Background: an optimization exercise with open tools, aiming at small area and a short achievable clock period. Do not read the settings as production practice.
Function was checked by simulation only, so behaviour that the tests miss may differ from the original.
The series may have gaps, and a smaller design here may also do less where the tests do not look.

Fig. 1: run 1, layout detail
Scale bar: 20 um. Window x 429 to 479, y 248 to 298 um. Cells in grey, sequential cells in the stronger grey; small squares are vias.
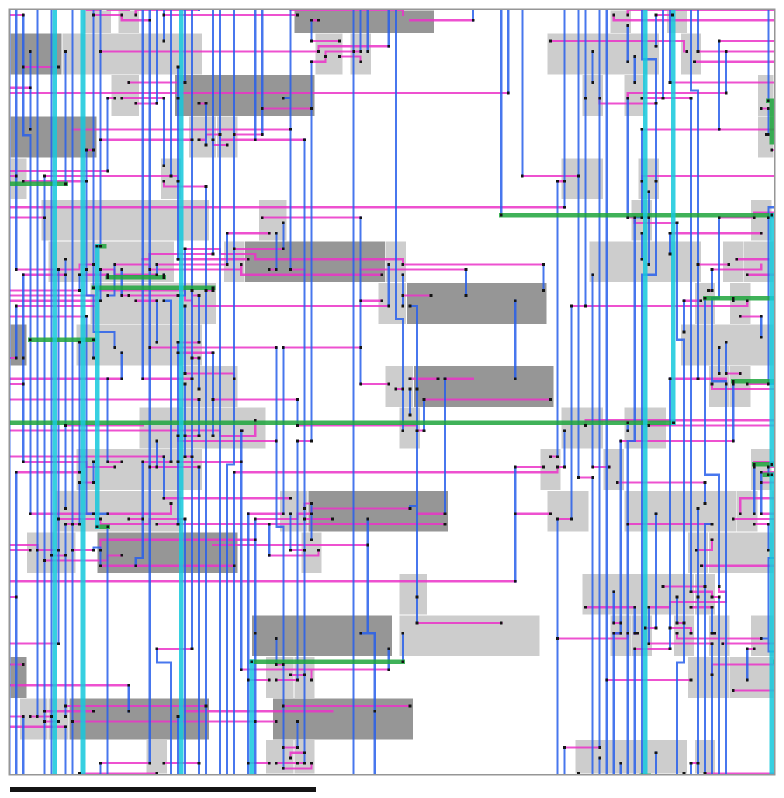
Fig. 2: run 1, metal layers overlaid
Two of the layers only.
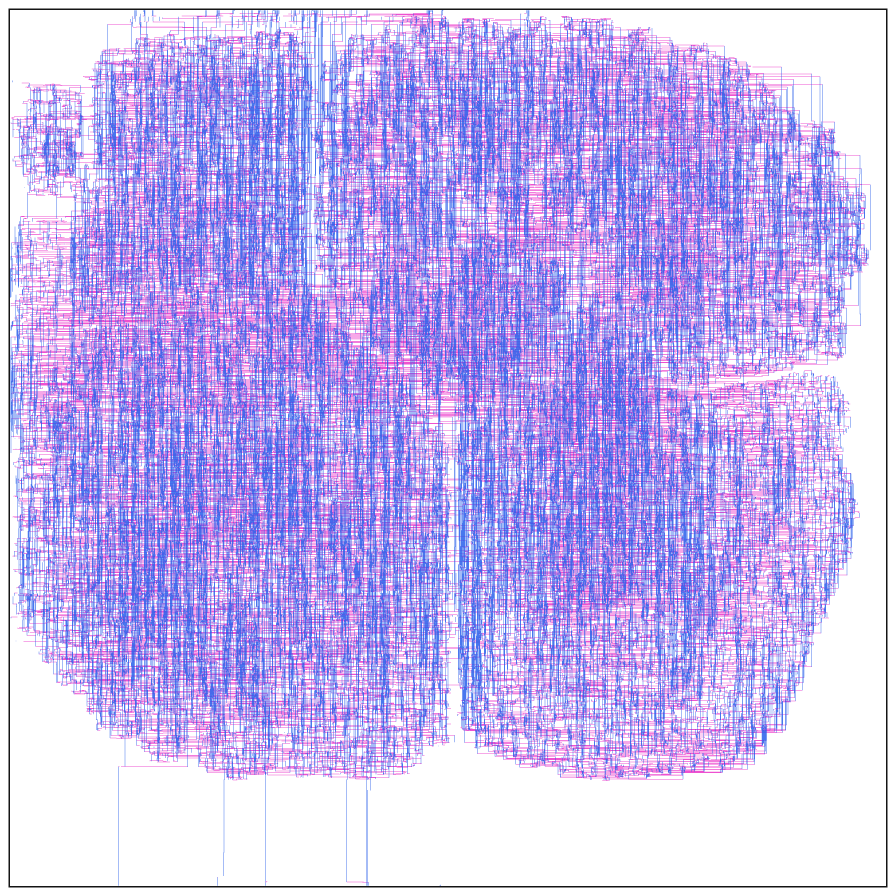
Fig. 3: run 1, clock wires, drivers and flops
Scale bar: 200 um.
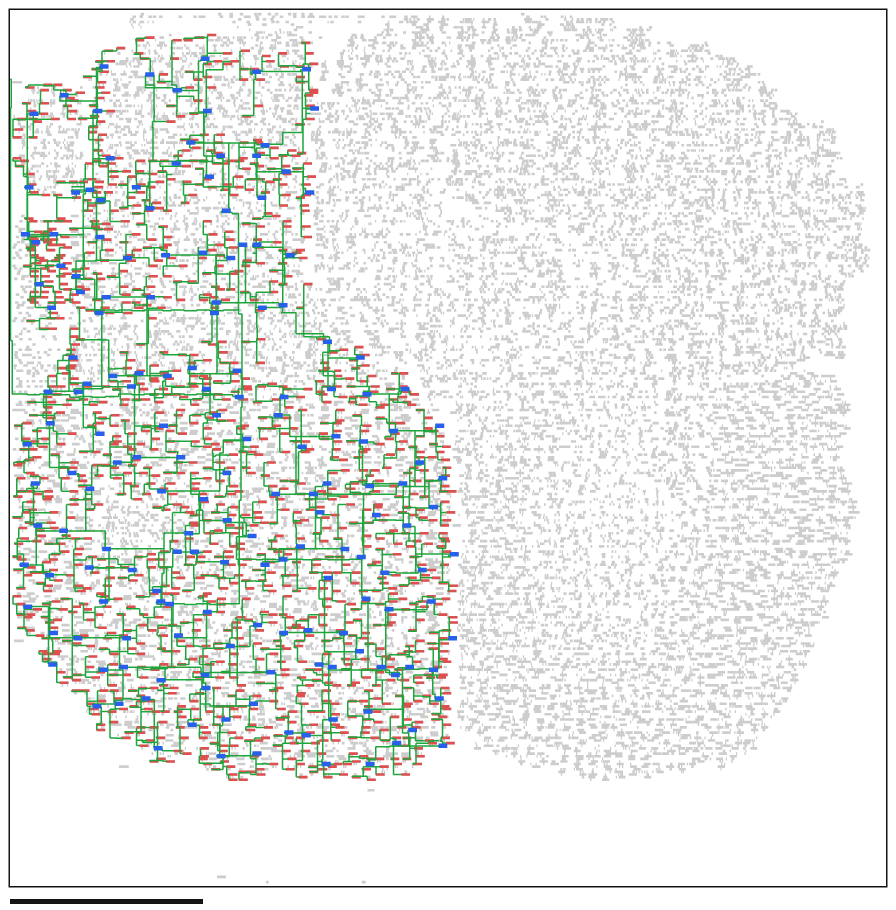
==> design.v <==
`timescale 1ns/1ps
module mux2dimto1(in, sel, out);
parameter 	WIDTH=32,
			INPUTS=32;
localparam sel_width=$clog2(INPUTS);
input wire [WIDTH-1:0][INPUTS-1:0] in;
input wire [sel_width-1:0] sel;
output wire [WIDTH-1:0] out;
assign out=in[sel];
endmodule
`timescale 1ns/1ps
module register #(parameter WIDTH = 32) (clk, we, d, q, arst);
	input clk,we,arst;
	input [WIDTH-1:0] d;
	output reg [WIDTH-1:0] q;
	always @(posedge clk or negedge arst) begin 
		if(!arst) begin 
			q <= '0;
		end else if(we) begin
			q <= d;
		end else begin 
			q <= q;
		end 
	end
endmodule 
`timescale 1ns/1ps
module regfile  (clk, we, arstn, ra, rb, waddr, wdata, rd1, rd2, r31);
parameter 	REGS_NUM = 32,
			REGS_WIDTH = 32;
localparam addr_width = $clog2(REGS_NUM);
input wire clk;
input wire we;
input wire arstn;
input wire [addr_width-1:0] ra, rb, waddr;
input wire [REGS_WIDTH-1:0] wdata;
output wire [REGS_WIDTH-1:0] rd1, rd2, r31;
reg [REGS_WIDTH-1:1][REGS_NUM-1:0] regs; 
wire [REGS_WIDTH-1:0][REGS_NUM-1:0] state;
always_ff @ (posedge clk or negedge arstn) begin
	if(!arstn)regs <= '0;
	else if (we && waddr) regs[waddr] <= wdata;
	else regs <= regs;
end
assign state[31:1] = regs[31:1];
assign state[0] = 32'h0;
assign r31 = regs[31];
mux2dimto1 #(32,32) mux1 (.in(state),.out(rd1),.sel(ra));
mux2dimto1 #(32,32) mux2 (.in(state),.out(rd2),.sel(rb));
endmodule
`timescale 1ns/1ps
module barrel_shifter (data_in, bs_opsel, shift_amount, result);
parameter REGS_WIDTH = 32;
localparam addr_width = $clog2(REGS_WIDTH);
input wire [REGS_WIDTH-1:0] data_in;
input wire [2:0] bs_opsel;
input wire [addr_width-1:0] shift_amount;
output logic [REGS_WIDTH-1:0] result;
wire sign;
assign sign = data_in[REGS_WIDTH-1] & bs_opsel[2];
wire [REGS_WIDTH*2-1:0] left;
wire [REGS_WIDTH*2:0] right;
assign left = {data_in, data_in} << shift_amount;
assign right = $signed({sign, data_in, data_in}) >>> shift_amount;
always_comb begin
	casez(bs_opsel)
		3'b?00: result = left[0+:REGS_WIDTH]; 
		3'b010: result = right[REGS_WIDTH+:REGS_WIDTH];  
		3'b11?: result = right[REGS_WIDTH+:REGS_WIDTH];  
		3'b011: result = right[0+:REGS_WIDTH];  
		3'b?01: result = left[REGS_WIDTH+:REGS_WIDTH];  
	endcase
end
endmodule
`timescale 1ns/1ps
module alu #(parameter WIDTH = 32) (
    input logic [WIDTH-1:0] a, b,
    input logic [1:0] instr,
    input logic [1:0] alusel,
    output logic [WIDTH-1:0] y,
    output logic zero, carry, sign, ovf);
	wire [WIDTH-1:0] shout, logout, arout, mulout;
	wire cout, sf, of;
	assign carry = ((~|alusel) && cout);
	assign sign = ((~|alusel) && sf);
	assign ovf = ((~|alusel) && of);
	addsub #(WIDTH)  ar1(a, b, instr, arout, of, sf, cout);
	muldiv #(WIDTH)  md1(a, b, instr, mulout);
	logic_op #(WIDTH)  log1(instr, a, b, logout);
	sh_wrapper #(WIDTH)  sw1(a, b, instr, shout);
	always_comb begin
	    case (alusel)
	    	2'b00: y = arout;
	    	2'b01: y = mulout;
	    	2'b10: y = logout;
	    	2'b11: y = shout;  
	    	default: y = '0;
	   	endcase
	   	zero = ~| y;
	end        
endmodule
module addsub #(parameter WIDTH = 32) (input logic [WIDTH-1:0] a, b, input logic [1:0] f, output logic [WIDTH-1:0] y, output logic ovf, sign, carry);
	wire inv_b;
	wire [WIDTH-1:0] b_alu;
	wire cout;
	wire [WIDTH-1:0] temp_y;
	assign inv_b = |f;
	assign b_alu = b ^ {WIDTH{inv_b}};
	assign sign = temp_y[WIDTH-1];
	assign y = f[1] ? {{(WIDTH-1){1'b0}}, (f[0] ? (sign^ovf) : carry)} : temp_y;
	assign carry = cout;
	assign ovf = (a[31]^temp_y[31]) & (b_alu[31]^temp_y[31]);
	adder #(WIDTH) aluadder(a, b_alu, inv_b, temp_y, cout);
endmodule
module adder #(parameter WIDTH = 32) (input logic [WIDTH-1:0] a, b, input logic cin, output logic [WIDTH-1:0] y, output logic cout);
	var logic [WIDTH+1:0] temp;
	always_comb begin
		temp = {a, cin} + {b, cin};
		{cout, y} = temp[WIDTH+1:1];
	end
endmodule
module logic_op #(parameter WIDTH = 32) (input logic [1:0] f, input logic [WIDTH-1:0] a, b, output logic [WIDTH-1:0] y);
	always_comb begin 
		case(f)
			2'h0: y = a & b;
			2'h1: y = a | b;
			2'h2: y = ~(a | b); 
			2'h3: y = a ^ b;
			default: y = '0;
		endcase
	end
endmodule
module sh_wrapper #(parameter WIDTH = 32) (input logic [WIDTH-1:0] a, shamt, input logic [1:0] f, output logic [WIDTH-1:0] result);
	var logic [2:0] opsel;
	localparam sel_width = $clog2(WIDTH);
	always_comb begin 
		case(f)
			2'h0: opsel = 3'b000;
			2'h1: opsel = 3'b010;
			2'h2: opsel = 3'b110;
			2'h3: opsel = 3'b011;
			default: opsel = '0;
		endcase
	end
	barrel_shifter #(WIDTH) bs(a, opsel, shamt[sel_width-1:0], result);
endmodule
module muldiv #(parameter WIDTH = 32) (input logic [WIDTH-1:0] a, b, input logic [1:0] f, output logic [WIDTH-1:0] y);
	wire [WIDTH*2-1:0] mulout, divout;
	wire [WIDTH*2-1:0] result;
	mul #(WIDTH) mul1 (a, b, mulout);
	div #(WIDTH) div1(a, b, divout);
	assign result = (f[0]) ? divout : mulout;
	assign y = (f[1]) ? result[WIDTH+:WIDTH] : result[0+:WIDTH];
endmodule
module mul #(parameter WIDTH = 32) (input logic [WIDTH-1:0] a, b, output logic [WIDTH*2-1:0] y);
	assign y = $signed(a) * $signed(b);
endmodule
module div #(parameter WIDTH = 32) (input logic [WIDTH-1:0] a, b, output logic [WIDTH*2-1:0] y);
	wire b_zero = ~|b;
	wire d_ovf = (a == {1'b1, {(WIDTH-1){1'b0}}}) && (&b);
	wire [WIDTH-1:0] b_safe = (b_zero | d_ovf) ? {{(WIDTH-1){1'b0}}, 1'b1} : b;
	wire [WIDTH-1:0] q = $signed(a) / $signed(b_safe);
	wire [WIDTH-1:0] r = $signed(a) % $signed(b_safe);
	assign y[0+:WIDTH] = b_zero ? a : d_ovf ? {WIDTH{1'b0}} : r;
	assign y[WIDTH+:WIDTH] = b_zero ? {WIDTH{1'b1}} : d_ovf ? a : q;
endmodule
module timer #(parameter WIDTH=32) (
	input clk,     
	input 	rst_n,   
			tcnt_we, ocra_we, ocrb_we, ocrc_we, tccr_we, ext_clk,
	input 	[WIDTH-1:0] data_in,
	output 	inta, intb, intc, into, pwma, pwmb, pwmc,
	output [WIDTH-1:0] o_tcnt, o_ocra, o_ocrb, o_ocrc, o_tccr,
	output [4:0] extclk_select
);
reg [WIDTH-1:0] TCNT, OCRA, OCRB, OCRC, TCCR;
wire ctl_clear, ctl_count, ctl_direction, compa, compb, compc, presc_clken, edge_clken;
reg [WIDTH-1:0] TOP;
wire [1:0] TOPVAL;
wire DIR, PEA, PEB, PEC, INTAE, INTBE, INTCE, INTOE, CLKSRC;
wire [4:0] PRESCALE;
wire PCI, PBI, PAI, CNTEN;
const_div prescaler(clk, rst_n, (1<<PRESCALE), presc_clken);
edge_detector det  (clk, rst_n, ext_clk, edge_clken);
assign ctl_count = (CLKSRC)? edge_clken : presc_clken;
assign ctl_direction = !DIR;
assign {extclk_select, PRESCALE, CLKSRC, INTOE, INTCE, INTBE, INTAE, PCI, PEC, PBI, PEB, PAI, PEA, DIR, TOPVAL, CNTEN} = TCCR; 
assign inta = compa & INTAE;
assign intb = compb & INTBE;
assign intc = compc & INTCE;
assign into = ctl_clear & INTOE;
assign pwma = ((OCRA > TCNT)^PAI) & PEA;
assign pwmb = ((OCRB > TCNT)^PBI) & PEB;
assign pwmc = ((OCRC > TCNT)^PCI) & PEC;
assign compa = (OCRA == TCNT);
assign compb = (OCRB == TCNT);
assign compc = (OCRC == TCNT);
assign o_tcnt = TCNT;
assign o_ocra = OCRA;
assign o_ocrb = OCRB;
assign o_ocrc = OCRC;
assign o_tccr = TCCR;
always_comb begin
	casez(TOPVAL)
		2'h0: TOP = 32'hffffffff;
		2'h1: TOP = OCRA;
		2'h2: TOP = OCRB;
		2'h3: TOP = OCRC;
	endcase
end
assign ctl_clear = (!CNTEN) | (ctl_direction? (TCNT==TOP) : (TCNT==0));
always_ff @(posedge clk or negedge rst_n) begin
	if(~rst_n) begin
		TCNT <= 0;
	end else begin
		if (tcnt_we) begin
			TCNT <= data_in;
		end else begin
			if (ctl_clear) begin
				if (ctl_direction) begin
					TCNT <= 0;
				end else begin
					TCNT <= TOP;
				end
			end else begin
				if (ctl_count) begin
					if (ctl_direction) begin
						TCNT <= TCNT+1;
					end else begin 
						TCNT <= TCNT-1;
					end
				end
			end
		end
	end
end
always_ff @(posedge clk or negedge rst_n) begin
	if(~rst_n) begin
		OCRA <= 0;
	end else begin
		if (ocra_we) begin
			OCRA <= data_in;
		end
	end
end
always_ff @(posedge clk or negedge rst_n) begin
	if(~rst_n) begin
		OCRB <= 0;
	end else begin
		if (ocrb_we) begin
			OCRB <= data_in;
		end
	end
end
always_ff @(posedge clk or negedge rst_n) begin
	if(~rst_n) begin
		OCRC <= 0;
	end else begin
		if (ocrc_we) begin
			OCRC <= data_in;
		end
	end
end
always_ff @(posedge clk or negedge rst_n) begin
	if(~rst_n) begin
		TCCR <= 0;
	end else begin
		if (tccr_we) begin
			TCCR <= data_in;
		end else begin 
			if(into) TCCR[31]<=1;
			if(intc) TCCR[30]<=1;
			if(intb) TCCR[29]<=1;
			if(inta) TCCR[28]<=1;
		end
	end
end
endmodule
module edge_detector (
	input clk,     
	input rst_n,   
	input data,
	output wire edg
);
reg detector;
always_ff @(posedge clk or negedge rst_n) begin
	if(~rst_n) begin
		detector <= 0;
	end else begin
		detector <= data;
	end
end
assign edg = !detector & data;
endmodule
module const_div(i_clk, i_rst_n, i_div_by, o_event);
	input i_clk;
	input i_rst_n;
	output o_event;
	input wire [31:0] i_div_by;
	reg [32-1:0] cnt;
	wire [32-1:0] cnt_max = i_div_by-1;
	wire sync_rst_cnt = (cnt_max == cnt);
	assign o_event = sync_rst_cnt;
	always @(posedge i_clk, negedge i_rst_n) begin
		if(~i_rst_n) begin
			cnt <= 0;
		end else begin
			if (sync_rst_cnt)
				cnt <= 0;
			else
				cnt <= cnt + 1'b1;
			end
	end
endmodule
module memory #(parameter WIDTH = 32) (clk, we, addr, wd,rd, arst, dmem_we, dmem_addr, dmem_wdata, dmem_rdata,
		gpio_in, gpio_out, gpio_oe, inta, intb, intc, into);
	input  clk, we, arst;
	input  [WIDTH-1:0] addr, wd;
	output wire [WIDTH-1:0] rd;
	output wire inta, intb, intc, into;
	output wire dmem_we;
	output wire [6:0] dmem_addr;
	output wire [WIDTH-1:0] dmem_wdata;
	input  wire [WIDTH-1:0] dmem_rdata;
	input  wire [WIDTH-1:0] gpio_in;
	output wire [WIDTH-1:0] gpio_out, gpio_oe;
	wire ram_we, ddr_we, port_we, pin_we, af1_we, af2_we, tcnt_we, ocra_we, ocrb_we, ocrc_we, tccr_we;
	wire pwma, pwmb, pwmc, extclk;
	wire [WIDTH-1:0] ram_rd, ddr_out, port_out, pin_out, af1_out, af2_out, tcnt_out, ocra_out, ocrb_out, ocrc_out, tccr_out;
	wire [4:0] extclk_select;
	decoder #(32) dec(addr, ram_we, ddr_we, port_we, pin_we, af1_we, af2_we, tcnt_we, ocra_we, ocrb_we, ocrc_we, tccr_we);
	assign dmem_we = ram_we & we;
	assign dmem_addr = addr[6:0];
	assign dmem_wdata = wd;
	assign ram_rd = dmem_rdata;
	gpio #(32) gpio1(clk, arst, ddr_we&we, port_we&we, af1_we&we, af2_we&we, pwma, pwmb, pwmc, extclk_select, wd, 
		ddr_out, port_out, pin_out, af1_out, af2_out, extclk, gpio_in, gpio_out, gpio_oe);
	timer #(32) timer1(clk, arst, tcnt_we&we, ocra_we&we, ocrb_we&we, ocrc_we&we, tccr_we&we, extclk, wd, 
		inta, intb, intc, into, pwma, pwmb, pwmc, tcnt_out, ocra_out, ocrb_out, ocrc_out, tccr_out, extclk_select);
	assign rd = (ram_we) ? ram_rd :
				(ddr_we) ? ddr_out:
				(port_we)? port_out:
				(pin_we) ? pin_out:
				(af1_we) ? af1_out:
				(af2_we) ? af2_out:
				(tcnt_we)? tcnt_out:
				(ocra_we)? ocra_out:
				(ocrb_we)? ocrb_out:
				(ocrc_we)? ocrc_out:
				(tccr_we)? tccr_out:
				32'h0;
endmodule
module decoder #(parameter WIDTH = 32) (i_addr, ram_we, ddr_we, port_we, pin_we, af1_we, af2_we, tcnt_we, ocra_we, ocrb_we, ocrc_we, tccr_we);
	input [WIDTH-1:0] i_addr;
	output wire ram_we, ddr_we, port_we, pin_we, af1_we, af2_we, tcnt_we, ocra_we, ocrb_we, ocrc_we, tccr_we;
	assign ram_we = (i_addr<'h80);
	assign ddr_we = (i_addr=='h80);
	assign port_we = (i_addr=='h81);
	assign pin_we = (i_addr=='h82);
	assign af1_we = (i_addr=='h83);
	assign af2_we = (i_addr=='h84);
	assign tcnt_we = (i_addr=='h85);
	assign ocra_we = (i_addr=='h86);
	assign ocrb_we = (i_addr=='h87);
	assign ocrc_we = (i_addr=='h88);
	assign tccr_we = (i_addr=='h89);
endmodule
module gpio #(parameter WIDTH = 32) (clk, rst, ddr_we, port_we, af1_we, af2_we, pwma, pwmb, pwmc, extclk_select, data_in, 
										ddr_out, port_out, pin_out, af1_out, af2_out, extclk, ioport_in, ioport_out, ioport_oe);
	input clk;
	input rst;
	input ddr_we, port_we, af1_we, af2_we, pwma, pwmb, pwmc;
	input [4:0] extclk_select;
	input [WIDTH-1:0] data_in;
	output [WIDTH-1:0] ddr_out, port_out, pin_out, af1_out, af2_out;
	output extclk;
	input [WIDTH-1:0] ioport_in;
	output [WIDTH-1:0] ioport_out, ioport_oe;
	reg [WIDTH-1:0] ddr, port, pin, ibuffer, af1reg, af2reg;
	wire[WIDTH-1:0] ddrw, portw;
	wire[WIDTH*2-1:0] af = {af2reg, af1reg};
	assign port_out = port;
	assign pin_out = pin;
	assign ddr_out = ddr;
	assign af1_out = af1reg;
	assign af2_out = af2reg;
	assign ddrw = ddr;
	assign extclk = pin[extclk_select];
	genvar i;
	generate
		for (i = 0; i < WIDTH; i++) begin: portmap
			wire [3:0] port_vars = {pwmc, pwmb, pwma, port[i]};
			assign portw[i] = port_vars[af[i*2+:2]];
		end
	endgenerate
	generate
		for (i = 0; i < WIDTH; i++) begin : bidir
        	assign ioport_out[i] = portw[i];
        	assign ioport_oe[i] = ddrw[i];
		end
	endgenerate
	always_ff @(posedge clk or negedge rst) begin
		if(!rst) {ddr, port, pin, ibuffer, af1reg, af2reg} <= '0;
		else begin 
			if (ddr_we) ddr <= data_in;
			if (port_we) port <= data_in;
			if (af1_we) af1reg <= data_in;
			if (af2_we) af2reg <= data_in;
			pin <= ibuffer;
			ibuffer <= ioport_in;
		end
	end
endmodule
`timescale 1ns/1ps
module mips (
	input clk,
	input rst_n,
	output [3:0] LEDR,
	output [31:0] imem_addr,
	input [31:0] imem_rdata,
	output dmem_we,
	output [6:0] dmem_addr,
	output [31:0] dmem_wdata,
	input [31:0] dmem_rdata,
	input [31:0] ioport_in,
	output [31:0] ioport_out,
	output [31:0] ioport_oe
);
wire inta, intb, intc, into;
assign LEDR = {inta, intb, intc, into};	
	wire [31:0] pc_out, pc_in, instr, ra, rb, alu_b, aluout, ext_out, dmem_out, mmio_out, ram_out, regw_data, pcmux_jump, pcmux_next,r31;
	wire [4:0] rs, rt, rd, w_reg, shamt;
	wire [15:0] imm16;
	wire [25:0] jmp_imm;
	wire [5:0] opcode, funct;
	wire [1:0] alu_sel, alu_instr, jmp_cond;
	wire pcsrc, regdst, reg_write, alusrc, mem_write, memtoreg, zfi, cfi, sfi, ofi, b_inv, j, j_en, call, ret;
	reg cfr, zfr, sfr, ofr;
	register #(32) pc(clk, 1'b1, pcmux_jump, pc_out, rst_n);
	assign pcmux_next = pc_out+1;  
	assign imem_addr = pc_out;
	assign instr = imem_rdata;
	assign {opcode, rs, rt, rd, shamt, funct} = instr;  
	assign imm16 = instr[15:0];
	assign jmp_imm = instr[25:0];
	assign w_reg = call?5'h1f:(regdst)?rt:rd;
	regfile #(32, 32) register_file(clk, reg_write|call, rst_n, rs, rt, w_reg, regw_data, ra, rb,r31);
	signext extender(imm16, ext_out);
	assign alu_b = (alusrc)? ext_out:rb;
	alu #(32) main_alu(ra, alu_b, alu_instr, alu_sel, aluout, zfi, cfi, sfi, ofi);
	memory #(32) ram(clk, mem_write, aluout, rb, ram_out, rst_n, dmem_we, dmem_addr, dmem_wdata, dmem_rdata,
		ioport_in, ioport_out, ioport_oe, inta, intb, intc, into);
	assign dmem_out = ram_out;
	assign regw_data = call?pcmux_next:memtoreg?dmem_out:aluout;
	next_pc pc_ctrl(pcmux_next, r31, jmp_imm, zfr, cfr, sfr, ofr, jmp_cond, b_inv, j, j_en, call, ret, pcsrc, pcmux_jump);
	main_ctrl mc(opcode, regdst, reg_write, alusrc, j, b_inv, j_en, mem_write, memtoreg, call, ret, jmp_cond);
	alu_ctrl ac(opcode, funct, alu_instr, alu_sel);
	always_ff @(posedge clk) begin 
		sfr <= sfi;
		zfr <= zfi;
		cfr <= cfi;
		ofr <= ofi;
	end
endmodule
module signext(
	input logic [15:0] a,
	output logic [31:0] y);
	assign y = {{16{a[15]}}, a};
endmodule
module mux2 #(parameter WIDTH = 8) (
	input logic [WIDTH-1:0] d0, d1,
	input logic s,
	output logic [WIDTH-1:0] y);
	assign y = s ? d1 : d0;
endmodule
module next_pc( 
	input logic [31:0] nextpc, r31,
	input logic [25:0] imm26,
	input logic zf, cf, sf, of,
	input wire [1:0] cond,  
	input wire inv, j, j_en, call, ret,
	output wire pcsrc,
	output wire [31:0] newpc
	);
	wire [15:0] imm16;
	wire [31:0] b_addr, j_addr, b_disp;
	wire cof, ccf, csf, czf;
	assign imm16 = imm26[0+:16];
	signext se(imm16, b_disp);
	assign b_addr = nextpc + b_disp;  
	assign j_addr = {nextpc[31:26], imm26};
	assign newpc = (ret)? r31 : (j&j_en)? j_addr : (pcsrc)? b_addr : nextpc; 
	assign cof = (of ^ inv) & !cond[0] & !cond[1];
	assign csf = (sf ^ inv) & cond[0] & !cond[1];
	assign czf = (zf ^ inv) & !cond[0] & cond[1];
	assign ccf = (cf ^ inv) & cond[0] & cond[1];
	assign pcsrc = (cof | ccf | csf | czf) & j_en;
endmodule
module main_ctrl(
	input wire [5:0] opcode, 
	output logic regdst, regwrite, alusrc, j, j_inv, j_en, memwrite, memtoreg, call, ret,
	output logic [1:0] cond);
	wire rtype, itype;
	assign rtype = ~|opcode;
	assign itype = !opcode[5];
	assign j = (opcode[4]);
	assign call = (opcode == 6'b111000);
	assign ret = (opcode == 6'b111111);
	assign regdst = !rtype;
	assign regwrite = (rtype | itype) & (!memwrite);
	assign alusrc = !rtype;
	assign j_en = opcode[5];
	assign j_inv = opcode[3];
	assign memwrite = (opcode == 6'b000010);  
	assign memtoreg = (opcode == 6'b000100);  
	assign cond = opcode[1:0];
endmodule
module alu_ctrl(
	input wire [5:0] opcode, funct, 
	output logic [1:0] instr, alusel);
	always_comb begin
		{alusel, instr} = 0;
		if(~|opcode) begin
			{alusel, instr} = funct[3:0];
		end else if(!opcode[5]) begin 
			if(opcode[0]) begin
				{alusel, instr} = opcode[4:1];
			end 
		end
	end
endmodule
==> run.sh <==
#!/bin/bash
# synth_recipe.tcl (not shown) runs the flow's synth.tcl, then flattens the netlist and writes it again
# the make line also repeats each setting of config.mk as NAME=value (left out here)
make -C /OpenROAD-flow-scripts/flow DESIGN_CONFIG=/design/flow/config.mk WORK_HOME=/design/flow/orfs CLKGATE_MAP_FILE= SYNTH_SCRIPT=/design/flow/synth_recipe.tcl finish
==> config.mk <==
export PLATFORM = sky130hd
export DESIGN_NAME = mips
export DESIGN_NICKNAME = mips
export VERILOG_FILES = /design/flow/design.v
export SDC_FILE = /design/flow/constraint.sdc
export NUM_CORES = 4
export LEC_CHECK = 0
export CAP_MARGIN = 20
export CORE_MARGIN = 2
export CORE_UTILIZATION = 20
export PLACE_DENSITY = 0.3
export SLEW_MARGIN = 20
==> constraint.sdc <==
create_clock -name core_clock -period 150.0 [get_ports {clk}]
set_input_delay 30.0000 -clock core_clock [delete_from_list [all_inputs] [get_ports {clk}]]
set_output_delay 30.0000 -clock core_clock [all_outputs]
set_load 0.01 [all_outputs]
==> out/qor.txt, run 1 <==
outcome - timing/DRC/antenna clean
CTS sink cnt - 1413
ys async rst share - 99.7%
fin. max-slew vios - 0
mux cell area share after synthesis - 9.91%
multi-input combinational area share - 58.2%
Max Freq - 6.86 MHz
Placed Area - 198000 um^2
num rows - 332
Final setup viols - 0
CP Capture Point - dmem_we
GP Congestion - 0.982
vias in the first global route - 167000
commonest non-fill, non-tap cell in the layout - buf_4
Post-Syn Area - 164000 um^2
wire length per cell - 34.9 um
Layout area overhead - 26.6%
flops & latches, synth - 1413
slowest library cell on the worst path - o311a_2
share of cells above drive strength 1 - 21.9%
Initial Utilization - 20.1%
Post-Syn Instances - 19600
worst hold path depth - 0
Seq/Total Area, Yosys - 21.6%
relative slew slack - 14.6%
Netlist cell types - 129
Post-Synth Adder-Cell Area - 20.8%
multi-input gates - 15300
I/O Pins - 238
hold_buf cts - 0
Fillers - 89600
CTS Buf Count - 175
Notes on Fig. 1 above:
| colour | layer |
|---|---|
| blue | metal 2 |
| green | metal 3 |
| cyan | metal 4 |
| magenta | metal 1 |
most frequent: nand2_1 (27), dfrtp_1 (11), inv_1 (9)
sequential cells in the window: 11
cells with their middle in the window: 85
netlist names of flops here include: `register_file.regs` (11)

Notes on Fig. 2 above:
| colour | layer | wire length |
|---|---|---|
| magenta | metal 1 | 511 mm |
| blue | metal 2 | 513 mm |
detailed-route via count: 167000
GR Util All Layers: 26.6%

Notes on Fig. 3 above:
[blue] clock drivers | count: 175
[red] flip-flops | count: 1413
[green] clock wires | length: 26.9 mm
routed clock nets: 176
Setup Skew: 0.111 ns
worst-skew pair later-pin latency: 0.94 ns

[run 1: layer usage]
layer / part of all wire, % / routed length (um) / GRT usage, %
met1: 45 / 511000 / 36.9
met4: 4.6 / 51900 / 9.54
met5: 0.013 / 145 / 0
met2: 45 / 513000 / 42.7
met3: 5.6 / 63900 / 3.13
[run 1: flip-flops by register name (all words and copies together), names as in the netlist]
signal	flops
ram.timer1.OCRC	32
ram.timer1.TCNT	32
ram.timer1.TCCR	32
ofr	1
ram.timer1.OCRA	32
ram.gpio1.ibuffer	32
pc.q	32
ram.timer1.prescaler.cnt	32
ram.gpio1.af1reg	32
ram.gpio1.pin	32
ram.timer1.OCRB	32
ram.timer1.det.detector	1
register_file.regs	992
zfr	1
ram.gpio1.port	32
sfr	1
cfr	1
ram.gpio1.af2reg	32
ram.gpio1.ddr	32
[run 1: critical path, delay by kind of cell]
family | cells | cell delay [ns]
compound gates | 196 | 39.14
buf+inv | 76 | 13.23
mux | 5 | 1.67
xor+xnor | 1 | 0.17
fa+ha+maj | 32 | 9.11
simple gates | 126 | 21.98
[run 1: worst min path at each step]
| stage | end | start |
|---|---|---|
| 2_1_floorplan | ram.gpio1.pin[0]$_DFF_PN0_ | ram.gpio1.ibuffer[0]$_DFF_PN0_ |
| 5_1_grt | ram.gpio1.pin[10]$_DFF_PN0_ | ram.gpio1.ibuffer[10]$_DFF_PN0_ |
| 4_1_cts | ram.gpio1.pin[10]$_DFF_PN0_ | ram.gpio1.ibuffer[10]$_DFF_PN0_ |
| 3_3_place_gp | ram.gpio1.pin[31]$_DFF_PN0_ | ram.gpio1.ibuffer[31]$_DFF_PN0_ |
| 3_5_place_dp | ram.gpio1.pin[29]$_DFF_PN0_ | ram.gpio1.ibuffer[29]$_DFF_PN0_ |
| 6_report | ram.gpio1.pin[10]$_DFF_PN0_ | ram.gpio1.ibuffer[10]$_DFF_PN0_ |
[run 1: repair_timing]
action,in CTS,in global routing
cloned,3,11
setup endpoints to repair,8,8
setup buffers,18,66
resized for setup,102,433
pin swaps,9,80
## Run 2: files that changed since run 1, shown whole
==> design.v <==
`timescale 1ns/1ps
module div (input logic [31:0] a, b, output logic [31:0] q, r);
	wire sa = a[31];
	wire sb = b[31];
	wire bz = ~|b;
	wire [31:0] n = sa ? -a : a;
	wire [31:0] d = sb ? -b : b;
	wire s4 = ~|d[31:16];
	wire [31:0] d4 = s4 ? {d[15:0], 16'b0} : d;
	wire [63:0] n4 = s4 ? {16'b0, n, 16'b0} : {32'b0, n};
	wire s3 = ~|d4[31:24];
	wire [31:0] d3 = s3 ? {d4[23:0], 8'b0} : d4;
	wire [63:0] n3 = s3 ? {n4[55:0], 8'b0} : n4;
	wire s2 = ~|d3[31:28];
	wire [31:0] d2 = s2 ? {d3[27:0], 4'b0} : d3;
	wire [63:0] n2 = s2 ? {n3[59:0], 4'b0} : n3;
	wire s1 = ~|d2[31:30];
	wire [31:0] d1 = s1 ? {d2[29:0], 2'b0} : d2;
	wire [63:0] n1 = s1 ? {n2[61:0], 2'b0} : n2;
	wire s0 = ~d1[31];
	wire [31:0] dn = s0 ? {d1[30:0], 1'b0} : d1;
	wire [63:0] nn = s0 ? {n1[62:0], 1'b0} : n1;
	wire [4:0] s = {s4, s3, s2, s1, s0};
	logic [33:0] S [0:32];
	logic [33:0] C [0:32];
	logic [31:0] qp, qn;
	assign S[0] = {2'b00, nn[63:32]};
	assign C[0] = 34'b0;
	genvar j;
	generate
		for (j = 0; j < 32; j = j + 1) begin : step
			wire [3:0] est = S[j][33:30] + C[j][33:30];
			wire pos = ~est[3];             
			wire ng = est[3] & ~&est[2:0];  
			wire [33:0] x = {S[j][32:0], nn[31-j]};
			wire [33:0] y = {C[j][32:0], pos};
			wire [33:0] z = pos ? {2'b11, ~dn} : ng ? {2'b00, dn} : 34'b0;
			assign S[j+1] = x ^ y ^ z;
			wire [33:0] cy = (x & y) | (x & z) | (y & z);
			assign C[j+1] = {cy[32:0], 1'b0};
			assign qp[31-j] = pos;
			assign qn[31-j] = ng;
		end
	endgenerate
	wire [33:0] p = S[32] + C[32];
	wire neg = p[33];
	wire [31:0] rn = neg ? p[31:0] + dn : p[31:0];
	wire [31:0] uq = qp - qn - {31'b0, neg};
	wire [31:0] ur = rn >> s;
	assign q = bz ? 32'hffffffff : (sa ^ sb) ? -uq : uq;
	assign r = bz ? a : sa ? -ur : ur;
endmodule
`timescale 1ns/1ps
module register #(parameter WIDTH = 32) (clk, we, d, q, arst);
	input clk, we, arst;
	input [WIDTH-1:0] d;
	output reg [WIDTH-1:0] q;
	always @(posedge clk or negedge arst) begin
		if (!arst) q <= '0;
		else if (we) q <= d;
	end
endmodule
`timescale 1ns/1ps
module regfile (
	input  wire clk,
	input  wire we,
	input  wire arstn,
	input  wire [4:0] ra, rb, waddr,
	input  wire [31:0] wdata,
	output wire [31:0] rd1, rd2, r31);
	reg [31:1] valid;
	wire [31:0] regs [0:31];
	assign regs[0] = 32'h0;
	always_ff @(posedge clk or negedge arstn) begin
		if (!arstn) valid <= '0;
		else if (we && waddr != 5'd0) valid[waddr] <= 1'b1;
	end
	genvar k;
	generate
		for (k = 1; k < 32; k = k + 1) begin : r
			reg [31:0] q;
			always_ff @(posedge clk) begin
				if (we && waddr == k) q <= wdata;
			end
			assign regs[k] = q;
		end
	endgenerate
	wire [31:0] v = {valid, 1'b0};
	assign rd1 = regs[ra] & {32{v[ra]}};
	assign rd2 = regs[rb] & {32{v[rb]}};
	assign r31 = regs[31] & {32{valid[31]}};
endmodule
`timescale 1ns/1ps
module shifter (
	input  logic [31:0] a,
	input  logic [4:0] n,
	input  logic [1:0] f,
	output logic [31:0] y);
	wire left = (f == 2'd0);
	wire [4:0] amt = left ? -n : n;
	wire [31:0] r0 = amt[0] ? {a[0], a[31:1]} : a;
	wire [31:0] r1 = amt[1] ? {r0[1:0], r0[31:2]} : r0;
	wire [31:0] r2 = amt[2] ? {r1[3:0], r1[31:4]} : r1;
	wire [31:0] r3 = amt[3] ? {r2[7:0], r2[31:8]} : r2;
	wire [31:0] rot = amt[4] ? {r3[15:0], r3[31:16]} : r3;
	wire [31:0] keep = 32'hffffffff >> n;
	wire fill = (f == 2'd2) & a[31];
	integer i;
	always_comb begin
		for (i = 0; i < 32; i = i + 1) begin
			case (f)
				2'd0: y[i] = rot[i] & keep[31-i];        
				2'd3: y[i] = rot[i];
				default: y[i] = keep[i] ? rot[i] : fill;
			endcase
		end
	end
endmodule
`timescale 1ns/1ps
module alu #(parameter WIDTH = 32) (
	input  logic [WIDTH-1:0] a, b,
	input  logic [1:0] instr,
	input  logic [1:0] alusel,
	output logic [WIDTH-1:0] y,
	output logic [WIDTH-1:0] sum,      
	output logic zero, carry, sign, ovf);
	wire [WIDTH-1:0] shout, logout, arout, mulout;
	wire cout, sf, of;
	wire arith = ~|alusel;
	assign carry = arith & cout;
	assign sign  = arith & sf;
	assign ovf   = arith & of;
	addsub   #(WIDTH) ar1(a, b, instr, arout, sum, of, sf, cout);
	muldiv   #(WIDTH) md1(a, b, instr, mulout);
	logic_op #(WIDTH) log1(instr, a, b, logout);
	shifter  sh1(a, b[4:0], instr, shout);
	always_comb begin
		case (alusel)
			2'b00: y = arout;
			2'b01: y = mulout;
			2'b10: y = logout;
			default: y = shout;
		endcase
	end
	assign zero = ~|y;
endmodule
module addsub #(parameter WIDTH = 32) (
	input  logic [WIDTH-1:0] a, b,
	input  logic [1:0] f,
	output logic [WIDTH-1:0] y,
	output logic [WIDTH-1:0] sum,
	output logic ovf, sign, carry);
	wire inv_b = |f;
	wire [WIDTH-1:0] b_alu = b ^ {WIDTH{inv_b}};
	assign {carry, sum} = {1'b0, a} + {1'b0, b_alu} + {{WIDTH{1'b0}}, inv_b};
	assign sign = sum[WIDTH-1];
	assign ovf = (a[WIDTH-1] ^ sum[WIDTH-1]) & (b_alu[WIDTH-1] ^ sum[WIDTH-1]);
	assign y = f[1] ? {{(WIDTH-1){1'b0}}, (f[0] ? (sign ^ ovf) : carry)} : sum;
endmodule
module logic_op #(parameter WIDTH = 32) (input logic [1:0] f, input logic [WIDTH-1:0] a, b, output logic [WIDTH-1:0] y);
	always_comb begin
		case (f)
			2'h0: y = a & b;
			2'h1: y = a | b;
			2'h2: y = ~(a | b);
			default: y = a ^ b;
		endcase
	end
endmodule
module muldiv #(parameter WIDTH = 32) (input logic [WIDTH-1:0] a, b, input logic [1:0] f, output logic [WIDTH-1:0] y);
	wire [63:0] p;
	wire [31:0] q, r;
	mul  mul1(a, b, p);
	div  div1(a, b, q, r);
	always_comb begin
		case (f)
			2'd0: y = p[31:0];
			2'd1: y = r;
			2'd2: y = p[63:32];
			default: y = q;
		endcase
	end
endmodule
module mul (input logic [31:0] a, b, output logic [63:0] y);
	assign y = $signed(a) * $signed(b);
endmodule
module timer #(parameter WIDTH=32) (
	input clk,     
	input 	rst_n,   
			tcnt_we, ocra_we, ocrb_we, ocrc_we, tccr_we, ext_clk,
	input 	[WIDTH-1:0] data_in,
	output 	inta, intb, intc, into, pwma, pwmb, pwmc,
	output [WIDTH-1:0] o_tcnt, o_ocra, o_ocrb, o_ocrc, o_tccr,
	output [4:0] extclk_select
);
reg [WIDTH-1:0] TCNT, OCRA, OCRB, OCRC, TCCR;
wire ctl_clear, ctl_count, ctl_direction, compa, compb, compc, presc_clken, edge_clken;
reg [WIDTH-1:0] TOP;
wire [1:0] TOPVAL;
wire DIR, PEA, PEB, PEC, INTAE, INTBE, INTCE, INTOE, CLKSRC;
wire [4:0] PRESCALE;
wire PCI, PBI, PAI, CNTEN;
const_div prescaler(clk, rst_n, (1<<PRESCALE), presc_clken);
edge_detector det  (clk, rst_n, ext_clk, edge_clken);
assign ctl_count = (CLKSRC)? edge_clken : presc_clken;
assign ctl_direction = !DIR;
assign {extclk_select, PRESCALE, CLKSRC, INTOE, INTCE, INTBE, INTAE, PCI, PEC, PBI, PEB, PAI, PEA, DIR, TOPVAL, CNTEN} = TCCR; 
assign inta = compa & INTAE;
assign intb = compb & INTBE;
assign intc = compc & INTCE;
assign into = ctl_clear & INTOE;
assign pwma = ((OCRA > TCNT)^PAI) & PEA;
assign pwmb = ((OCRB > TCNT)^PBI) & PEB;
assign pwmc = ((OCRC > TCNT)^PCI) & PEC;
assign compa = (OCRA == TCNT);
assign compb = (OCRB == TCNT);
assign compc = (OCRC == TCNT);
assign o_tcnt = TCNT;
assign o_ocra = OCRA;
assign o_ocrb = OCRB;
assign o_ocrc = OCRC;
assign o_tccr = TCCR;
always_comb begin
	casez(TOPVAL)
		2'h0: TOP = 32'hffffffff;
		2'h1: TOP = OCRA;
		2'h2: TOP = OCRB;
		2'h3: TOP = OCRC;
	endcase
end
assign ctl_clear = (!CNTEN) | (ctl_direction? (TCNT==TOP) : (TCNT==0));
always_ff @(posedge clk or negedge rst_n) begin
	if(~rst_n) begin
		TCNT <= 0;
	end else begin
		if (tcnt_we) begin
			TCNT <= data_in;
		end else begin
			if (ctl_clear) begin
				if (ctl_direction) begin
					TCNT <= 0;
				end else begin
					TCNT <= TOP;
				end
			end else begin
				if (ctl_count) begin
					if (ctl_direction) begin
						TCNT <= TCNT+1;
					end else begin 
						TCNT <= TCNT-1;
					end
				end
			end
		end
	end
end
always_ff @(posedge clk or negedge rst_n) begin
	if(~rst_n) begin
		OCRA <= 0;
	end else begin
		if (ocra_we) begin
			OCRA <= data_in;
		end
	end
end
always_ff @(posedge clk or negedge rst_n) begin
	if(~rst_n) begin
		OCRB <= 0;
	end else begin
		if (ocrb_we) begin
			OCRB <= data_in;
		end
	end
end
always_ff @(posedge clk or negedge rst_n) begin
	if(~rst_n) begin
		OCRC <= 0;
	end else begin
		if (ocrc_we) begin
			OCRC <= data_in;
		end
	end
end
always_ff @(posedge clk or negedge rst_n) begin
	if(~rst_n) begin
		TCCR <= 0;
	end else begin
		if (tccr_we) begin
			TCCR <= data_in;
		end else begin 
			if(into) TCCR[31]<=1;
			if(intc) TCCR[30]<=1;
			if(intb) TCCR[29]<=1;
			if(inta) TCCR[28]<=1;
		end
	end
end
endmodule
module edge_detector (
	input clk,     
	input rst_n,   
	input data,
	output wire edg
);
reg detector;
always_ff @(posedge clk or negedge rst_n) begin
	if(~rst_n) begin
		detector <= 0;
	end else begin
		detector <= data;
	end
end
assign edg = !detector & data;
endmodule
module const_div(i_clk, i_rst_n, i_div_by, o_event);
	input i_clk;
	input i_rst_n;
	output o_event;
	input wire [31:0] i_div_by;
	reg [32-1:0] cnt;
	wire [32-1:0] cnt_max = i_div_by-1;
	wire sync_rst_cnt = (cnt_max == cnt);
	assign o_event = sync_rst_cnt;
	always @(posedge i_clk, negedge i_rst_n) begin
		if(~i_rst_n) begin
			cnt <= 0;
		end else begin
			if (sync_rst_cnt)
				cnt <= 0;
			else
				cnt <= cnt + 1'b1;
			end
	end
endmodule
`timescale 1ns/1ps
module memory (clk, arst, we, addr, wd, rd, dmem_we, dmem_addr, dmem_wdata, dmem_rdata,
		gpio_in, gpio_out, gpio_oe, inta, intb, intc, into);
	input  clk, arst, we;
	input  [31:0] addr, wd;
	output wire [31:0] rd;
	output wire inta, intb, intc, into;
	output wire dmem_we;
	output wire [6:0] dmem_addr;
	output wire [31:0] dmem_wdata;
	input  wire [31:0] dmem_rdata;
	input  wire [31:0] gpio_in;
	output wire [31:0] gpio_out, gpio_oe;
	wire pwma, pwmb, pwmc, extclk;
	wire [31:0] ddr_out, port_out, pin_out, af1_out, af2_out, tcnt_out, ocra_out, ocrb_out, ocrc_out, tccr_out;
	wire [4:0] extclk_select;
	wire hi_zero = ~|addr[31:8];
	wire ram_sel = hi_zero & ~addr[7];
	wire io = hi_zero & addr[7] & ~|addr[6:4];
	wire [15:0] sel;
	assign sel = io ? (16'h1 << addr[3:0]) : 16'h0;
	assign dmem_we = ram_sel & we;
	assign dmem_addr = addr[6:0];
	assign dmem_wdata = wd;
	gpio gpio1(clk, arst, sel[0] & we, sel[1] & we, sel[3] & we, sel[4] & we, pwma, pwmb, pwmc, extclk_select, wd,
		ddr_out, port_out, pin_out, af1_out, af2_out, extclk, gpio_in, gpio_out, gpio_oe);
	timer #(32) timer1(clk, arst, sel[5] & we, sel[6] & we, sel[7] & we, sel[8] & we, sel[9] & we, extclk, wd,
		inta, intb, intc, into, pwma, pwmb, pwmc, tcnt_out, ocra_out, ocrb_out, ocrc_out, tccr_out, extclk_select);
	assign rd = ({32{ram_sel}} & dmem_rdata) |
	            ({32{sel[0]}} & ddr_out) |
	            ({32{sel[1]}} & port_out) |
	            ({32{sel[2]}} & pin_out) |
	            ({32{sel[3]}} & af1_out) |
	            ({32{sel[4]}} & af2_out) |
	            ({32{sel[5]}} & tcnt_out) |
	            ({32{sel[6]}} & ocra_out) |
	            ({32{sel[7]}} & ocrb_out) |
	            ({32{sel[8]}} & ocrc_out) |
	            ({32{sel[9]}} & tccr_out);
endmodule
module gpio (clk, rst, ddr_we, port_we, af1_we, af2_we, pwma, pwmb, pwmc, extclk_select, data_in,
		ddr_out, port_out, pin_out, af1_out, af2_out, extclk, ioport_in, ioport_out, ioport_oe);
	input clk;
	input rst;
	input ddr_we, port_we, af1_we, af2_we, pwma, pwmb, pwmc;
	input [4:0] extclk_select;
	input [31:0] data_in;
	output [31:0] ddr_out, port_out, pin_out, af1_out, af2_out;
	output extclk;
	input [31:0] ioport_in;
	output [31:0] ioport_out, ioport_oe;
	reg [31:0] ddr, port, pin, ibuffer, af1reg, af2reg;
	wire [63:0] af = {af2reg, af1reg};
	assign port_out = port;
	assign pin_out = pin;
	assign ddr_out = ddr;
	assign af1_out = af1reg;
	assign af2_out = af2reg;
	assign extclk = pin[extclk_select];
	assign ioport_oe = ddr;
	genvar i;
	generate
		for (i = 0; i < 32; i = i + 1) begin : portmap
			wire [3:0] port_vars = {pwmc, pwmb, pwma, port[i]};
			assign ioport_out[i] = port_vars[af[i*2+:2]];
		end
	endgenerate
	always_ff @(posedge clk or negedge rst) begin
		if (!rst) {ddr, port, pin, ibuffer, af1reg, af2reg} <= '0;
		else begin
			if (ddr_we) ddr <= data_in;
			if (port_we) port <= data_in;
			if (af1_we) af1reg <= data_in;
			if (af2_we) af2reg <= data_in;
			pin <= ibuffer;
			ibuffer <= ioport_in;
		end
	end
endmodule
`timescale 1ns/1ps
module mips (
	input clk,
	input rst_n,
	output [3:0] LEDR,
	output [31:0] imem_addr,
	input [31:0] imem_rdata,
	output dmem_we,
	output [6:0] dmem_addr,
	output [31:0] dmem_wdata,
	input [31:0] dmem_rdata,
	input [31:0] ioport_in,
	output [31:0] ioport_out,
	output [31:0] ioport_oe
);
	wire inta, intb, intc, into;
	assign LEDR = {inta, intb, intc, into};
	wire [31:0] pc_out, pc_in, ra, rb, r31, alu_b, aluout, sum, mem_rd, regw_data, pc_plus1, b_addr;
	wire [31:0] instr = imem_rdata;
	wire [5:0] opcode = instr[31:26];
	wire [4:0] rs = instr[25:21];
	wire [4:0] rt = instr[20:16];
	wire [4:0] rd = instr[15:11];
	wire [5:0] funct = instr[5:0];
	wire [31:0] ext = {{16{instr[15]}}, instr[15:0]};
	wire zfi, cfi, sfi, ofi;
	reg cfr, zfr, sfr, ofr;
	wire rtype = ~|opcode;
	wire itype = ~opcode[5];
	wire call = (opcode == 6'b111000);
	wire ret = (opcode == 6'b111111);
	wire mem_write = (opcode == 6'b000010);
	wire memtoreg = (opcode == 6'b000100);
	wire reg_write = (rtype | itype) & ~mem_write;
	wire [4:0] w_reg = call ? 5'h1f : rtype ? rd : rt;
	wire [3:0] aluop = rtype ? funct[3:0] : (itype & opcode[0]) ? opcode[4:1] : 4'b0;
	register #(32) pc(clk, 1'b1, pc_in, pc_out, rst_n);
	assign imem_addr = pc_out;
	regfile register_file(clk, reg_write | call, rst_n, rs, rt, w_reg, regw_data, ra, rb, r31);
	assign alu_b = rtype ? rb : ext;
	alu #(32) main_alu(ra, alu_b, aluop[1:0], aluop[3:2], aluout, sum, zfi, cfi, sfi, ofi);
	memory ram(clk, rst_n, mem_write, sum, rb, mem_rd, dmem_we, dmem_addr, dmem_wdata, dmem_rdata,
		ioport_in, ioport_out, ioport_oe, inta, intb, intc, into);
	assign pc_plus1 = pc_out + 32'd1;
	assign regw_data = call ? pc_plus1 : memtoreg ? mem_rd : aluout;
	assign b_addr = pc_plus1 + ext;
	reg flag;
	always_comb begin
		case (opcode[1:0])
			2'd0: flag = ofr;
			2'd1: flag = sfr;
			2'd2: flag = zfr;
			default: flag = cfr;
		endcase
	end
	wire taken = opcode[5] & (flag ^ opcode[3]);
	assign pc_in = ret ? r31 :
	               (opcode[5] & opcode[4]) ? {pc_plus1[31:26], instr[25:0]} :
	               taken ? b_addr : pc_plus1;
	always_ff @(posedge clk) begin
		sfr <= sfi;
		zfr <= zfi;
		cfr <= cfi;
		ofr <= ofi;
	end
endmodule
Fig. 4: run 2, clock wires, drivers and flops
Scale bar: 200 um.
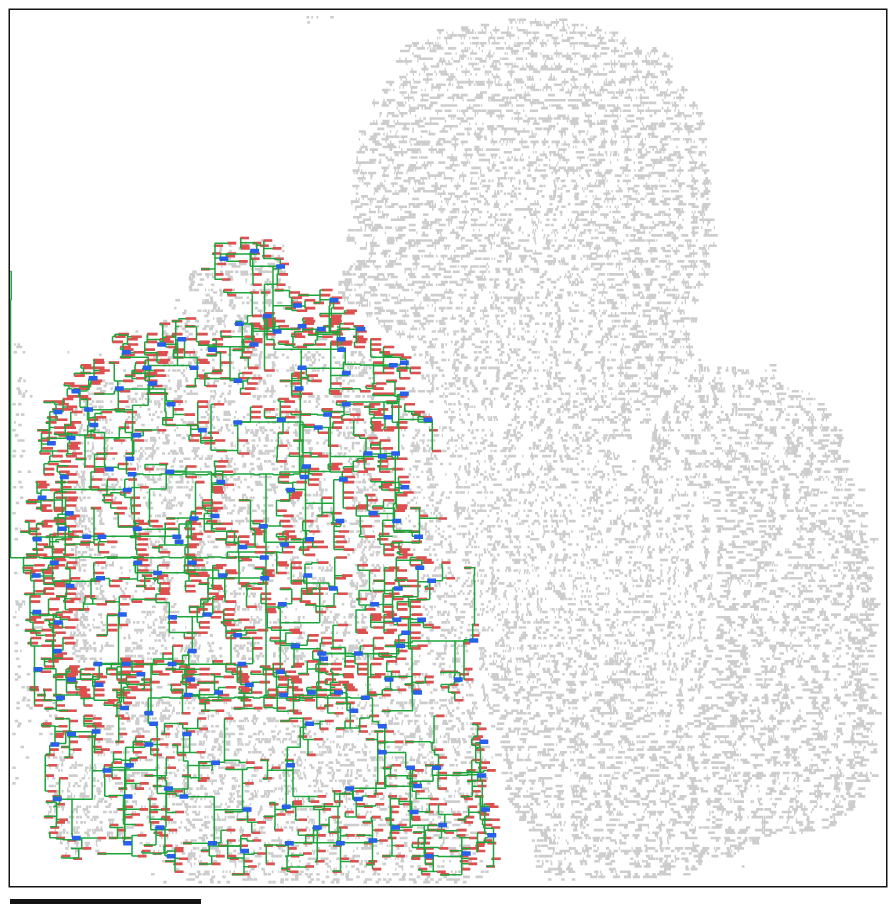
[red] flip-flops | count: 1444
[green] clock wires | length: 25.2 mm
[blue] clock drivers | count: 181
routed clock nets: 182

Fig. 5: run 2, metal layers overlaid
Two of the layers only.
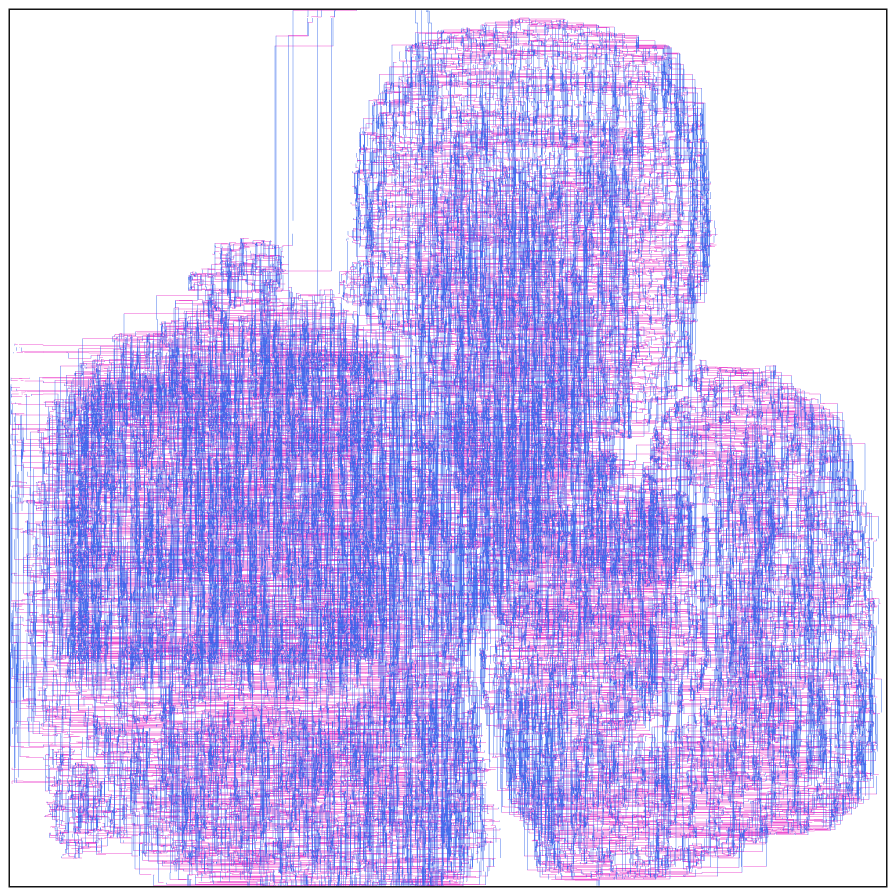
| colour | layer | wire length |
|---|---|---|
| magenta | metal 1 | 464 mm |
| blue | metal 2 | 482 mm |
wire length per cell: 37.0 um
wirelength, routed: 1080000 um

==> run 2 against run 1 <==
Worst hold slack better by 0.018 ns. Critical path depth is 20 higher. Largest cell class unchanged. Synthesized cell count is 8.2% lower. Synthesized area is 1.9% higher. Cell area is 7.0% lower. Clock skew is 0.029 ns lower. Sequential share of layout area is 4.3 points higher. Setup slack better by 4.0 ns. Critical endpoint is now register_file.r[2].q[20]$_DFFE_PP_. Critical path type is now input pin to flop. Register-to-register slack worse by 23 ns.
==> out/qor.txt, run 2 <==
worst hold path depth - 0
GR Util All Layers - 24.9%
vias in the first global route - 150000
Post-Syn Instances - 18000
DRC - 0
Most flops, register - register_file.r.q
Post-Syn Area - 167000 um^2
Netlist cell types - 121
Setup Skew - 0.0819 ns
min-delay worst type - flop to flop
Worst Reg-to-Reg Cells - 455
Root Driver - clkbuf_16
commonest non-fill, non-tap cell in the layout - fa_1
relative slew slack - 15.7%
critical path data required time - 150.61 ns
I/O Pins - 238
hold_buf cts - 0
outcome - timing/DRC/antenna clean
detailed-route via count - 149000
fin. max-slew vios - 0
placed cells - 28700
share of cells above drive strength 1 - 9.26%
slowest library cell on the worst path - nor2b_4
num rows - 335
worst-skew pair later-pin latency - 0.91 ns
flops & latches, synth - 1444
Layout area overhead - 15.5%
CTS sink cnt - 1444
htree depth - 4
Nets - 20800
ys async rst share - 31.0%
CTS Buf Count - 181
max reg flops - 992
Max Freq - 7.05 MHz
Initial Utilization - 20.1%
Pre-antenna DRT Iters - 13
GP Congestion - 0.975
Seq/Total Area, Yosys - 24.6%
Fig. 6: run 2, layout detail
Scale bar: 20 um. Window x 434 to 484, y 250 to 300 um. Cells in grey, sequential cells in the stronger grey; small squares are vias.
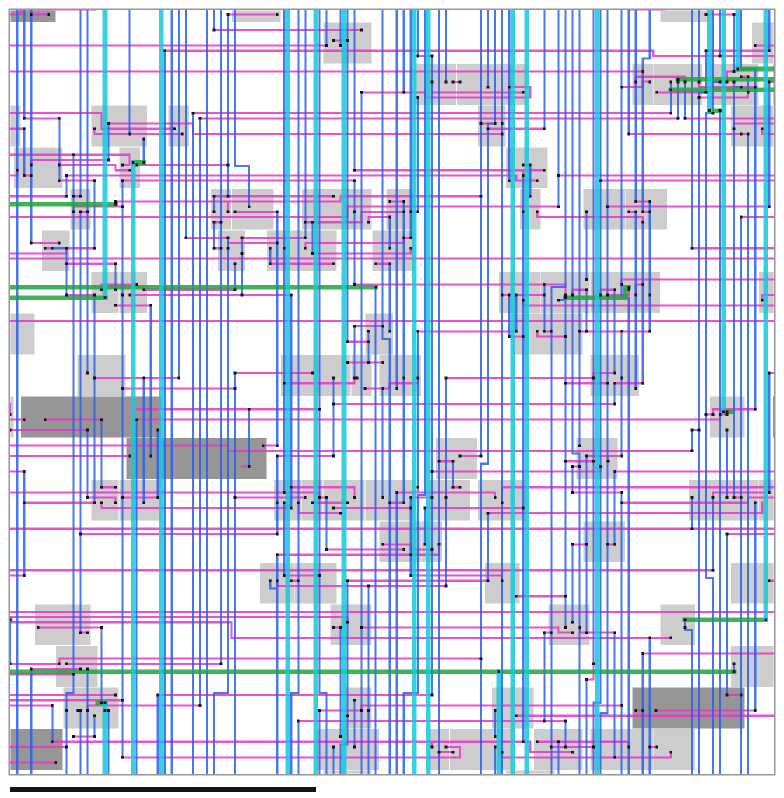
| colour | layer |
|---|---|
| green | metal 3 |
| cyan | metal 4 |
| blue | metal 2 |
| magenta | metal 1 |
sequential cells in the window: 3
most frequent: buf_4 (13), nand2_1 (6), o21ai_0 (6)
netlist names of flops here include: `pc.q` (2), `zfr` (1)
cells with their middle in the window: 75

==> run 2: critical path: cells and delay by family <==
family                   cells  cell delay, ns
adder cells (fa/ha/maj)     68           24.14
AND/OR/NAND/NOR             80           19.14
AO/OA/AOI/OAI              110           18.34
XOR/XNOR                    71           17.00
buffers and inverters      125           32.33
multiplexers                 2            0.62
==> run 2: cell type report <==
type | count | area (um^2)
antenna | 64 | 160
fill | 90600 | 639000
multi-input combinational | 13300 | 116000
tap | 11100 | 13900
sequential | 1444 | 41100
inverter | 1929 | 7290
timing repair buffer | 954 | 7900
clock inverter | 84 | 1110
timing repair inverter | 1 | 5.00
clock buffer | 232 | 4900
==> run 2: metal layers <==
layer / global-route usage, % / up-vias / share of wire, %
met1: 33.5 / 78400 / 43
li1: - / 61600 / -
met4: 11.2 / 57 / 5.6
met2: 39.3 / 7429 / 45
met5: 0 / - / 0.076
met3: 4.34 / 1867 / 6.8
==> run 2: worst paths after layout <==
| check | start | end | slack (ns) |
|---|---|---|---|
| setup reg to reg | register_file.valid[3]$_DFFE_PN0P_ | register_file.r[20].q[20]$_DFFE_PP_ | 38.38 |
| max in group asynchronous | rst_n | register_file.valid[31]$_DFFE_PN0P_ | 118.04 |
| min in group asynchronous | rst_n | ram.gpio1.ddr[28]$_DFFE_PN0P_ | 29.15 |
| setup / recovery | imem_rdata[16] | register_file.r[2].q[20]$_DFFE_PP_ | 8.22 |
| hold / removal | ram.gpio1.ibuffer[15]$_DFF_PN0_ | ram.gpio1.pin[15]$_DFF_PN0_ | 0.35 |
| hold reg to reg | ram.gpio1.ibuffer[15]$_DFF_PN0_ | ram.gpio1.pin[15]$_DFF_PN0_ | 0.35 |
==> run 2: cell families after synthesis <==
group	after synthesis	share of synthesized area, %
flip-flops	1444	24.6
AND/OR/NAND/NOR	5150	13.9
XOR/XNOR	620	3.32
buffers and inverters	3189	7.31
AO/OA/AOI/OAI	4024	15.5
multiplexers	708	4.85
other	1	0.00225
adder cells (fa/ha/maj)	2823	30.5
==> run 2: what timing repair did <==
item | CTS | global route
hold endpoints to repair | 0 | 0
endpoints found under the setup margin | 62 | 993
gates resized for setup | 2 | 59
gates cloned | 0 | 7
setup buffers | 0 | 22
pin swaps | 0 | 9
--- run 3: outline of the changes from run 2 ---
design.v: 479 -> 2235 lines; modules unchanged: 13
  div: edited, 51 -> 66 lines
  mul: edited, 3 -> 1744 lines
==> module div as of run 3 <==
module div (input logic [31:0] a, b, output logic [31:0] q, r);
	wire sa = a[31];
	wire sb = b[31];
	wire bz = ~|b;
	wire [31:0] n = sa ? -a : a;
	wire [31:0] d = sb ? -b : b;
	wire s4 = ~|d[31:16];
	wire [31:0] d4 = s4 ? {d[15:0], 16'b0} : d;
	wire [63:0] n4 = s4 ? {16'b0, n, 16'b0} : {32'b0, n};
	wire s3 = ~|d4[31:24];
	wire [31:0] d3 = s3 ? {d4[23:0], 8'b0} : d4;
	wire [63:0] n3 = s3 ? {n4[55:0], 8'b0} : n4;
	wire s2 = ~|d3[31:28];
	wire [31:0] d2 = s2 ? {d3[27:0], 4'b0} : d3;
	wire [63:0] n2 = s2 ? {n3[59:0], 4'b0} : n3;
	wire s1 = ~|d2[31:30];
	wire [31:0] d1 = s1 ? {d2[29:0], 2'b0} : d2;
	wire [63:0] n1 = s1 ? {n2[61:0], 2'b0} : n2;
	wire s0 = ~d1[31];
	wire [31:0] dn = s0 ? {d1[30:0], 1'b0} : d1;
	wire [63:0] nn = s0 ? {n1[62:0], 1'b0} : n1;
	wire [4:0] s = {s4, s3, s2, s1, s0};
	logic [33:0] S [0:32];
	logic [33:0] C [0:32];
	logic [32:0] pos, ng;               
	logic [31:0] qp, qn;
	assign S[0] = {2'b00, nn[63:32]};
	assign C[0] = 34'b0;
	wire [3:0] est0 = {2'b00, nn[63:62]};
	assign pos[0] = ~est0[3];
	assign ng[0] = est0[3] & ~&est0[2:0];
	wire [4:0] zp = {2'b11, ~dn[31:29]};    
	wire [4:0] zn = {2'b00, dn[31:29]};     
	genvar j;
	generate
		for (j = 0; j < 32; j = j + 1) begin : step
			wire [33:0] x = {S[j][32:0], nn[31-j]};
			wire [33:0] y = {C[j][32:0], pos[j]};
			wire [33:0] z = pos[j] ? {2'b11, ~dn} : ng[j] ? {2'b00, dn} : 34'b0;
			assign S[j+1] = x ^ y ^ z;
			wire [33:0] cy = (x & y) | (x & z) | (y & z);
			assign C[j+1] = {cy[32:0], 1'b0};
			assign qp[31-j] = pos[j];
			assign qn[31-j] = ng[j];
			wire [4:0] xt = S[j][32:28];
			wire [4:0] yt = C[j][32:28];
			wire [3:0] e_p = (xt[4:1] ^ yt[4:1] ^ zp[4:1]) +
			                 {(xt[3:0] & yt[3:0]) | (xt[3:0] & zp[3:0]) | (yt[3:0] & zp[3:0])};
			wire [3:0] e_n = (xt[4:1] ^ yt[4:1] ^ zn[4:1]) +
			                 {(xt[3:0] & yt[3:0]) | (xt[3:0] & zn[3:0]) | (yt[3:0] & zn[3:0])};
			wire [3:0] e_z = (xt[4:1] ^ yt[4:1]) + (xt[3:0] & yt[3:0]);
			wire p_p = ~e_p[3], n_p = e_p[3] & ~&e_p[2:0];
			wire p_n = ~e_n[3], n_n = e_n[3] & ~&e_n[2:0];
			wire p_z = ~e_z[3], n_z = e_z[3] & ~&e_z[2:0];
			assign pos[j+1] = pos[j] ? p_p : ng[j] ? p_n : p_z;
			assign ng[j+1]  = pos[j] ? n_p : ng[j] ? n_n : n_z;
		end
	endgenerate
	wire [33:0] p = S[32] + C[32];
	wire neg = p[33];
	wire [31:0] rn = neg ? p[31:0] + dn : p[31:0];
	wire [31:0] uq = qp - qn - {31'b0, neg};
	wire [31:0] ur = rn >> s;
	assign q = bz ? 32'hffffffff : (sa ^ sb) ? -uq : uq;
	assign r = bz ? a : sa ? -ur : ur;
endmodule
Fig. 7: run 3, layout detail
Scale bar: 20 um. Window x 440 to 490, y 254 to 304 um. Cells in grey, sequential cells in the stronger grey; small squares are vias.
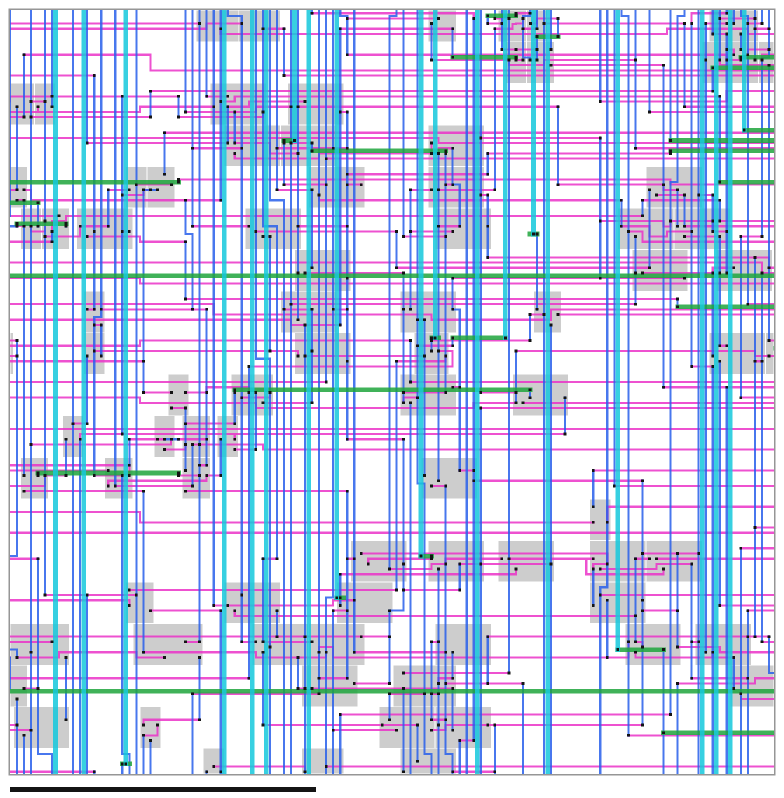
| colour | layer |
|---|---|
| cyan | metal 4 |
| blue | metal 2 |
| magenta | metal 1 |
| green | metal 3 |
sequential cells in the window: 0
most frequent: mux2i_1 (42), nand2_1 (10), nor2_1 (9)
cells with their middle in the window: 83

Fig. 8: run 3, metal layers overlaid
Two of the layers only.
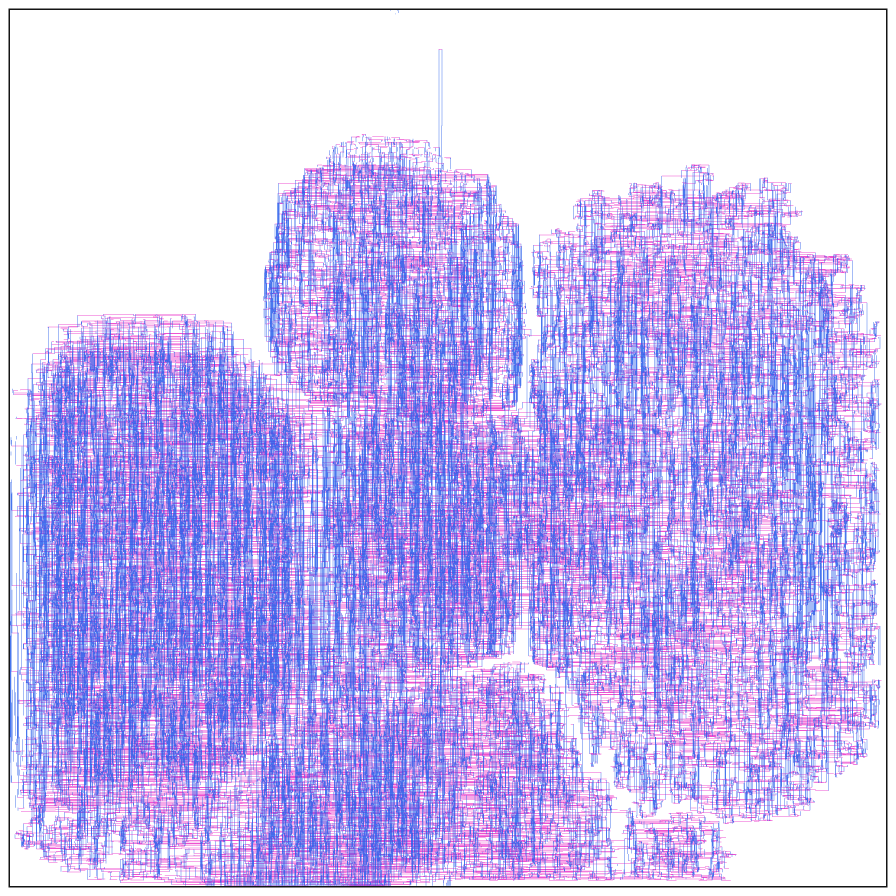
| colour | layer | wire length |
|---|---|---|
| blue | metal 2 | 498 mm |
| magenta | metal 1 | 459 mm |
GR Util All Layers: 24.1%
detailed-route via count: 154000
wirelength, routed: 1080000 um
wire length per cell: 36.1 um

==> run 3 against run 2 <==
Still clean on timing, DRC and antenna. Die area is 2.8% higher. Cell count is 2.3% higher. Critical path depth is 107 lower. Clock-buffer cell count is 3 lower. Sequential share of layout area is 0.41 points lower. Wire length is 0.18% lower. Synthesized cell count is 2.6% higher. Critical path type unchanged. Largest cell class unchanged.
==> out/qor.txt, run 3 <==
outcome - timing/DRC/antenna clean
most common cell in the netlist - fa_1
Most flops, register - register_file.r.q
Max Freq - 8.07 MHz
end of the worst hold path - ram.gpio1.pin[31]$_DFF_PN0_
Fin Setup TNS - 0 ns
Worst Reg-to-Reg Cells - 347
hold_buf cts - 0
htree depth - 4
met2 Track Usage GR - 39.5%
Synth Area in Simple Gates - 11.9%
slowest library cell on the worst path - a211oi_1
flops & latches, synth - 1444
ys async rst share - 31.0%
Most Crowded Layer GR - met2
cts repair resizes - 0
GP Congestion - 0.974
worst reg2reg path endpoint - register_file.r[17].q[29]$_DFFE_PP_
Synth Area per Inst - 9.31 um^2
FF-to-FF Start - register_file.r[24].q[21]$_DFFE_PP_
fin. max-slew vios - 0
largest family of logic cells by synthesized area - adder cells
max reg flops - 992
share of cells above drive strength 1 - 9.48%
min-delay worst type - flop to flop
Seq/Total Area, Yosys - 23.9%
relative slew slack - 9.66%
Initial Utilization - 20.0%
fin crit share - 82.6%
Post-DP HPWL - 799000 um
grt met3 use - 3.20%
Netlist cell types - 163
mux cell area share after synthesis - 5.28%
first-pass GRT wire length - 1440000 um
critical path data required time - 150.62 ns
commonest non-fill, non-tap cell in the layout - fa_1
Post-Syn Instances - 18400
Fillers - 92900
DRC - 0
Root Driver - clkbuf_16
setup repair bufs after CTS - 0
vias in the first global route - 154000
Reg2Reg Setup Slack - 56.31 ns
Nets - 20900
Layout area overhead - 14.5%
Ys Warns - 14
Final setup viols - 0
post-synthesis compound-gate area fraction - 19.5%
CTS sink cnt - 1444
DRT iter0 DRCs - 16700
I/O Pins - 238
Pre-antenna DRT Iters - 7
post-synthesis xor/xnor area fraction - 6.63%
CTS Buf Count - 179
clk slew on worst S/H paths - 0.06 ns
Post-Synth Adder-Cell Area - 25.9%
num rows - 340
Hold Startpoint - ram.gpio1.ibuffer[31]$_DFF_PN0_
Fig. 9: run 3, clock wires, drivers and flops
Scale bar: 200 um.
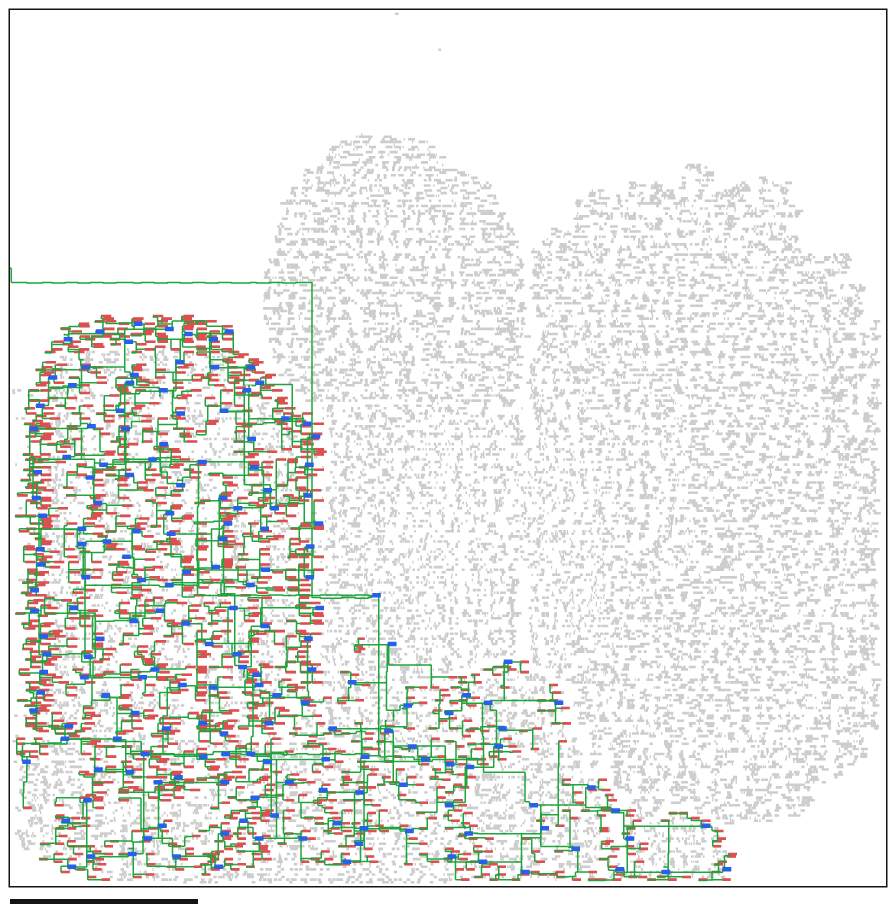
[red] flip-flops | count: 1444
[green] clock wires | length: 26.5 mm
[blue] clock drivers | count: 179
routed clock nets: 180
worst-skew pair later-pin latency: 0.97 ns
Setup Skew: 0.0998 ns

[run 3: how the worst max path moves through the flow]
| stage | slack, ns | depth (start not counted) | to | startpoint |
|---|---|---|---|---|
| 3_5_place_dp | 24.94 | 352 | register_file.r[30].q[31]$_DFFE_PP_ | imem_rdata[17] |
| 3_3_place_gp | 23.42 | 346 | register_file.r[11].q[26]$_DFFE_PP_ | imem_rdata[17] |
| 5_1_grt | 19.63 | 349 | register_file.r[11].q[24]$_DFFE_PP_ | imem_rdata[18] |
| 2_1_floorplan | 44.20 | 357 | register_file.r[10].q[24]$_DFFE_PP_ | imem_rdata[19] |
| 4_1_cts | 25.57 | 352 | register_file.r[9].q[31]$_DFFE_PP_ | imem_rdata[17] |
| 6_report | 26.14 | 349 | register_file.r[17].q[29]$_DFFE_PP_ | imem_rdata[18] |
[run 3: final cells by class]
type                       count  area [um^2]  share of cell area, %
antenna                       46          115                 0.0586
sequential                  1444        41100                   20.9
clock buffer                 229         4860                   2.48
inverter                    1521         5730                   2.92
timing repair buffer         981         8150                   4.15
tap                        11500        14300                   7.30
multi-input combinational  14100       121000                   61.6
clock inverter                92         1170                  0.597
[run 3: metal layers]
layer | up-vias | share of wire (%)
li1 | 65000 | -
met1 | 80300 | 43
met2 | 6565 | 46
met3 | 1677 | 5.8
met4 | 16 | 5.5
met5 | - | 0.0098
[run 3: worst max-delay path: cells and delay by family]
family / cells / cell delay (ns)
XOR/XNOR: 18 / 4.51
buffers and inverters: 58 / 17.53
multiplexers: 10 / 2.18
adder cells (fa/ha/maj): 51 / 22.82
AO/OA/AOI/OAI: 148 / 34.69
AND/OR/NAND/NOR: 64 / 12.11
[run 3: through the flow]
step	cells	cell area, um^2	hold slack (ns)	setup slack (ns)	utilization, %
2_1_floorplan	18400	172000	0.331	44.20	-
3_3_place_gp	29500	190000	0.334	23.42	22.2
3_5_place_dp	29500	190000	0.335	24.94	22.2
4_1_cts	29800	196000	0.349	25.57	22.9
5_1_grt	29800	196000	0.353	19.63	22.9
6_report	29800	196000	0.347	26.14	23.0
==> run 3 -> run 4 <==
--- a/design.v
+++ b/design.v
@@ -18,7 +18,7 @@
 	wire [31:0] d1 = s1 ? {d2[29:0], 2'b0} : d2;
 	wire [63:0] n1 = s1 ? {n2[61:0], 2'b0} : n2;
 	wire s0 = ~d1[31];
-	wire [31:0] dn = s0 ? {d1[30:0], 1'b0} : d1;
+	wire [31:0] dn = {1'b1, s0 ? d1[29:0] : d1[30:1], s0 ? 1'b0 : d1[0]};
 	wire [63:0] nn = s0 ? {n1[62:0], 1'b0} : n1;
 	wire [4:0] s = {s4, s3, s2, s1, s0};
 	logic [33:0] S [0:32];
@@ -27,44 +27,63 @@
 	logic [31:0] qp, qn;
 	assign S[0] = {2'b00, nn[63:32]};
 	assign C[0] = 34'b0;
-	wire [3:0] est0 = {2'b00, nn[63:62]};
-	assign pos[0] = ~est0[3];
-	assign ng[0] = est0[3] & ~&est0[2:0];
-	wire [4:0] zp = {2'b11, ~dn[31:29]};    
-	wire [4:0] zn = {2'b00, dn[31:29]};     
+	assign pos[0] = 1'b1;               
+	assign ng[0] = 1'b0;
+	wire [4:0] zp = {2'b11, 1'b0, ~dn[30:29]};    
+	wire [4:0] zn = {2'b00, 1'b1, dn[30:29]};     
 	genvar j;
 	generate
 		for (j = 0; j < 32; j = j + 1) begin : step
+			wire [3:0] est = S[j][33:30] + C[j][33:30];
+			wire pos_s = ~est[3];
+			wire ng_s = est[3] & ~&est[2:0];
 			wire [33:0] x = {S[j][32:0], nn[31-j]};
-			wire [33:0] y = {C[j][32:0], pos[j]};
-			wire [33:0] z = pos[j] ? {2'b11, ~dn} : ng[j] ? {2'b00, dn} : 34'b0;
+			wire [33:0] y = {C[j][32:0], pos_s};
+			wire [33:0] zf = pos[j] ? {2'b11, ~dn} : ng[j] ? {2'b00, dn} : 34'b0;
+			wire [33:0] zs = pos_s ? {2'b11, ~dn} : ng_s ? {2'b00, dn} : 34'b0;
+			wire [33:0] z = {zf[33:27], zs[26:0]};
 			assign S[j+1] = x ^ y ^ z;
 			wire [33:0] cy = (x & y) | (x & z) | (y & z);
 			assign C[j+1] = {cy[32:0], 1'b0};
-			assign qp[31-j] = pos[j];
-			assign qn[31-j] = ng[j];
+			assign qp[31-j] = (j == 31) ? pos[j] : pos_s;
+			assign qn[31-j] = (j == 31) ? ng[j] : ng_s;
 			wire [4:0] xt = S[j][32:28];
 			wire [4:0] yt = C[j][32:28];
-			wire [3:0] e_p = (xt[4:1] ^ yt[4:1] ^ zp[4:1]) +
-			                 {(xt[3:0] & yt[3:0]) | (xt[3:0] & zp[3:0]) | (yt[3:0] & zp[3:0])};
-			wire [3:0] e_n = (xt[4:1] ^ yt[4:1] ^ zn[4:1]) +
-			                 {(xt[3:0] & yt[3:0]) | (xt[3:0] & zn[3:0]) | (yt[3:0] & zn[3:0])};
-			wire [3:0] e_z = (xt[4:1] ^ yt[4:1]) + (xt[3:0] & yt[3:0]);
-			wire p_p = ~e_p[3], n_p = e_p[3] & ~&e_p[2:0];
-			wire p_n = ~e_n[3], n_n = e_n[3] & ~&e_n[2:0];
-			wire p_z = ~e_z[3], n_z = e_z[3] & ~&e_z[2:0];
+			wire p_p, n_p, p_n, n_n, p_z, n_z;
+			srt_sel sel_p(xt, yt, zp, p_p, n_p);
+			srt_sel sel_n(xt, yt, zn, p_n, n_n);
+			srt_sel sel_z(xt, yt, 5'b0, p_z, n_z);
 			assign pos[j+1] = pos[j] ? p_p : ng[j] ? p_n : p_z;
 			assign ng[j+1]  = pos[j] ? n_p : ng[j] ? n_n : n_z;
 		end
 	endgenerate
-	wire [33:0] p = S[32] + C[32];
-	wire neg = p[33];
-	wire [31:0] rn = neg ? p[31:0] + dn : p[31:0];
-	wire [31:0] uq = qp - qn - {31'b0, neg};
+	wire [33:0] p0 = S[32] + C[32];
+	wire neg = p0[33];
+	wire [31:0] p1 = S[32][31:0] + C[32][31:0] + dn;
+	wire [31:0] rn = neg ? p1 : p0[31:0];
 	wire [31:0] ur = rn >> s;
-	assign q = bz ? 32'hffffffff : (sa ^ sb) ? -uq : uq;
+	wire qs = sa ^ sb;
+	wire [31:0] qx = qs ? qn : qp;
+	wire [31:0] qy = qs ? qp : qn;
+	wire [31:0] sq = qx - qy + (neg ? (qs ? 32'd1 : 32'hffffffff) : 32'd0);
+	assign q = bz ? 32'hffffffff : sq;
 	assign r = bz ? a : sa ? -ur : ur;
 endmodule
+module srt_sel (input logic [4:0] x, y, z, output logic p, n);
+	wire [3:0] s = x[4:1] ^ y[4:1] ^ z[4:1];
+	wire [3:0] c = (x[3:0] & y[3:0]) | (x[3:0] & z[3:0]) | (y[3:0] & z[3:0]);
+	wire [3:0] g = s & c;
+	wire [3:0] t = s ^ c;
+	wire c1 = g[0];
+	wire c2 = g[1] | (t[1] & g[0]);
+	wire c3 = g[2] | (t[2] & g[1]) | (t[2] & t[1] & g[0]);
+	wire e3 = t[3] ^ c3;
+	wire e2 = t[2] ^ c2;
+	wire e1 = t[1] ^ c1;
+	wire e0 = t[0];
+	assign p = ~e3;
+	assign n = e3 & ~(e2 & e1 & e0);
+endmodule
 `timescale 1ns/1ps
 module register #(parameter WIDTH = 32) (clk, we, d, q, arst);
 	input clk, we, arst;
@@ -1952,22 +1971,23 @@
 reg [WIDTH-1:0] TCNT, OCRA, OCRB, OCRC, TCCR;
 wire ctl_clear, ctl_count, ctl_direction, compa, compb, compc, presc_clken, edge_clken;
 reg [WIDTH-1:0] TOP;
+reg at_top;
 wire [1:0] TOPVAL;
 wire DIR, PEA, PEB, PEC, INTAE, INTBE, INTCE, INTOE, CLKSRC;
 wire [4:0] PRESCALE;
 wire PCI, PBI, PAI, CNTEN;
-const_div prescaler(clk, rst_n, (1<<PRESCALE), presc_clken);
-edge_detector det  (clk, rst_n, ext_clk, edge_clken);
-assign ctl_count = (CLKSRC)? edge_clken : presc_clken;
+const_div prescaler(clk, rst_n, PRESCALE, presc_clken);
+edge_detector det(clk, rst_n, ext_clk, edge_clken);
+assign ctl_count = CLKSRC ? edge_clken : presc_clken;
 assign ctl_direction = !DIR;
-assign {extclk_select, PRESCALE, CLKSRC, INTOE, INTCE, INTBE, INTAE, PCI, PEC, PBI, PEB, PAI, PEA, DIR, TOPVAL, CNTEN} = TCCR; 
+assign {extclk_select, PRESCALE, CLKSRC, INTOE, INTCE, INTBE, INTAE, PCI, PEC, PBI, PEB, PAI, PEA, DIR, TOPVAL, CNTEN} = TCCR[24:0];
 assign inta = compa & INTAE;
 assign intb = compb & INTBE;
 assign intc = compc & INTCE;
 assign into = ctl_clear & INTOE;
-assign pwma = ((OCRA > TCNT)^PAI) & PEA;
-assign pwmb = ((OCRB > TCNT)^PBI) & PEB;
-assign pwmc = ((OCRC > TCNT)^PCI) & PEC;
+assign pwma = ((OCRA > TCNT) ^ PAI) & PEA;
+assign pwmb = ((OCRB > TCNT) ^ PBI) & PEB;
+assign pwmc = ((OCRC > TCNT) ^ PCI) & PEC;
 assign compa = (OCRA == TCNT);
 assign compb = (OCRB == TCNT);
 assign compc = (OCRC == TCNT);
@@ -1977,78 +1997,40 @@
 assign o_ocrc = OCRC;
 assign o_tccr = TCCR;
 always_comb begin
-	casez(TOPVAL)
-		2'h0: TOP = 32'hffffffff;
-		2'h1: TOP = OCRA;
-		2'h2: TOP = OCRB;
-		2'h3: TOP = OCRC;
+	case (TOPVAL)
+		2'h0: begin TOP = 32'hffffffff; at_top = &TCNT; end
+		2'h1: begin TOP = OCRA; at_top = compa; end
+		2'h2: begin TOP = OCRB; at_top = compb; end
+		default: begin TOP = OCRC; at_top = compc; end
 	endcase
 end
-assign ctl_clear = (!CNTEN) | (ctl_direction? (TCNT==TOP) : (TCNT==0));
+assign ctl_clear = !CNTEN | (ctl_direction ? at_top : ~|TCNT);
 always_ff @(posedge clk or negedge rst_n) begin
-	if(~rst_n) begin
-		TCNT <= 0;
-	end else begin
-		if (tcnt_we) begin
-			TCNT <= data_in;
-		end else begin
-			if (ctl_clear) begin
-				if (ctl_direction) begin
-					TCNT <= 0;
-				end else begin
-					TCNT <= TOP;
-				end
-			end else begin
-				if (ctl_count) begin
-					if (ctl_direction) begin
-						TCNT <= TCNT+1;
-					end else begin 
-						TCNT <= TCNT-1;
-					end
-				end
-			end
-		end
-	end
+	if (~rst_n) TCNT <= 0;
+	else if (tcnt_we) TCNT <= data_in;
+	else if (ctl_clear) TCNT <= ctl_direction ? 32'h0 : TOP;
+	else if (ctl_count) TCNT <= TCNT + {{31{DIR}}, 1'b1};
 end
 always_ff @(posedge clk or negedge rst_n) begin
-	if(~rst_n) begin
-		OCRA <= 0;
-	end else begin
-		if (ocra_we) begin
-			OCRA <= data_in;
-		end
-	end
+	if (~rst_n) OCRA <= 0;
+	else if (ocra_we) OCRA <= data_in;
 end
 always_ff @(posedge clk or negedge rst_n) begin
-	if(~rst_n) begin
-		OCRB <= 0;
-	end else begin
-		if (ocrb_we) begin
-			OCRB <= data_in;
-		end
-	end
+	if (~rst_n) OCRB <= 0;
+	else if (ocrb_we) OCRB <= data_in;
 end
 always_ff @(posedge clk or negedge rst_n) begin
-	if(~rst_n) begin
-		OCRC <= 0;
-	end else begin
-		if (ocrc_we) begin
-			OCRC <= data_in;
-		end
-	end
+	if (~rst_n) OCRC <= 0;
+	else if (ocrc_we) OCRC <= data_in;
 end
 always_ff @(posedge clk or negedge rst_n) begin
-	if(~rst_n) begin
-		TCCR <= 0;
-	end else begin
-		if (tccr_we) begin
-			TCCR <= data_in;
-		end else begin 
-			if(into) TCCR[31]<=1;
-			if(intc) TCCR[30]<=1;
-			if(intb) TCCR[29]<=1;
-			if(inta) TCCR[28]<=1;
-		end
+	if (~rst_n) TCCR <= 0;
+	else if (tccr_we) TCCR <= data_in;
+	else begin
+		if (into) TCCR[31] <= 1;
+		if (intc) TCCR[30] <= 1;
+		if (intb) TCCR[29] <= 1;
+		if (inta) TCCR[28] <= 1;
 	end
 end
 endmodule
@@ -2060,32 +2042,24 @@
 );
 reg detector;
 always_ff @(posedge clk or negedge rst_n) begin
-	if(~rst_n) begin
-		detector <= 0;
-	end else begin
-		detector <= data;
-	end
+	if (~rst_n) detector <= 0;
+	else detector <= data;
 end
 assign edg = !detector & data;
 endmodule
-module const_div(i_clk, i_rst_n, i_div_by, o_event);
+module const_div(i_clk, i_rst_n, i_prescale, o_event);
 	input i_clk;
 	input i_rst_n;
+	input [4:0] i_prescale;
 	output o_event;
-	input wire [31:0] i_div_by;
-	reg [32-1:0] cnt;
-	wire [32-1:0] cnt_max = i_div_by-1;
+	reg [31:0] cnt;
+	wire [31:0] cnt_max = ~(32'hffffffff << i_prescale);
 	wire sync_rst_cnt = (cnt_max == cnt);
 	assign o_event = sync_rst_cnt;
 	always @(posedge i_clk, negedge i_rst_n) begin
-		if(~i_rst_n) begin
-			cnt <= 0;
-		end else begin
-			if (sync_rst_cnt)
-				cnt <= 0;
-			else
-				cnt <= cnt + 1'b1;
-			end
+		if (~i_rst_n) cnt <= 0;
+		else if (sync_rst_cnt) cnt <= 0;
+		else cnt <= cnt + 1'b1;
 	end
 endmodule
 `timescale 1ns/1ps
--- a/config.mk
+++ b/config.mk
@@ -7,6 +7,6 @@
 export LEC_CHECK = 0
 export CAP_MARGIN = 20
 export CORE_MARGIN = 2
-export CORE_UTILIZATION = 20
-export PLACE_DENSITY = 0.3
+export CORE_UTILIZATION = 50
+export PLACE_DENSITY = 0.62
 export SLEW_MARGIN = 20
Fig. 10: run 4, metal layers overlaid
Two of the layers only.
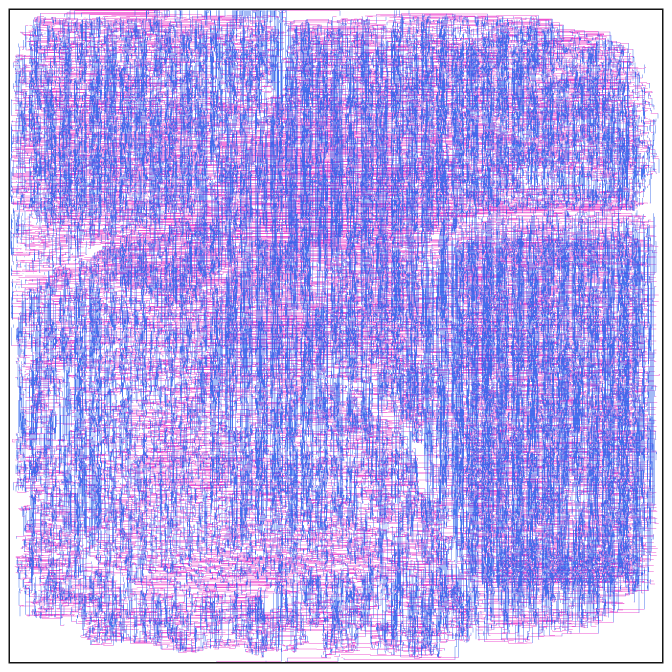
| colour | layer | wire length |
|---|---|---|
| magenta | metal 1 | 286 mm |
| blue | metal 2 | 314 mm |
wirelength, routed: 772000 um
wire length per cell: 35.3 um
GR Util All Layers: 44.0%
detailed-route via count: 150000

Fig. 11: run 4, layout detail
Scale bar: 20 um. Window x 268 to 318, y 151 to 201 um. Cells in grey, sequential cells in the stronger grey; small squares are vias.
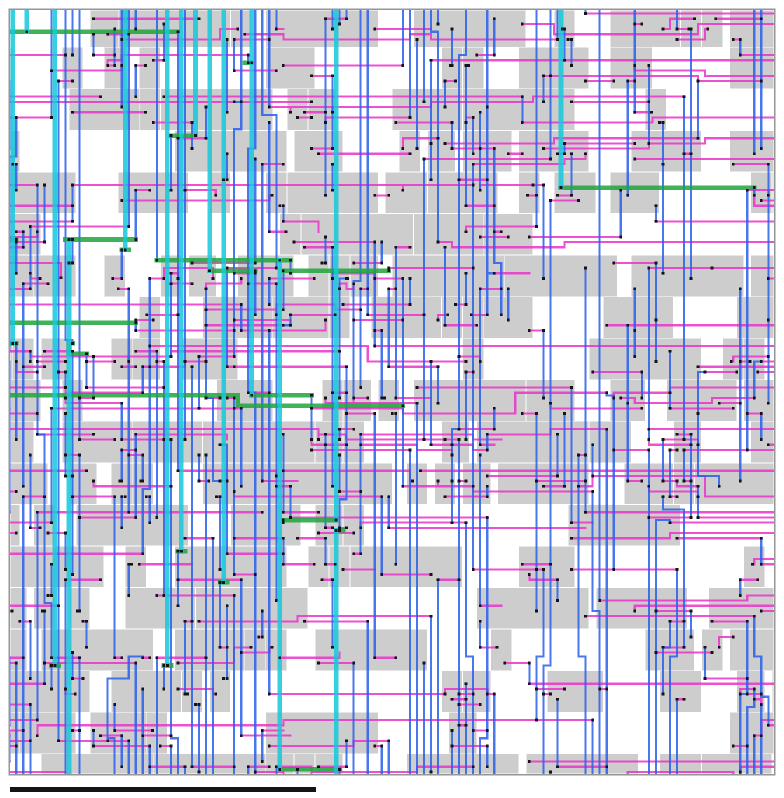
| colour | layer |
|---|---|
| green | metal 3 |
| cyan | metal 4 |
| magenta | metal 1 |
| blue | metal 2 |
sequential cells in the window: 0
most frequent: inv_1 (43), fa_1 (27), ha_1 (24)
cells with their middle in the window: 158

Fig. 12: run 4, clock wires, drivers and flops
Scale bar: 200 um.
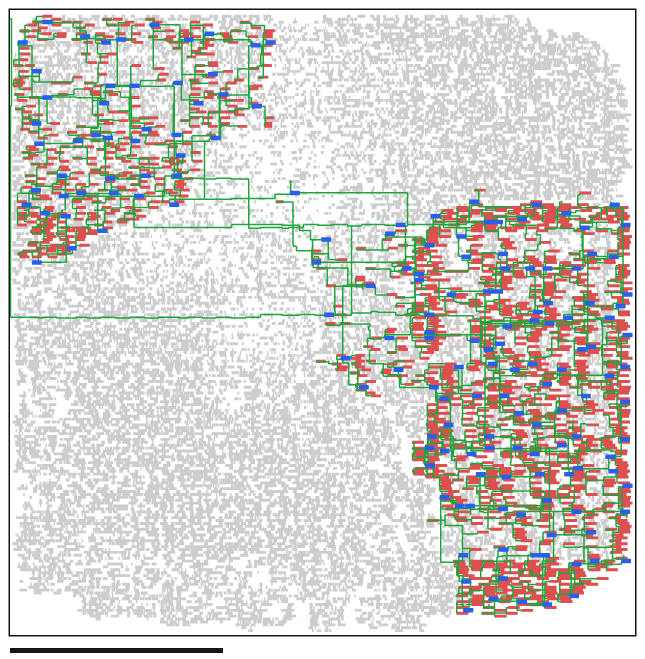
[green] clock wires | length: 20.1 mm
[blue] clock drivers | count: 164
[red] flip-flops | count: 1444
routed clock nets: 165
flops lie: widely spread
Setup Skew: 0.144 ns

==> run 4 against run 3 <==
Sequential share of layout area up 1.3 points. Wire length down 28%. Highest routed layer unchanged. Clock skew up 0.044 ns. Utilization up 32 points. Setup slack better by 9.7 ns. Synthesized cell count down 5.1%.
==> out/qor.txt, run 4 <==
hold_buf cts - 0
cts repair resizes - 0
fin area - 185000 um^2
fin crit share - 76.1%
DRT iter0 DRCs - 23600
share of cells above drive strength 1 - 9.73%
outcome - timing/DRC/antenna clean
Synth Area per Inst - 9.71 um^2
flops & latches, synth - 1444
htree depth - 4
Nets - 20000
vias in the first global route - 146000
Root Driver - clkbuf_16
Post-Syn Instances - 17500
Post-Syn Area - 170000 um^2
Fin Setup TNS - 0 ns
max reg flops - 992
Layout area overhead - 8.99%
min-delay worst type - flop to flop
Max Freq - 8.76 MHz
Crit path max-delay family - compound AO/OA/AOI/OAI gates
Pre-antenna DRT Iters - 15
I/O Pins - 238
final setup margin - 35.83 ns
Netlist cell types - 141
fin. max-slew vios - 0
Util after Layout - 54.9%
pre-CTS setup slack - 36.29 ns
Ys Warns - 14
CP bufs+invs - 50
ys async rst share - 31.0%
worst-skew pair later-pin latency - 0.97 ns
first-pass GRT wire length - 1100000 um
CTS sink cnt - 1444
-- run 4: cell type report --
cell class	instances	area (um^2)
clock buffer	203	4380
multi-input combinational	13100	120000
inverter	1704	6420
antenna	44	110
clock inverter	88	1020
sequential	1444	41100
timing repair buffer	809	6780
fill	30400	152000
tap	4515	5650
-- run 4: worst register-to-register path: cells and delay by family (launching register included) --
family | cells | cell delay, ns
AND/OR/NAND/NOR | 55 | 13.45
buffers and inverters | 48 | 9.72
AO/OA/AOI/OAI | 143 | 28.44
flip-flops | 1 | 0.39
adder cells (fa/ha/maj) | 56 | 23.70
multiplexers | 18 | 4.65
XOR/XNOR | 20 | 3.23
-- run 4: metal layers --
layer	part of all wire (%)	GRT usage, %
met1	37	57.1
met2	41	62.2
met3	15	17.2
met4	7.5	25.0
met5	0.086	1.05
-- run 4: kinds of logic after synthesis --
group	share of synthesized area [%]
and+or+nand+nor	9.39
DFF	24.2
buffers and inverters	6.72
adders and majority gates	27.8
muxes	7.80
AOI/OAI and AO/OA	17.7
other	0.00221
xor gates and xnor gates	6.36
-- run 4: final timing paths --
path / startpoint / end / slack [ns] / depth (start not counted)
setup / recovery: imem_rdata[20] / register_file.r[23].q[31]$_DFFE_PP_ / 35.83 / 345
hold / removal: ram.gpio1.ibuffer[5]$_DFF_PN0_ / ram.gpio1.pin[5]$_DFF_PN0_ / 0.35 / 0
setup reg to reg: register_file.valid[15]$_DFFE_PN0P_ / register_file.r[17].q[31]$_DFFE_PP_ / 66.18 / 340
hold reg to reg: ram.gpio1.ibuffer[5]$_DFF_PN0_ / ram.gpio1.pin[5]$_DFF_PN0_ / 0.35 / 0
max in group asynchronous: rst_n / register_file.valid[16]$_DFFE_PN0P_ / 119.15 / 2
min in group asynchronous: rst_n / ram.timer1.prescaler.cnt[5]$_DFF_PN0_ / 29.16 / 1
-- run 4: metrics by stage --
stage               std cells
CTS                     21800
floorplan               17500
global route            21800
finish                  21900
detailed placement      21500
global placement        21500
==> run 4 -> run 5 <==
--- a/design.v
+++ b/design.v
@@ -57,17 +57,22 @@
 			assign ng[j+1]  = pos[j] ? n_p : ng[j] ? n_n : n_z;
 		end
 	endgenerate
-	wire [33:0] p0 = S[32] + C[32];
-	wire neg = p0[33];
-	wire [31:0] p1 = S[32][31:0] + C[32][31:0] + dn;
-	wire [31:0] rn = neg ? p1 : p0[31:0];
-	wire [31:0] ur = rn >> s;
+	wire [33:0] sf = S[32];
+	wire [33:0] cf = C[32];
+	wire [33:0] a0 = sf + cf;                           
+	wire neg = a0[33];
+	wire [33:0] a1 = sf + cf + {2'b00, dn};             
+	wire [33:0] na0 = ~sf + ~cf + 34'd2;                
+	wire [33:0] na1 = ~sf + ~cf + {2'b11, ~dn} + 34'd3;  
+	wire [33:0] rs = sa ? (neg ? na1 : na0) : (neg ? a1 : a0);
+	wire [33:0] rsh = $signed(rs) >>> s;
 	wire qs = sa ^ sb;
 	wire [31:0] qx = qs ? qn : qp;
 	wire [31:0] qy = qs ? qp : qn;
-	wire [31:0] sq = qx - qy + (neg ? (qs ? 32'd1 : 32'hffffffff) : 32'd0);
-	assign q = bz ? 32'hffffffff : sq;
-	assign r = bz ? a : sa ? -ur : ur;
+	wire [31:0] h0 = qx + ~qy + 32'd1;
+	wire [31:0] h1 = qx + ~qy + {30'b0, qs, 1'b0};
+	assign q = bz ? 32'hffffffff : neg ? h1 : h0;
+	assign r = bz ? a : rsh[31:0];
 endmodule
 module srt_sel (input logic [4:0] x, y, z, output logic p, n);
 	wire [3:0] s = x[4:1] ^ y[4:1] ^ z[4:1];
--- a/config.mk
+++ b/config.mk
@@ -7,6 +7,6 @@
 export LEC_CHECK = 0
 export CAP_MARGIN = 20
 export CORE_MARGIN = 2
-export CORE_UTILIZATION = 50
-export PLACE_DENSITY = 0.62
+export CORE_UTILIZATION = 40
+export PLACE_DENSITY = 0.5
 export SLEW_MARGIN = 20
Fig. 13: run 5, metal layers overlaid
Two of the layers only.
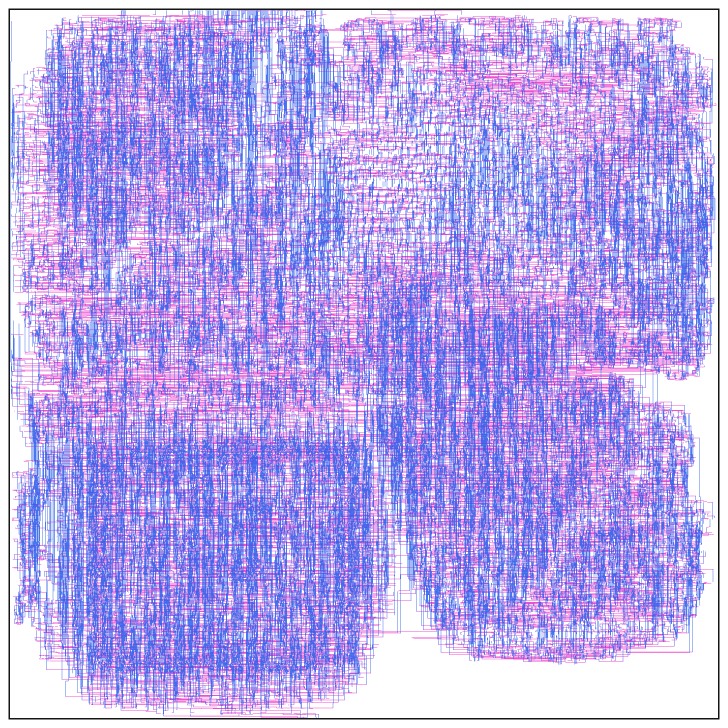
| colour | layer | wire length |
|---|---|---|
| magenta | metal 1 | 340 mm |
| blue | metal 2 | 353 mm |
wire length per cell: 36.3 um
wirelength, routed: 849000 um

Fig. 14: run 5, clock wires, drivers and flops
Scale bar: 200 um.
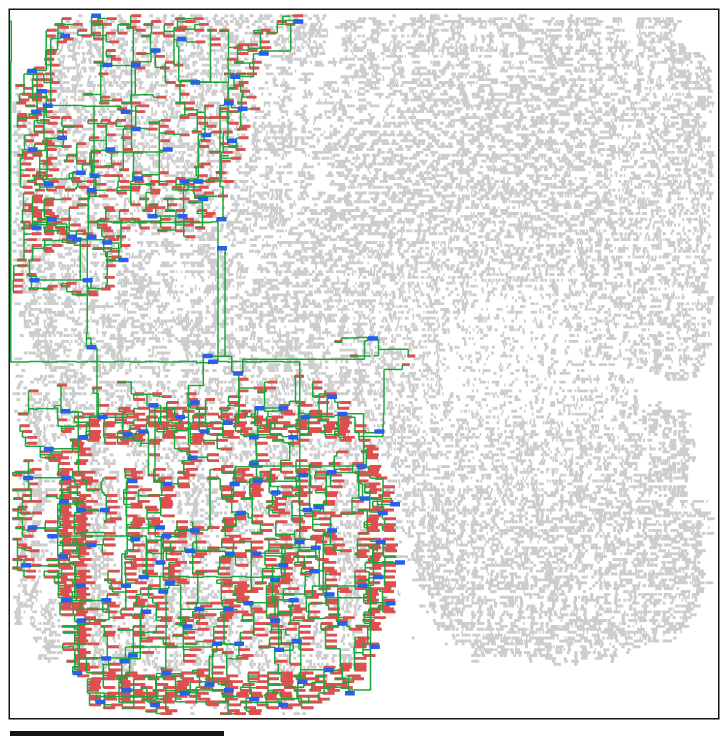
[green] clock wires | length: 20.3 mm
[blue] clock drivers | count: 152
[red] flip-flops | count: 1444
routed clock nets: 153
worst-skew pair later-pin latency: 0.91 ns
Setup Skew: 0.118 ns

Fig. 15: run 5, layout detail
Scale bar: 20 um. Window x 306 to 356, y 174 to 224 um. Cells in grey, sequential cells in the stronger grey; small squares are vias.
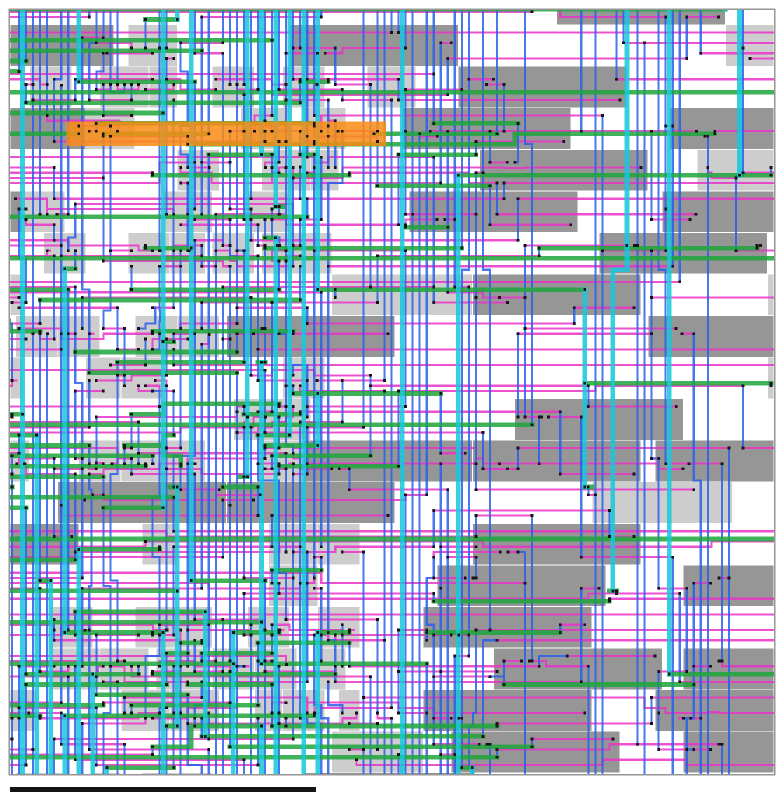
| colour | layer |
|---|---|
| magenta | metal 1 |
| cyan | metal 4 |
| green | metal 3 |
| orange | metal 5 |
| blue | metal 2 |
most frequent: a22oi_1 (28), edfxtp_1 (28), a221oi_1 (7)
sequential cells in the window: 28
cells with their middle in the window: 89
netlist names of flops here include: `register_file.r.q` (28)

==> run 5 against run 4 <==
Critical path depth fell by 36. Clock skew fell by 0.026 ns. Non-clock buffer count fell by 3. Fmax fell by 1.5%. Critical endpoint is now register_file.r[8].q[18]$_DFFE_PP_.
==> out/qor.txt, run 5 <==
outcome - timing/DRC/antenna clean
CTS sink cnt - 1444
ys async rst share - 31.0%
flops & latches, synth - 1444
Pre-antenna DRT Iters - 14
Worst Reg-to-Reg Cells - 304
DRT iter0 DRCs - 22300
share of cells above drive strength 1 - 10.0%
DRC - 0
Initial Utilization - 40.2%
setup repair bufs after CTS - 0
GP Congestion - 1.02
slowest library cell on the worst path - clkdlybuf4s50_1
first-pass GRT wire length - 1180000 um
Placed Area - 185000 um^2
Max Freq - 8.62 MHz
Ys Warns - 14
cts repair resizes - 0
Layout area overhead - 9.41%
I/O Pins - 238
worst reg2reg path endpoint - register_file.r[8].q[18]$_DFFE_PP_
num rows - 241
critical path data required time - 150.57 ns
hold_buf cts - 0
relative slew slack - 5.06%
Fin Setup TNS - 0 ns
Post-DP HPWL - 618000 um
most common cell in the netlist - fa_1
Final setup viols - 0
hold slack - 0.325 ns
Non-Filler Instances - 23400
Seq/Total Area, Yosys - 23.7%
fin crit share - 77.3%
worst hold path depth - 0
Reg2Reg Setup Slack - 64.52 ns
clk slew on worst S/H paths - 0.07 ns
fin. max-slew vios - 0
Most flops, register - register_file.r.q
Post-Syn Area - 173000 um^2
commonest non-fill, non-tap cell in the layout - fa_1
run 5: worst max-delay path by stage:
stage | slack (ns) | cells past startpoint | startpoint | to
4_1_cts | 35.67 | 309 | imem_rdata[19] | register_file.r[23].q[18]$_DFFE_PP_
6_report | 34.05 | 309 | imem_rdata[19] | register_file.r[8].q[18]$_DFFE_PP_
3_3_place_gp | 34.77 | 307 | imem_rdata[19] | register_file.r[10].q[26]$_DFFE_PP_
2_1_floorplan | 49.06 | 318 | imem_rdata[31] | register_file.r[10].q[2]$_DFFE_PP_
5_1_grt | 29.23 | 312 | imem_rdata[19] | zfr$_DFF_P_
3_5_place_dp | 35.02 | 309 | imem_rdata[19] | register_file.r[10].q[18]$_DFFE_PP_
run 5: per-layer routing:
| metal | global-route usage, % | vias up | wire length, um |
|---|---|---|---|
| li1 | - | 63100 | - |
| met4 | 19.6 | 52 | 54400 |
| met2 | 55.2 | 9968 | 353000 |
| met3 | 11.4 | 2261 | 101000 |
| met1 | 50.7 | 77100 | 340000 |
| met5 | 0.0439 | - | 617 |
run 5: area by class of cell:
type / count / area (um^2) / share of cell area, %
clock inverter: 85 / 837 / 0.442
antenna: 33 / 82.6 / 0.0436
multi-input combinational: 13500 / 123000 / 65.1
inverter: 1662 / 6250 / 3.30
tap: 5710 / 7140 / 3.77
timing repair buffer: 806 / 6690 / 3.53
clock buffer: 176 / 4040 / 2.13
sequential: 1444 / 41100 / 21.7
run 5: kinds of logic (layout without fill, tap and decap cells):
logic type | after synthesis | after routing | share of synthesized area, %
fa+ha+maj | 2782 | 2782 | 27.2
flops | 1444 | 1444 | 23.7
simple gates | 3513 | 3513 | 9.44
xor+xnor | 1296 | 1296 | 6.55
compound gates | 4625 | 4625 | 18.1
buf+inv | 2956 | 2729 | 6.45
other cells | 1 | 36 | 0.00216
mux | 1289 | 1289 | 8.45
run 5: stage by stage:
stage	utilization [%]
floorplan	-
global route	44.0
CTS	43.9
detailed placement	42.8
global placement	42.8
finish	44.0
==> run 5 -> run 6 <==
--- a/design.v
+++ b/design.v
@@ -5,22 +5,35 @@
 	wire bz = ~|b;
 	wire [31:0] n = sa ? -a : a;
 	wire [31:0] d = sb ? -b : b;
-	wire s4 = ~|d[31:16];
-	wire [31:0] d4 = s4 ? {d[15:0], 16'b0} : d;
-	wire [63:0] n4 = s4 ? {16'b0, n, 16'b0} : {32'b0, n};
-	wire s3 = ~|d4[31:24];
-	wire [31:0] d3 = s3 ? {d4[23:0], 8'b0} : d4;
-	wire [63:0] n3 = s3 ? {n4[55:0], 8'b0} : n4;
-	wire s2 = ~|d3[31:28];
-	wire [31:0] d2 = s2 ? {d3[27:0], 4'b0} : d3;
-	wire [63:0] n2 = s2 ? {n3[59:0], 4'b0} : n3;
-	wire s1 = ~|d2[31:30];
-	wire [31:0] d1 = s1 ? {d2[29:0], 2'b0} : d2;
-	wire [63:0] n1 = s1 ? {n2[61:0], 2'b0} : n2;
-	wire s0 = ~d1[31];
-	wire [31:0] dn = {1'b1, s0 ? d1[29:0] : d1[30:1], s0 ? 1'b0 : d1[0]};
-	wire [63:0] nn = s0 ? {n1[62:0], 1'b0} : n1;
-	wire [4:0] s = {s4, s3, s2, s1, s0};
+	wire [7:0] nz;                        
+	wire [15:0] nlz;                      
+	genvar g;
+	generate
+		for (g = 0; g < 8; g = g + 1) begin : nib
+			wire [3:0] v = d[4*g+3:4*g];
+			assign nz[g] = |v;
+			assign nlz[2*g+1:2*g] = v[3] ? 2'd0 : v[2] ? 2'd1 : v[1] ? 2'd2 : 2'd3;
+		end
+	endgenerate
+	reg [2:0] nsel;                       
+	always_comb begin
+		casez (nz)
+			8'b1???????: nsel = 3'd0;
+			8'b01??????: nsel = 3'd1;
+			8'b001?????: nsel = 3'd2;
+			8'b0001????: nsel = 3'd3;
+			8'b00001???: nsel = 3'd4;
+			8'b000001??: nsel = 3'd5;
+			8'b0000001?: nsel = 3'd6;
+			default:     nsel = 3'd7;
+		endcase
+	end
+	wire [2:0] nidx = 3'd7 - nsel;
+	wire [1:0] lzn = nlz[2*nidx +: 2];
+	wire [4:0] s = {nsel, lzn};
+	wire [31:0] dsh = d << s;
+	wire [31:0] dn = {1'b1, dsh[30:0]};
+	wire [63:0] nn = {32'b0, n} << s;
 	logic [33:0] S [0:32];
 	logic [33:0] C [0:32];
 	logic [32:0] pos, ng;               
@@ -125,8 +138,20 @@
 		end
 	endgenerate
 	wire [31:0] v = {valid, 1'b0};
-	assign rd1 = regs[ra] & {32{v[ra]}};
-	assign rd2 = regs[rb] & {32{v[rb]}};
+	wire [31:0] sa = (32'h1 << ra) & v;
+	wire [31:0] sb = (32'h1 << rb) & v;
+	reg [31:0] o1, o2;
+	integer i;
+	always_comb begin
+		o1 = 32'h0;
+		o2 = 32'h0;
+		for (i = 1; i < 32; i = i + 1) begin
+			o1 = o1 | (regs[i] & {32{sa[i]}});
+			o2 = o2 | (regs[i] & {32{sb[i]}});
+		end
+	end
+	assign rd1 = o1;
+	assign rd2 = o2;
 	assign r31 = regs[31] & {32{valid[31]}};
 endmodule
 `timescale 1ns/1ps
Fig. 16: run 6, clock wires, drivers and flops
Scale bar: 200 um.
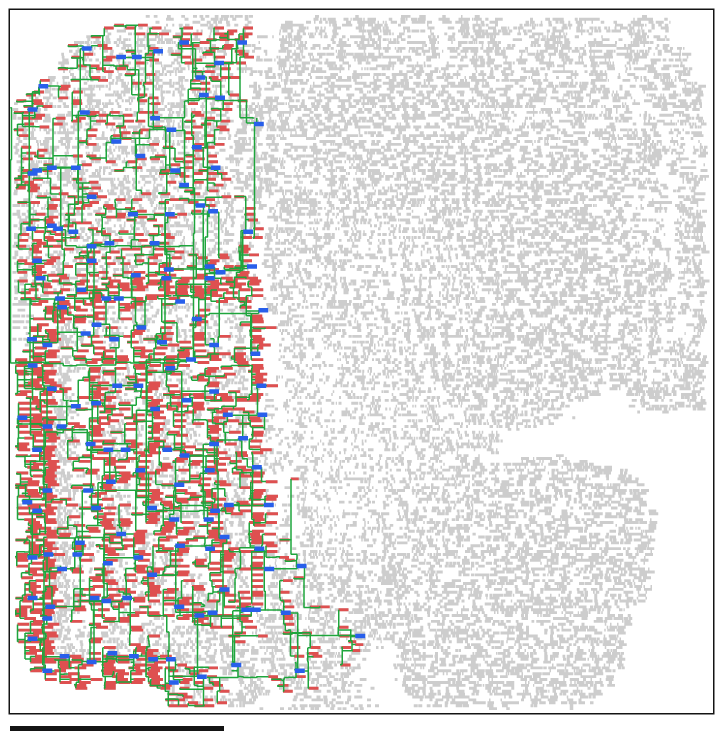
[green] clock wires | length: 19900 um
[blue] clock drivers | count: 148
[red] flip-flops | count: 1444
routed clock nets: 149
Setup Skew: 0.101 ns
worst-skew pair later-pin latency: 0.86 ns

Fig. 17: run 6, metal layers overlaid
Two of the layers only.
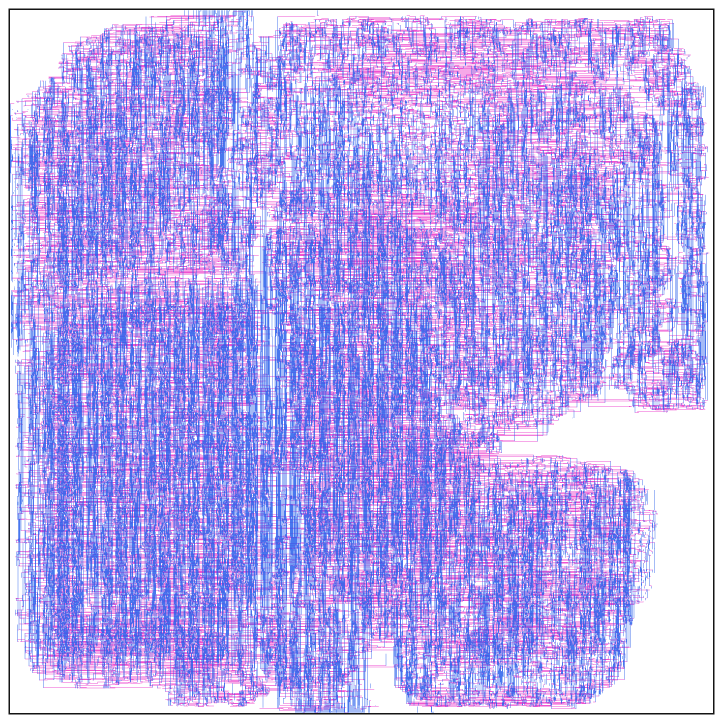
| colour | layer | wire length |
|---|---|---|
| magenta | metal 1 | 324 mm |
| blue | metal 2 | 364 mm |
detailed-route via count: 151000
wire length per cell: 36.7 um
GR Util All Layers: 38.4%
wirelength, routed: 852000 um

Fig. 18: run 6, layout detail
Scale bar: 20 um. Window x 304 to 354, y 172 to 222 um. Cells in grey, sequential cells in the stronger grey; small squares are vias.
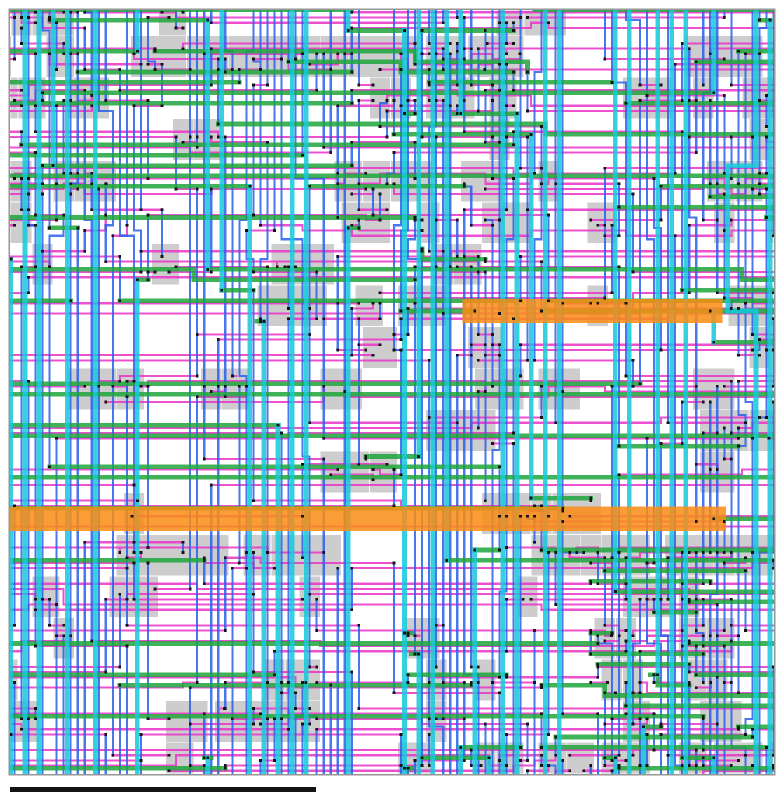
| colour | layer |
|---|---|
| green | metal 3 |
| cyan | metal 4 |
| orange | metal 5 |
| blue | metal 2 |
| magenta | metal 1 |
sequential cells in the window: 0
cells with their middle in the window: 123
most frequent: nor2_1 (17), nand2_1 (16), xnor2_1 (13)

==> run 6 against run 5 <==
Global-route usage increased by 0.51 points. Largest cell class unchanged. Critical path depth decreased by 14. Via count decreased by 0.83%.
==> out/qor.txt, run 6 <==
outcome - timing/DRC/antenna clean
cts repair resizes - 0
num rows - 239
Initial Utilization - 40.2%
FF-to-FF Start - register_file.valid[5]$_DFFE_PN0P_
M1 WL - 324000 um
min-delay worst type - flop to flop
placed cells - 22900
met2 wire length - 364000 um
fin. max-slew vios - 0
GP Congestion - 1.05
Most flops, register - register_file.r.q
worst reg2reg path endpoint - register_file.r[29].q[4]$_DFFE_PP_
total area of multi-input combinational cells - 120000 um^2
setup repair bufs after CTS - 0
Fillers - 41100
most common cell in the netlist - fa_1
share of cells above drive strength 1 - 9.15%
worst hold path depth - 0
Synth Area per Inst - 9.63 um^2
Pre-antenna DRT Iters - 11
CP Launch Point - imem_rdata[17]
slowest library cell on the worst path - a221oi_1
hold_buf cts - 0
ys async rst share - 31.0%
vias in the first global route - 148000
Post-Syn Instances - 17700
htree depth - 4
critical path data required time - 150.50 ns
I/O Pins - 238
Max Freq - 8.88 MHz
clk slew on worst S/H paths - 0.07 ns
CTS sink cnt - 1444
end of the worst hold path - ram.gpio1.pin[20]$_DFF_PN0_
Reg2Reg Setup Slack - 67.28 ns
grt ovf - 0
DR WL met3 - 92900 um
relative slew slack - 13.1%
Root Driver - clkbuf_16
DRT iter0 DRCs - 22900
Placed Area - 182000 um^2
Seq/Total Area, Yosys - 24.1%
Final setup viols - 0
max reg flops - 992
DRC - 0
Post-Syn Area - 171000 um^2
top routing layer used - met5
fin crit share - 75.1%
Ys Warns - 14
Post-DP HPWL - 619000 um
CTS Buf Count - 148
## run 6: cell type report
class / instances / area share [%]
flip-flops and latches: 1444 / 22.0
well taps: 5663 / 3.80
inverters: 1602 / 3.23
clock buffers: 180 / 2.11
diodes: 31 / 0.0416
multi-input cells: 13300 / 64.6
repair buffers: 855 / 3.81
clock inverters: 75 / 0.356
## run 6: routing by layer
| layer | up-vias | global-route usage (%) |
|---|---|---|
| met1 | 75900 | 48.5 |
| met3 | 2819 | 10.3 |
| met5 | - | 0.222 |
| li1 | 62500 | - |
| met2 | 10000 | 57.9 |
| met4 | 54 | 25.1 |
## run 6: cells by family (layout without fill, tap and decap cells)
family,count (synthesis),count (layout),share of synthesized area [%]
mux,1175,1175,7.42
compound gates,4687,4687,18.7
flops,1444,1444,24.1
buf+inv,2956,2712,6.53
fa+ha+maj,2749,2749,27.3
simple gates,3407,3407,9.30
other cells,1,34,0.00220
xor+xnor,1315,1315,6.74
## run 6: stage by stage
stage	hold WS [ns]	worst slack (ns)	util, %
after floorplan	0.331	53.58	-
after global placement	0.332	38.40	42.8
after global routing	0.346	32.74	43.9
after detailed placement	0.335	38.23	42.8
final	0.333	37.41	43.9
after CTS	0.332	38.82	43.9
## run 6: worst max-delay path by stage
stage                                                     end  slack, ns
after floorplan           register_file.r[10].q[10]$_DFFE_PP_      53.58
after global placement     register_file.r[13].q[6]$_DFFE_PP_      38.40
after CTS                  register_file.r[12].q[4]$_DFFE_PP_      38.82
after detailed placement   register_file.r[28].q[4]$_DFFE_PP_      38.23
after global routing       register_file.r[17].q[4]$_DFFE_PP_      32.74
final                      register_file.r[29].q[4]$_DFFE_PP_      37.41
## run 6: critical path: cells and delay by family
kind / cells / cell delay (ns)
adder cells (fa/ha/maj): 50 / 21.33
AO/OA/AOI/OAI: 133 / 32.52
AND/OR/NAND/NOR: 42 / 11.29
multiplexers: 10 / 2.79
buffers and inverters: 42 / 10.18
XOR/XNOR: 18 / 4.60

## static timing again, ports no longer ideal
No port has a modelled driver above. Below, the same layouts with a new extraction and two added sets of constraints.
Step 1: set_driving_cell puts a clkbuf_16 on clk and a buf_2 on each other input, an assumption about the parent block.
Step 2 adds t to the input delays and takes it off the output delays; t is the mean of the earliest and latest rising clock arrival at the registers after step 1. Input paths then give back, and output paths get back, about the clock's delay inside the block.
Three values: ideal, step 1, step 2; two values: the first two.
run | t, ns | setup WS [ns] | hold slack, ns | worst data-port slew with drivers (ns) | cell pins on the clock port's net
run 1 | 0.999 | 4.191 / 3.867 / 3.867 | 0.331 / 0.331 / 0.331 | 0.49 | 1
run 2 | 0.977 | 8.218 / 8.300 / 7.323 | 0.349 / 0.349 / 0.349 | 0.28 | 1
run 3 | 1.052 | 26.141 / 26.251 / 25.199 | 0.347 / 0.347 / 0.347 | 0.18 | 1
run 4 | 1.020 | 35.834 / 35.769 / 34.749 | 0.345 / 0.345 / 0.345 | 0.33 | 1
run 5 | 0.936 | 34.050 / 34.013 / 33.077 | 0.325 / 0.325 / 0.325 | 0.26 | 1
run 6 | 0.905 | 37.408 / 37.478 / 36.573 | 0.333 / 0.333 / 0.333 | 0.07 | 1
After both steps every run listed still meets setup and hold. The setup slack of run 4, which loses most, moves by -0.065 ns with the drivers and by -1.085 ns with both steps.
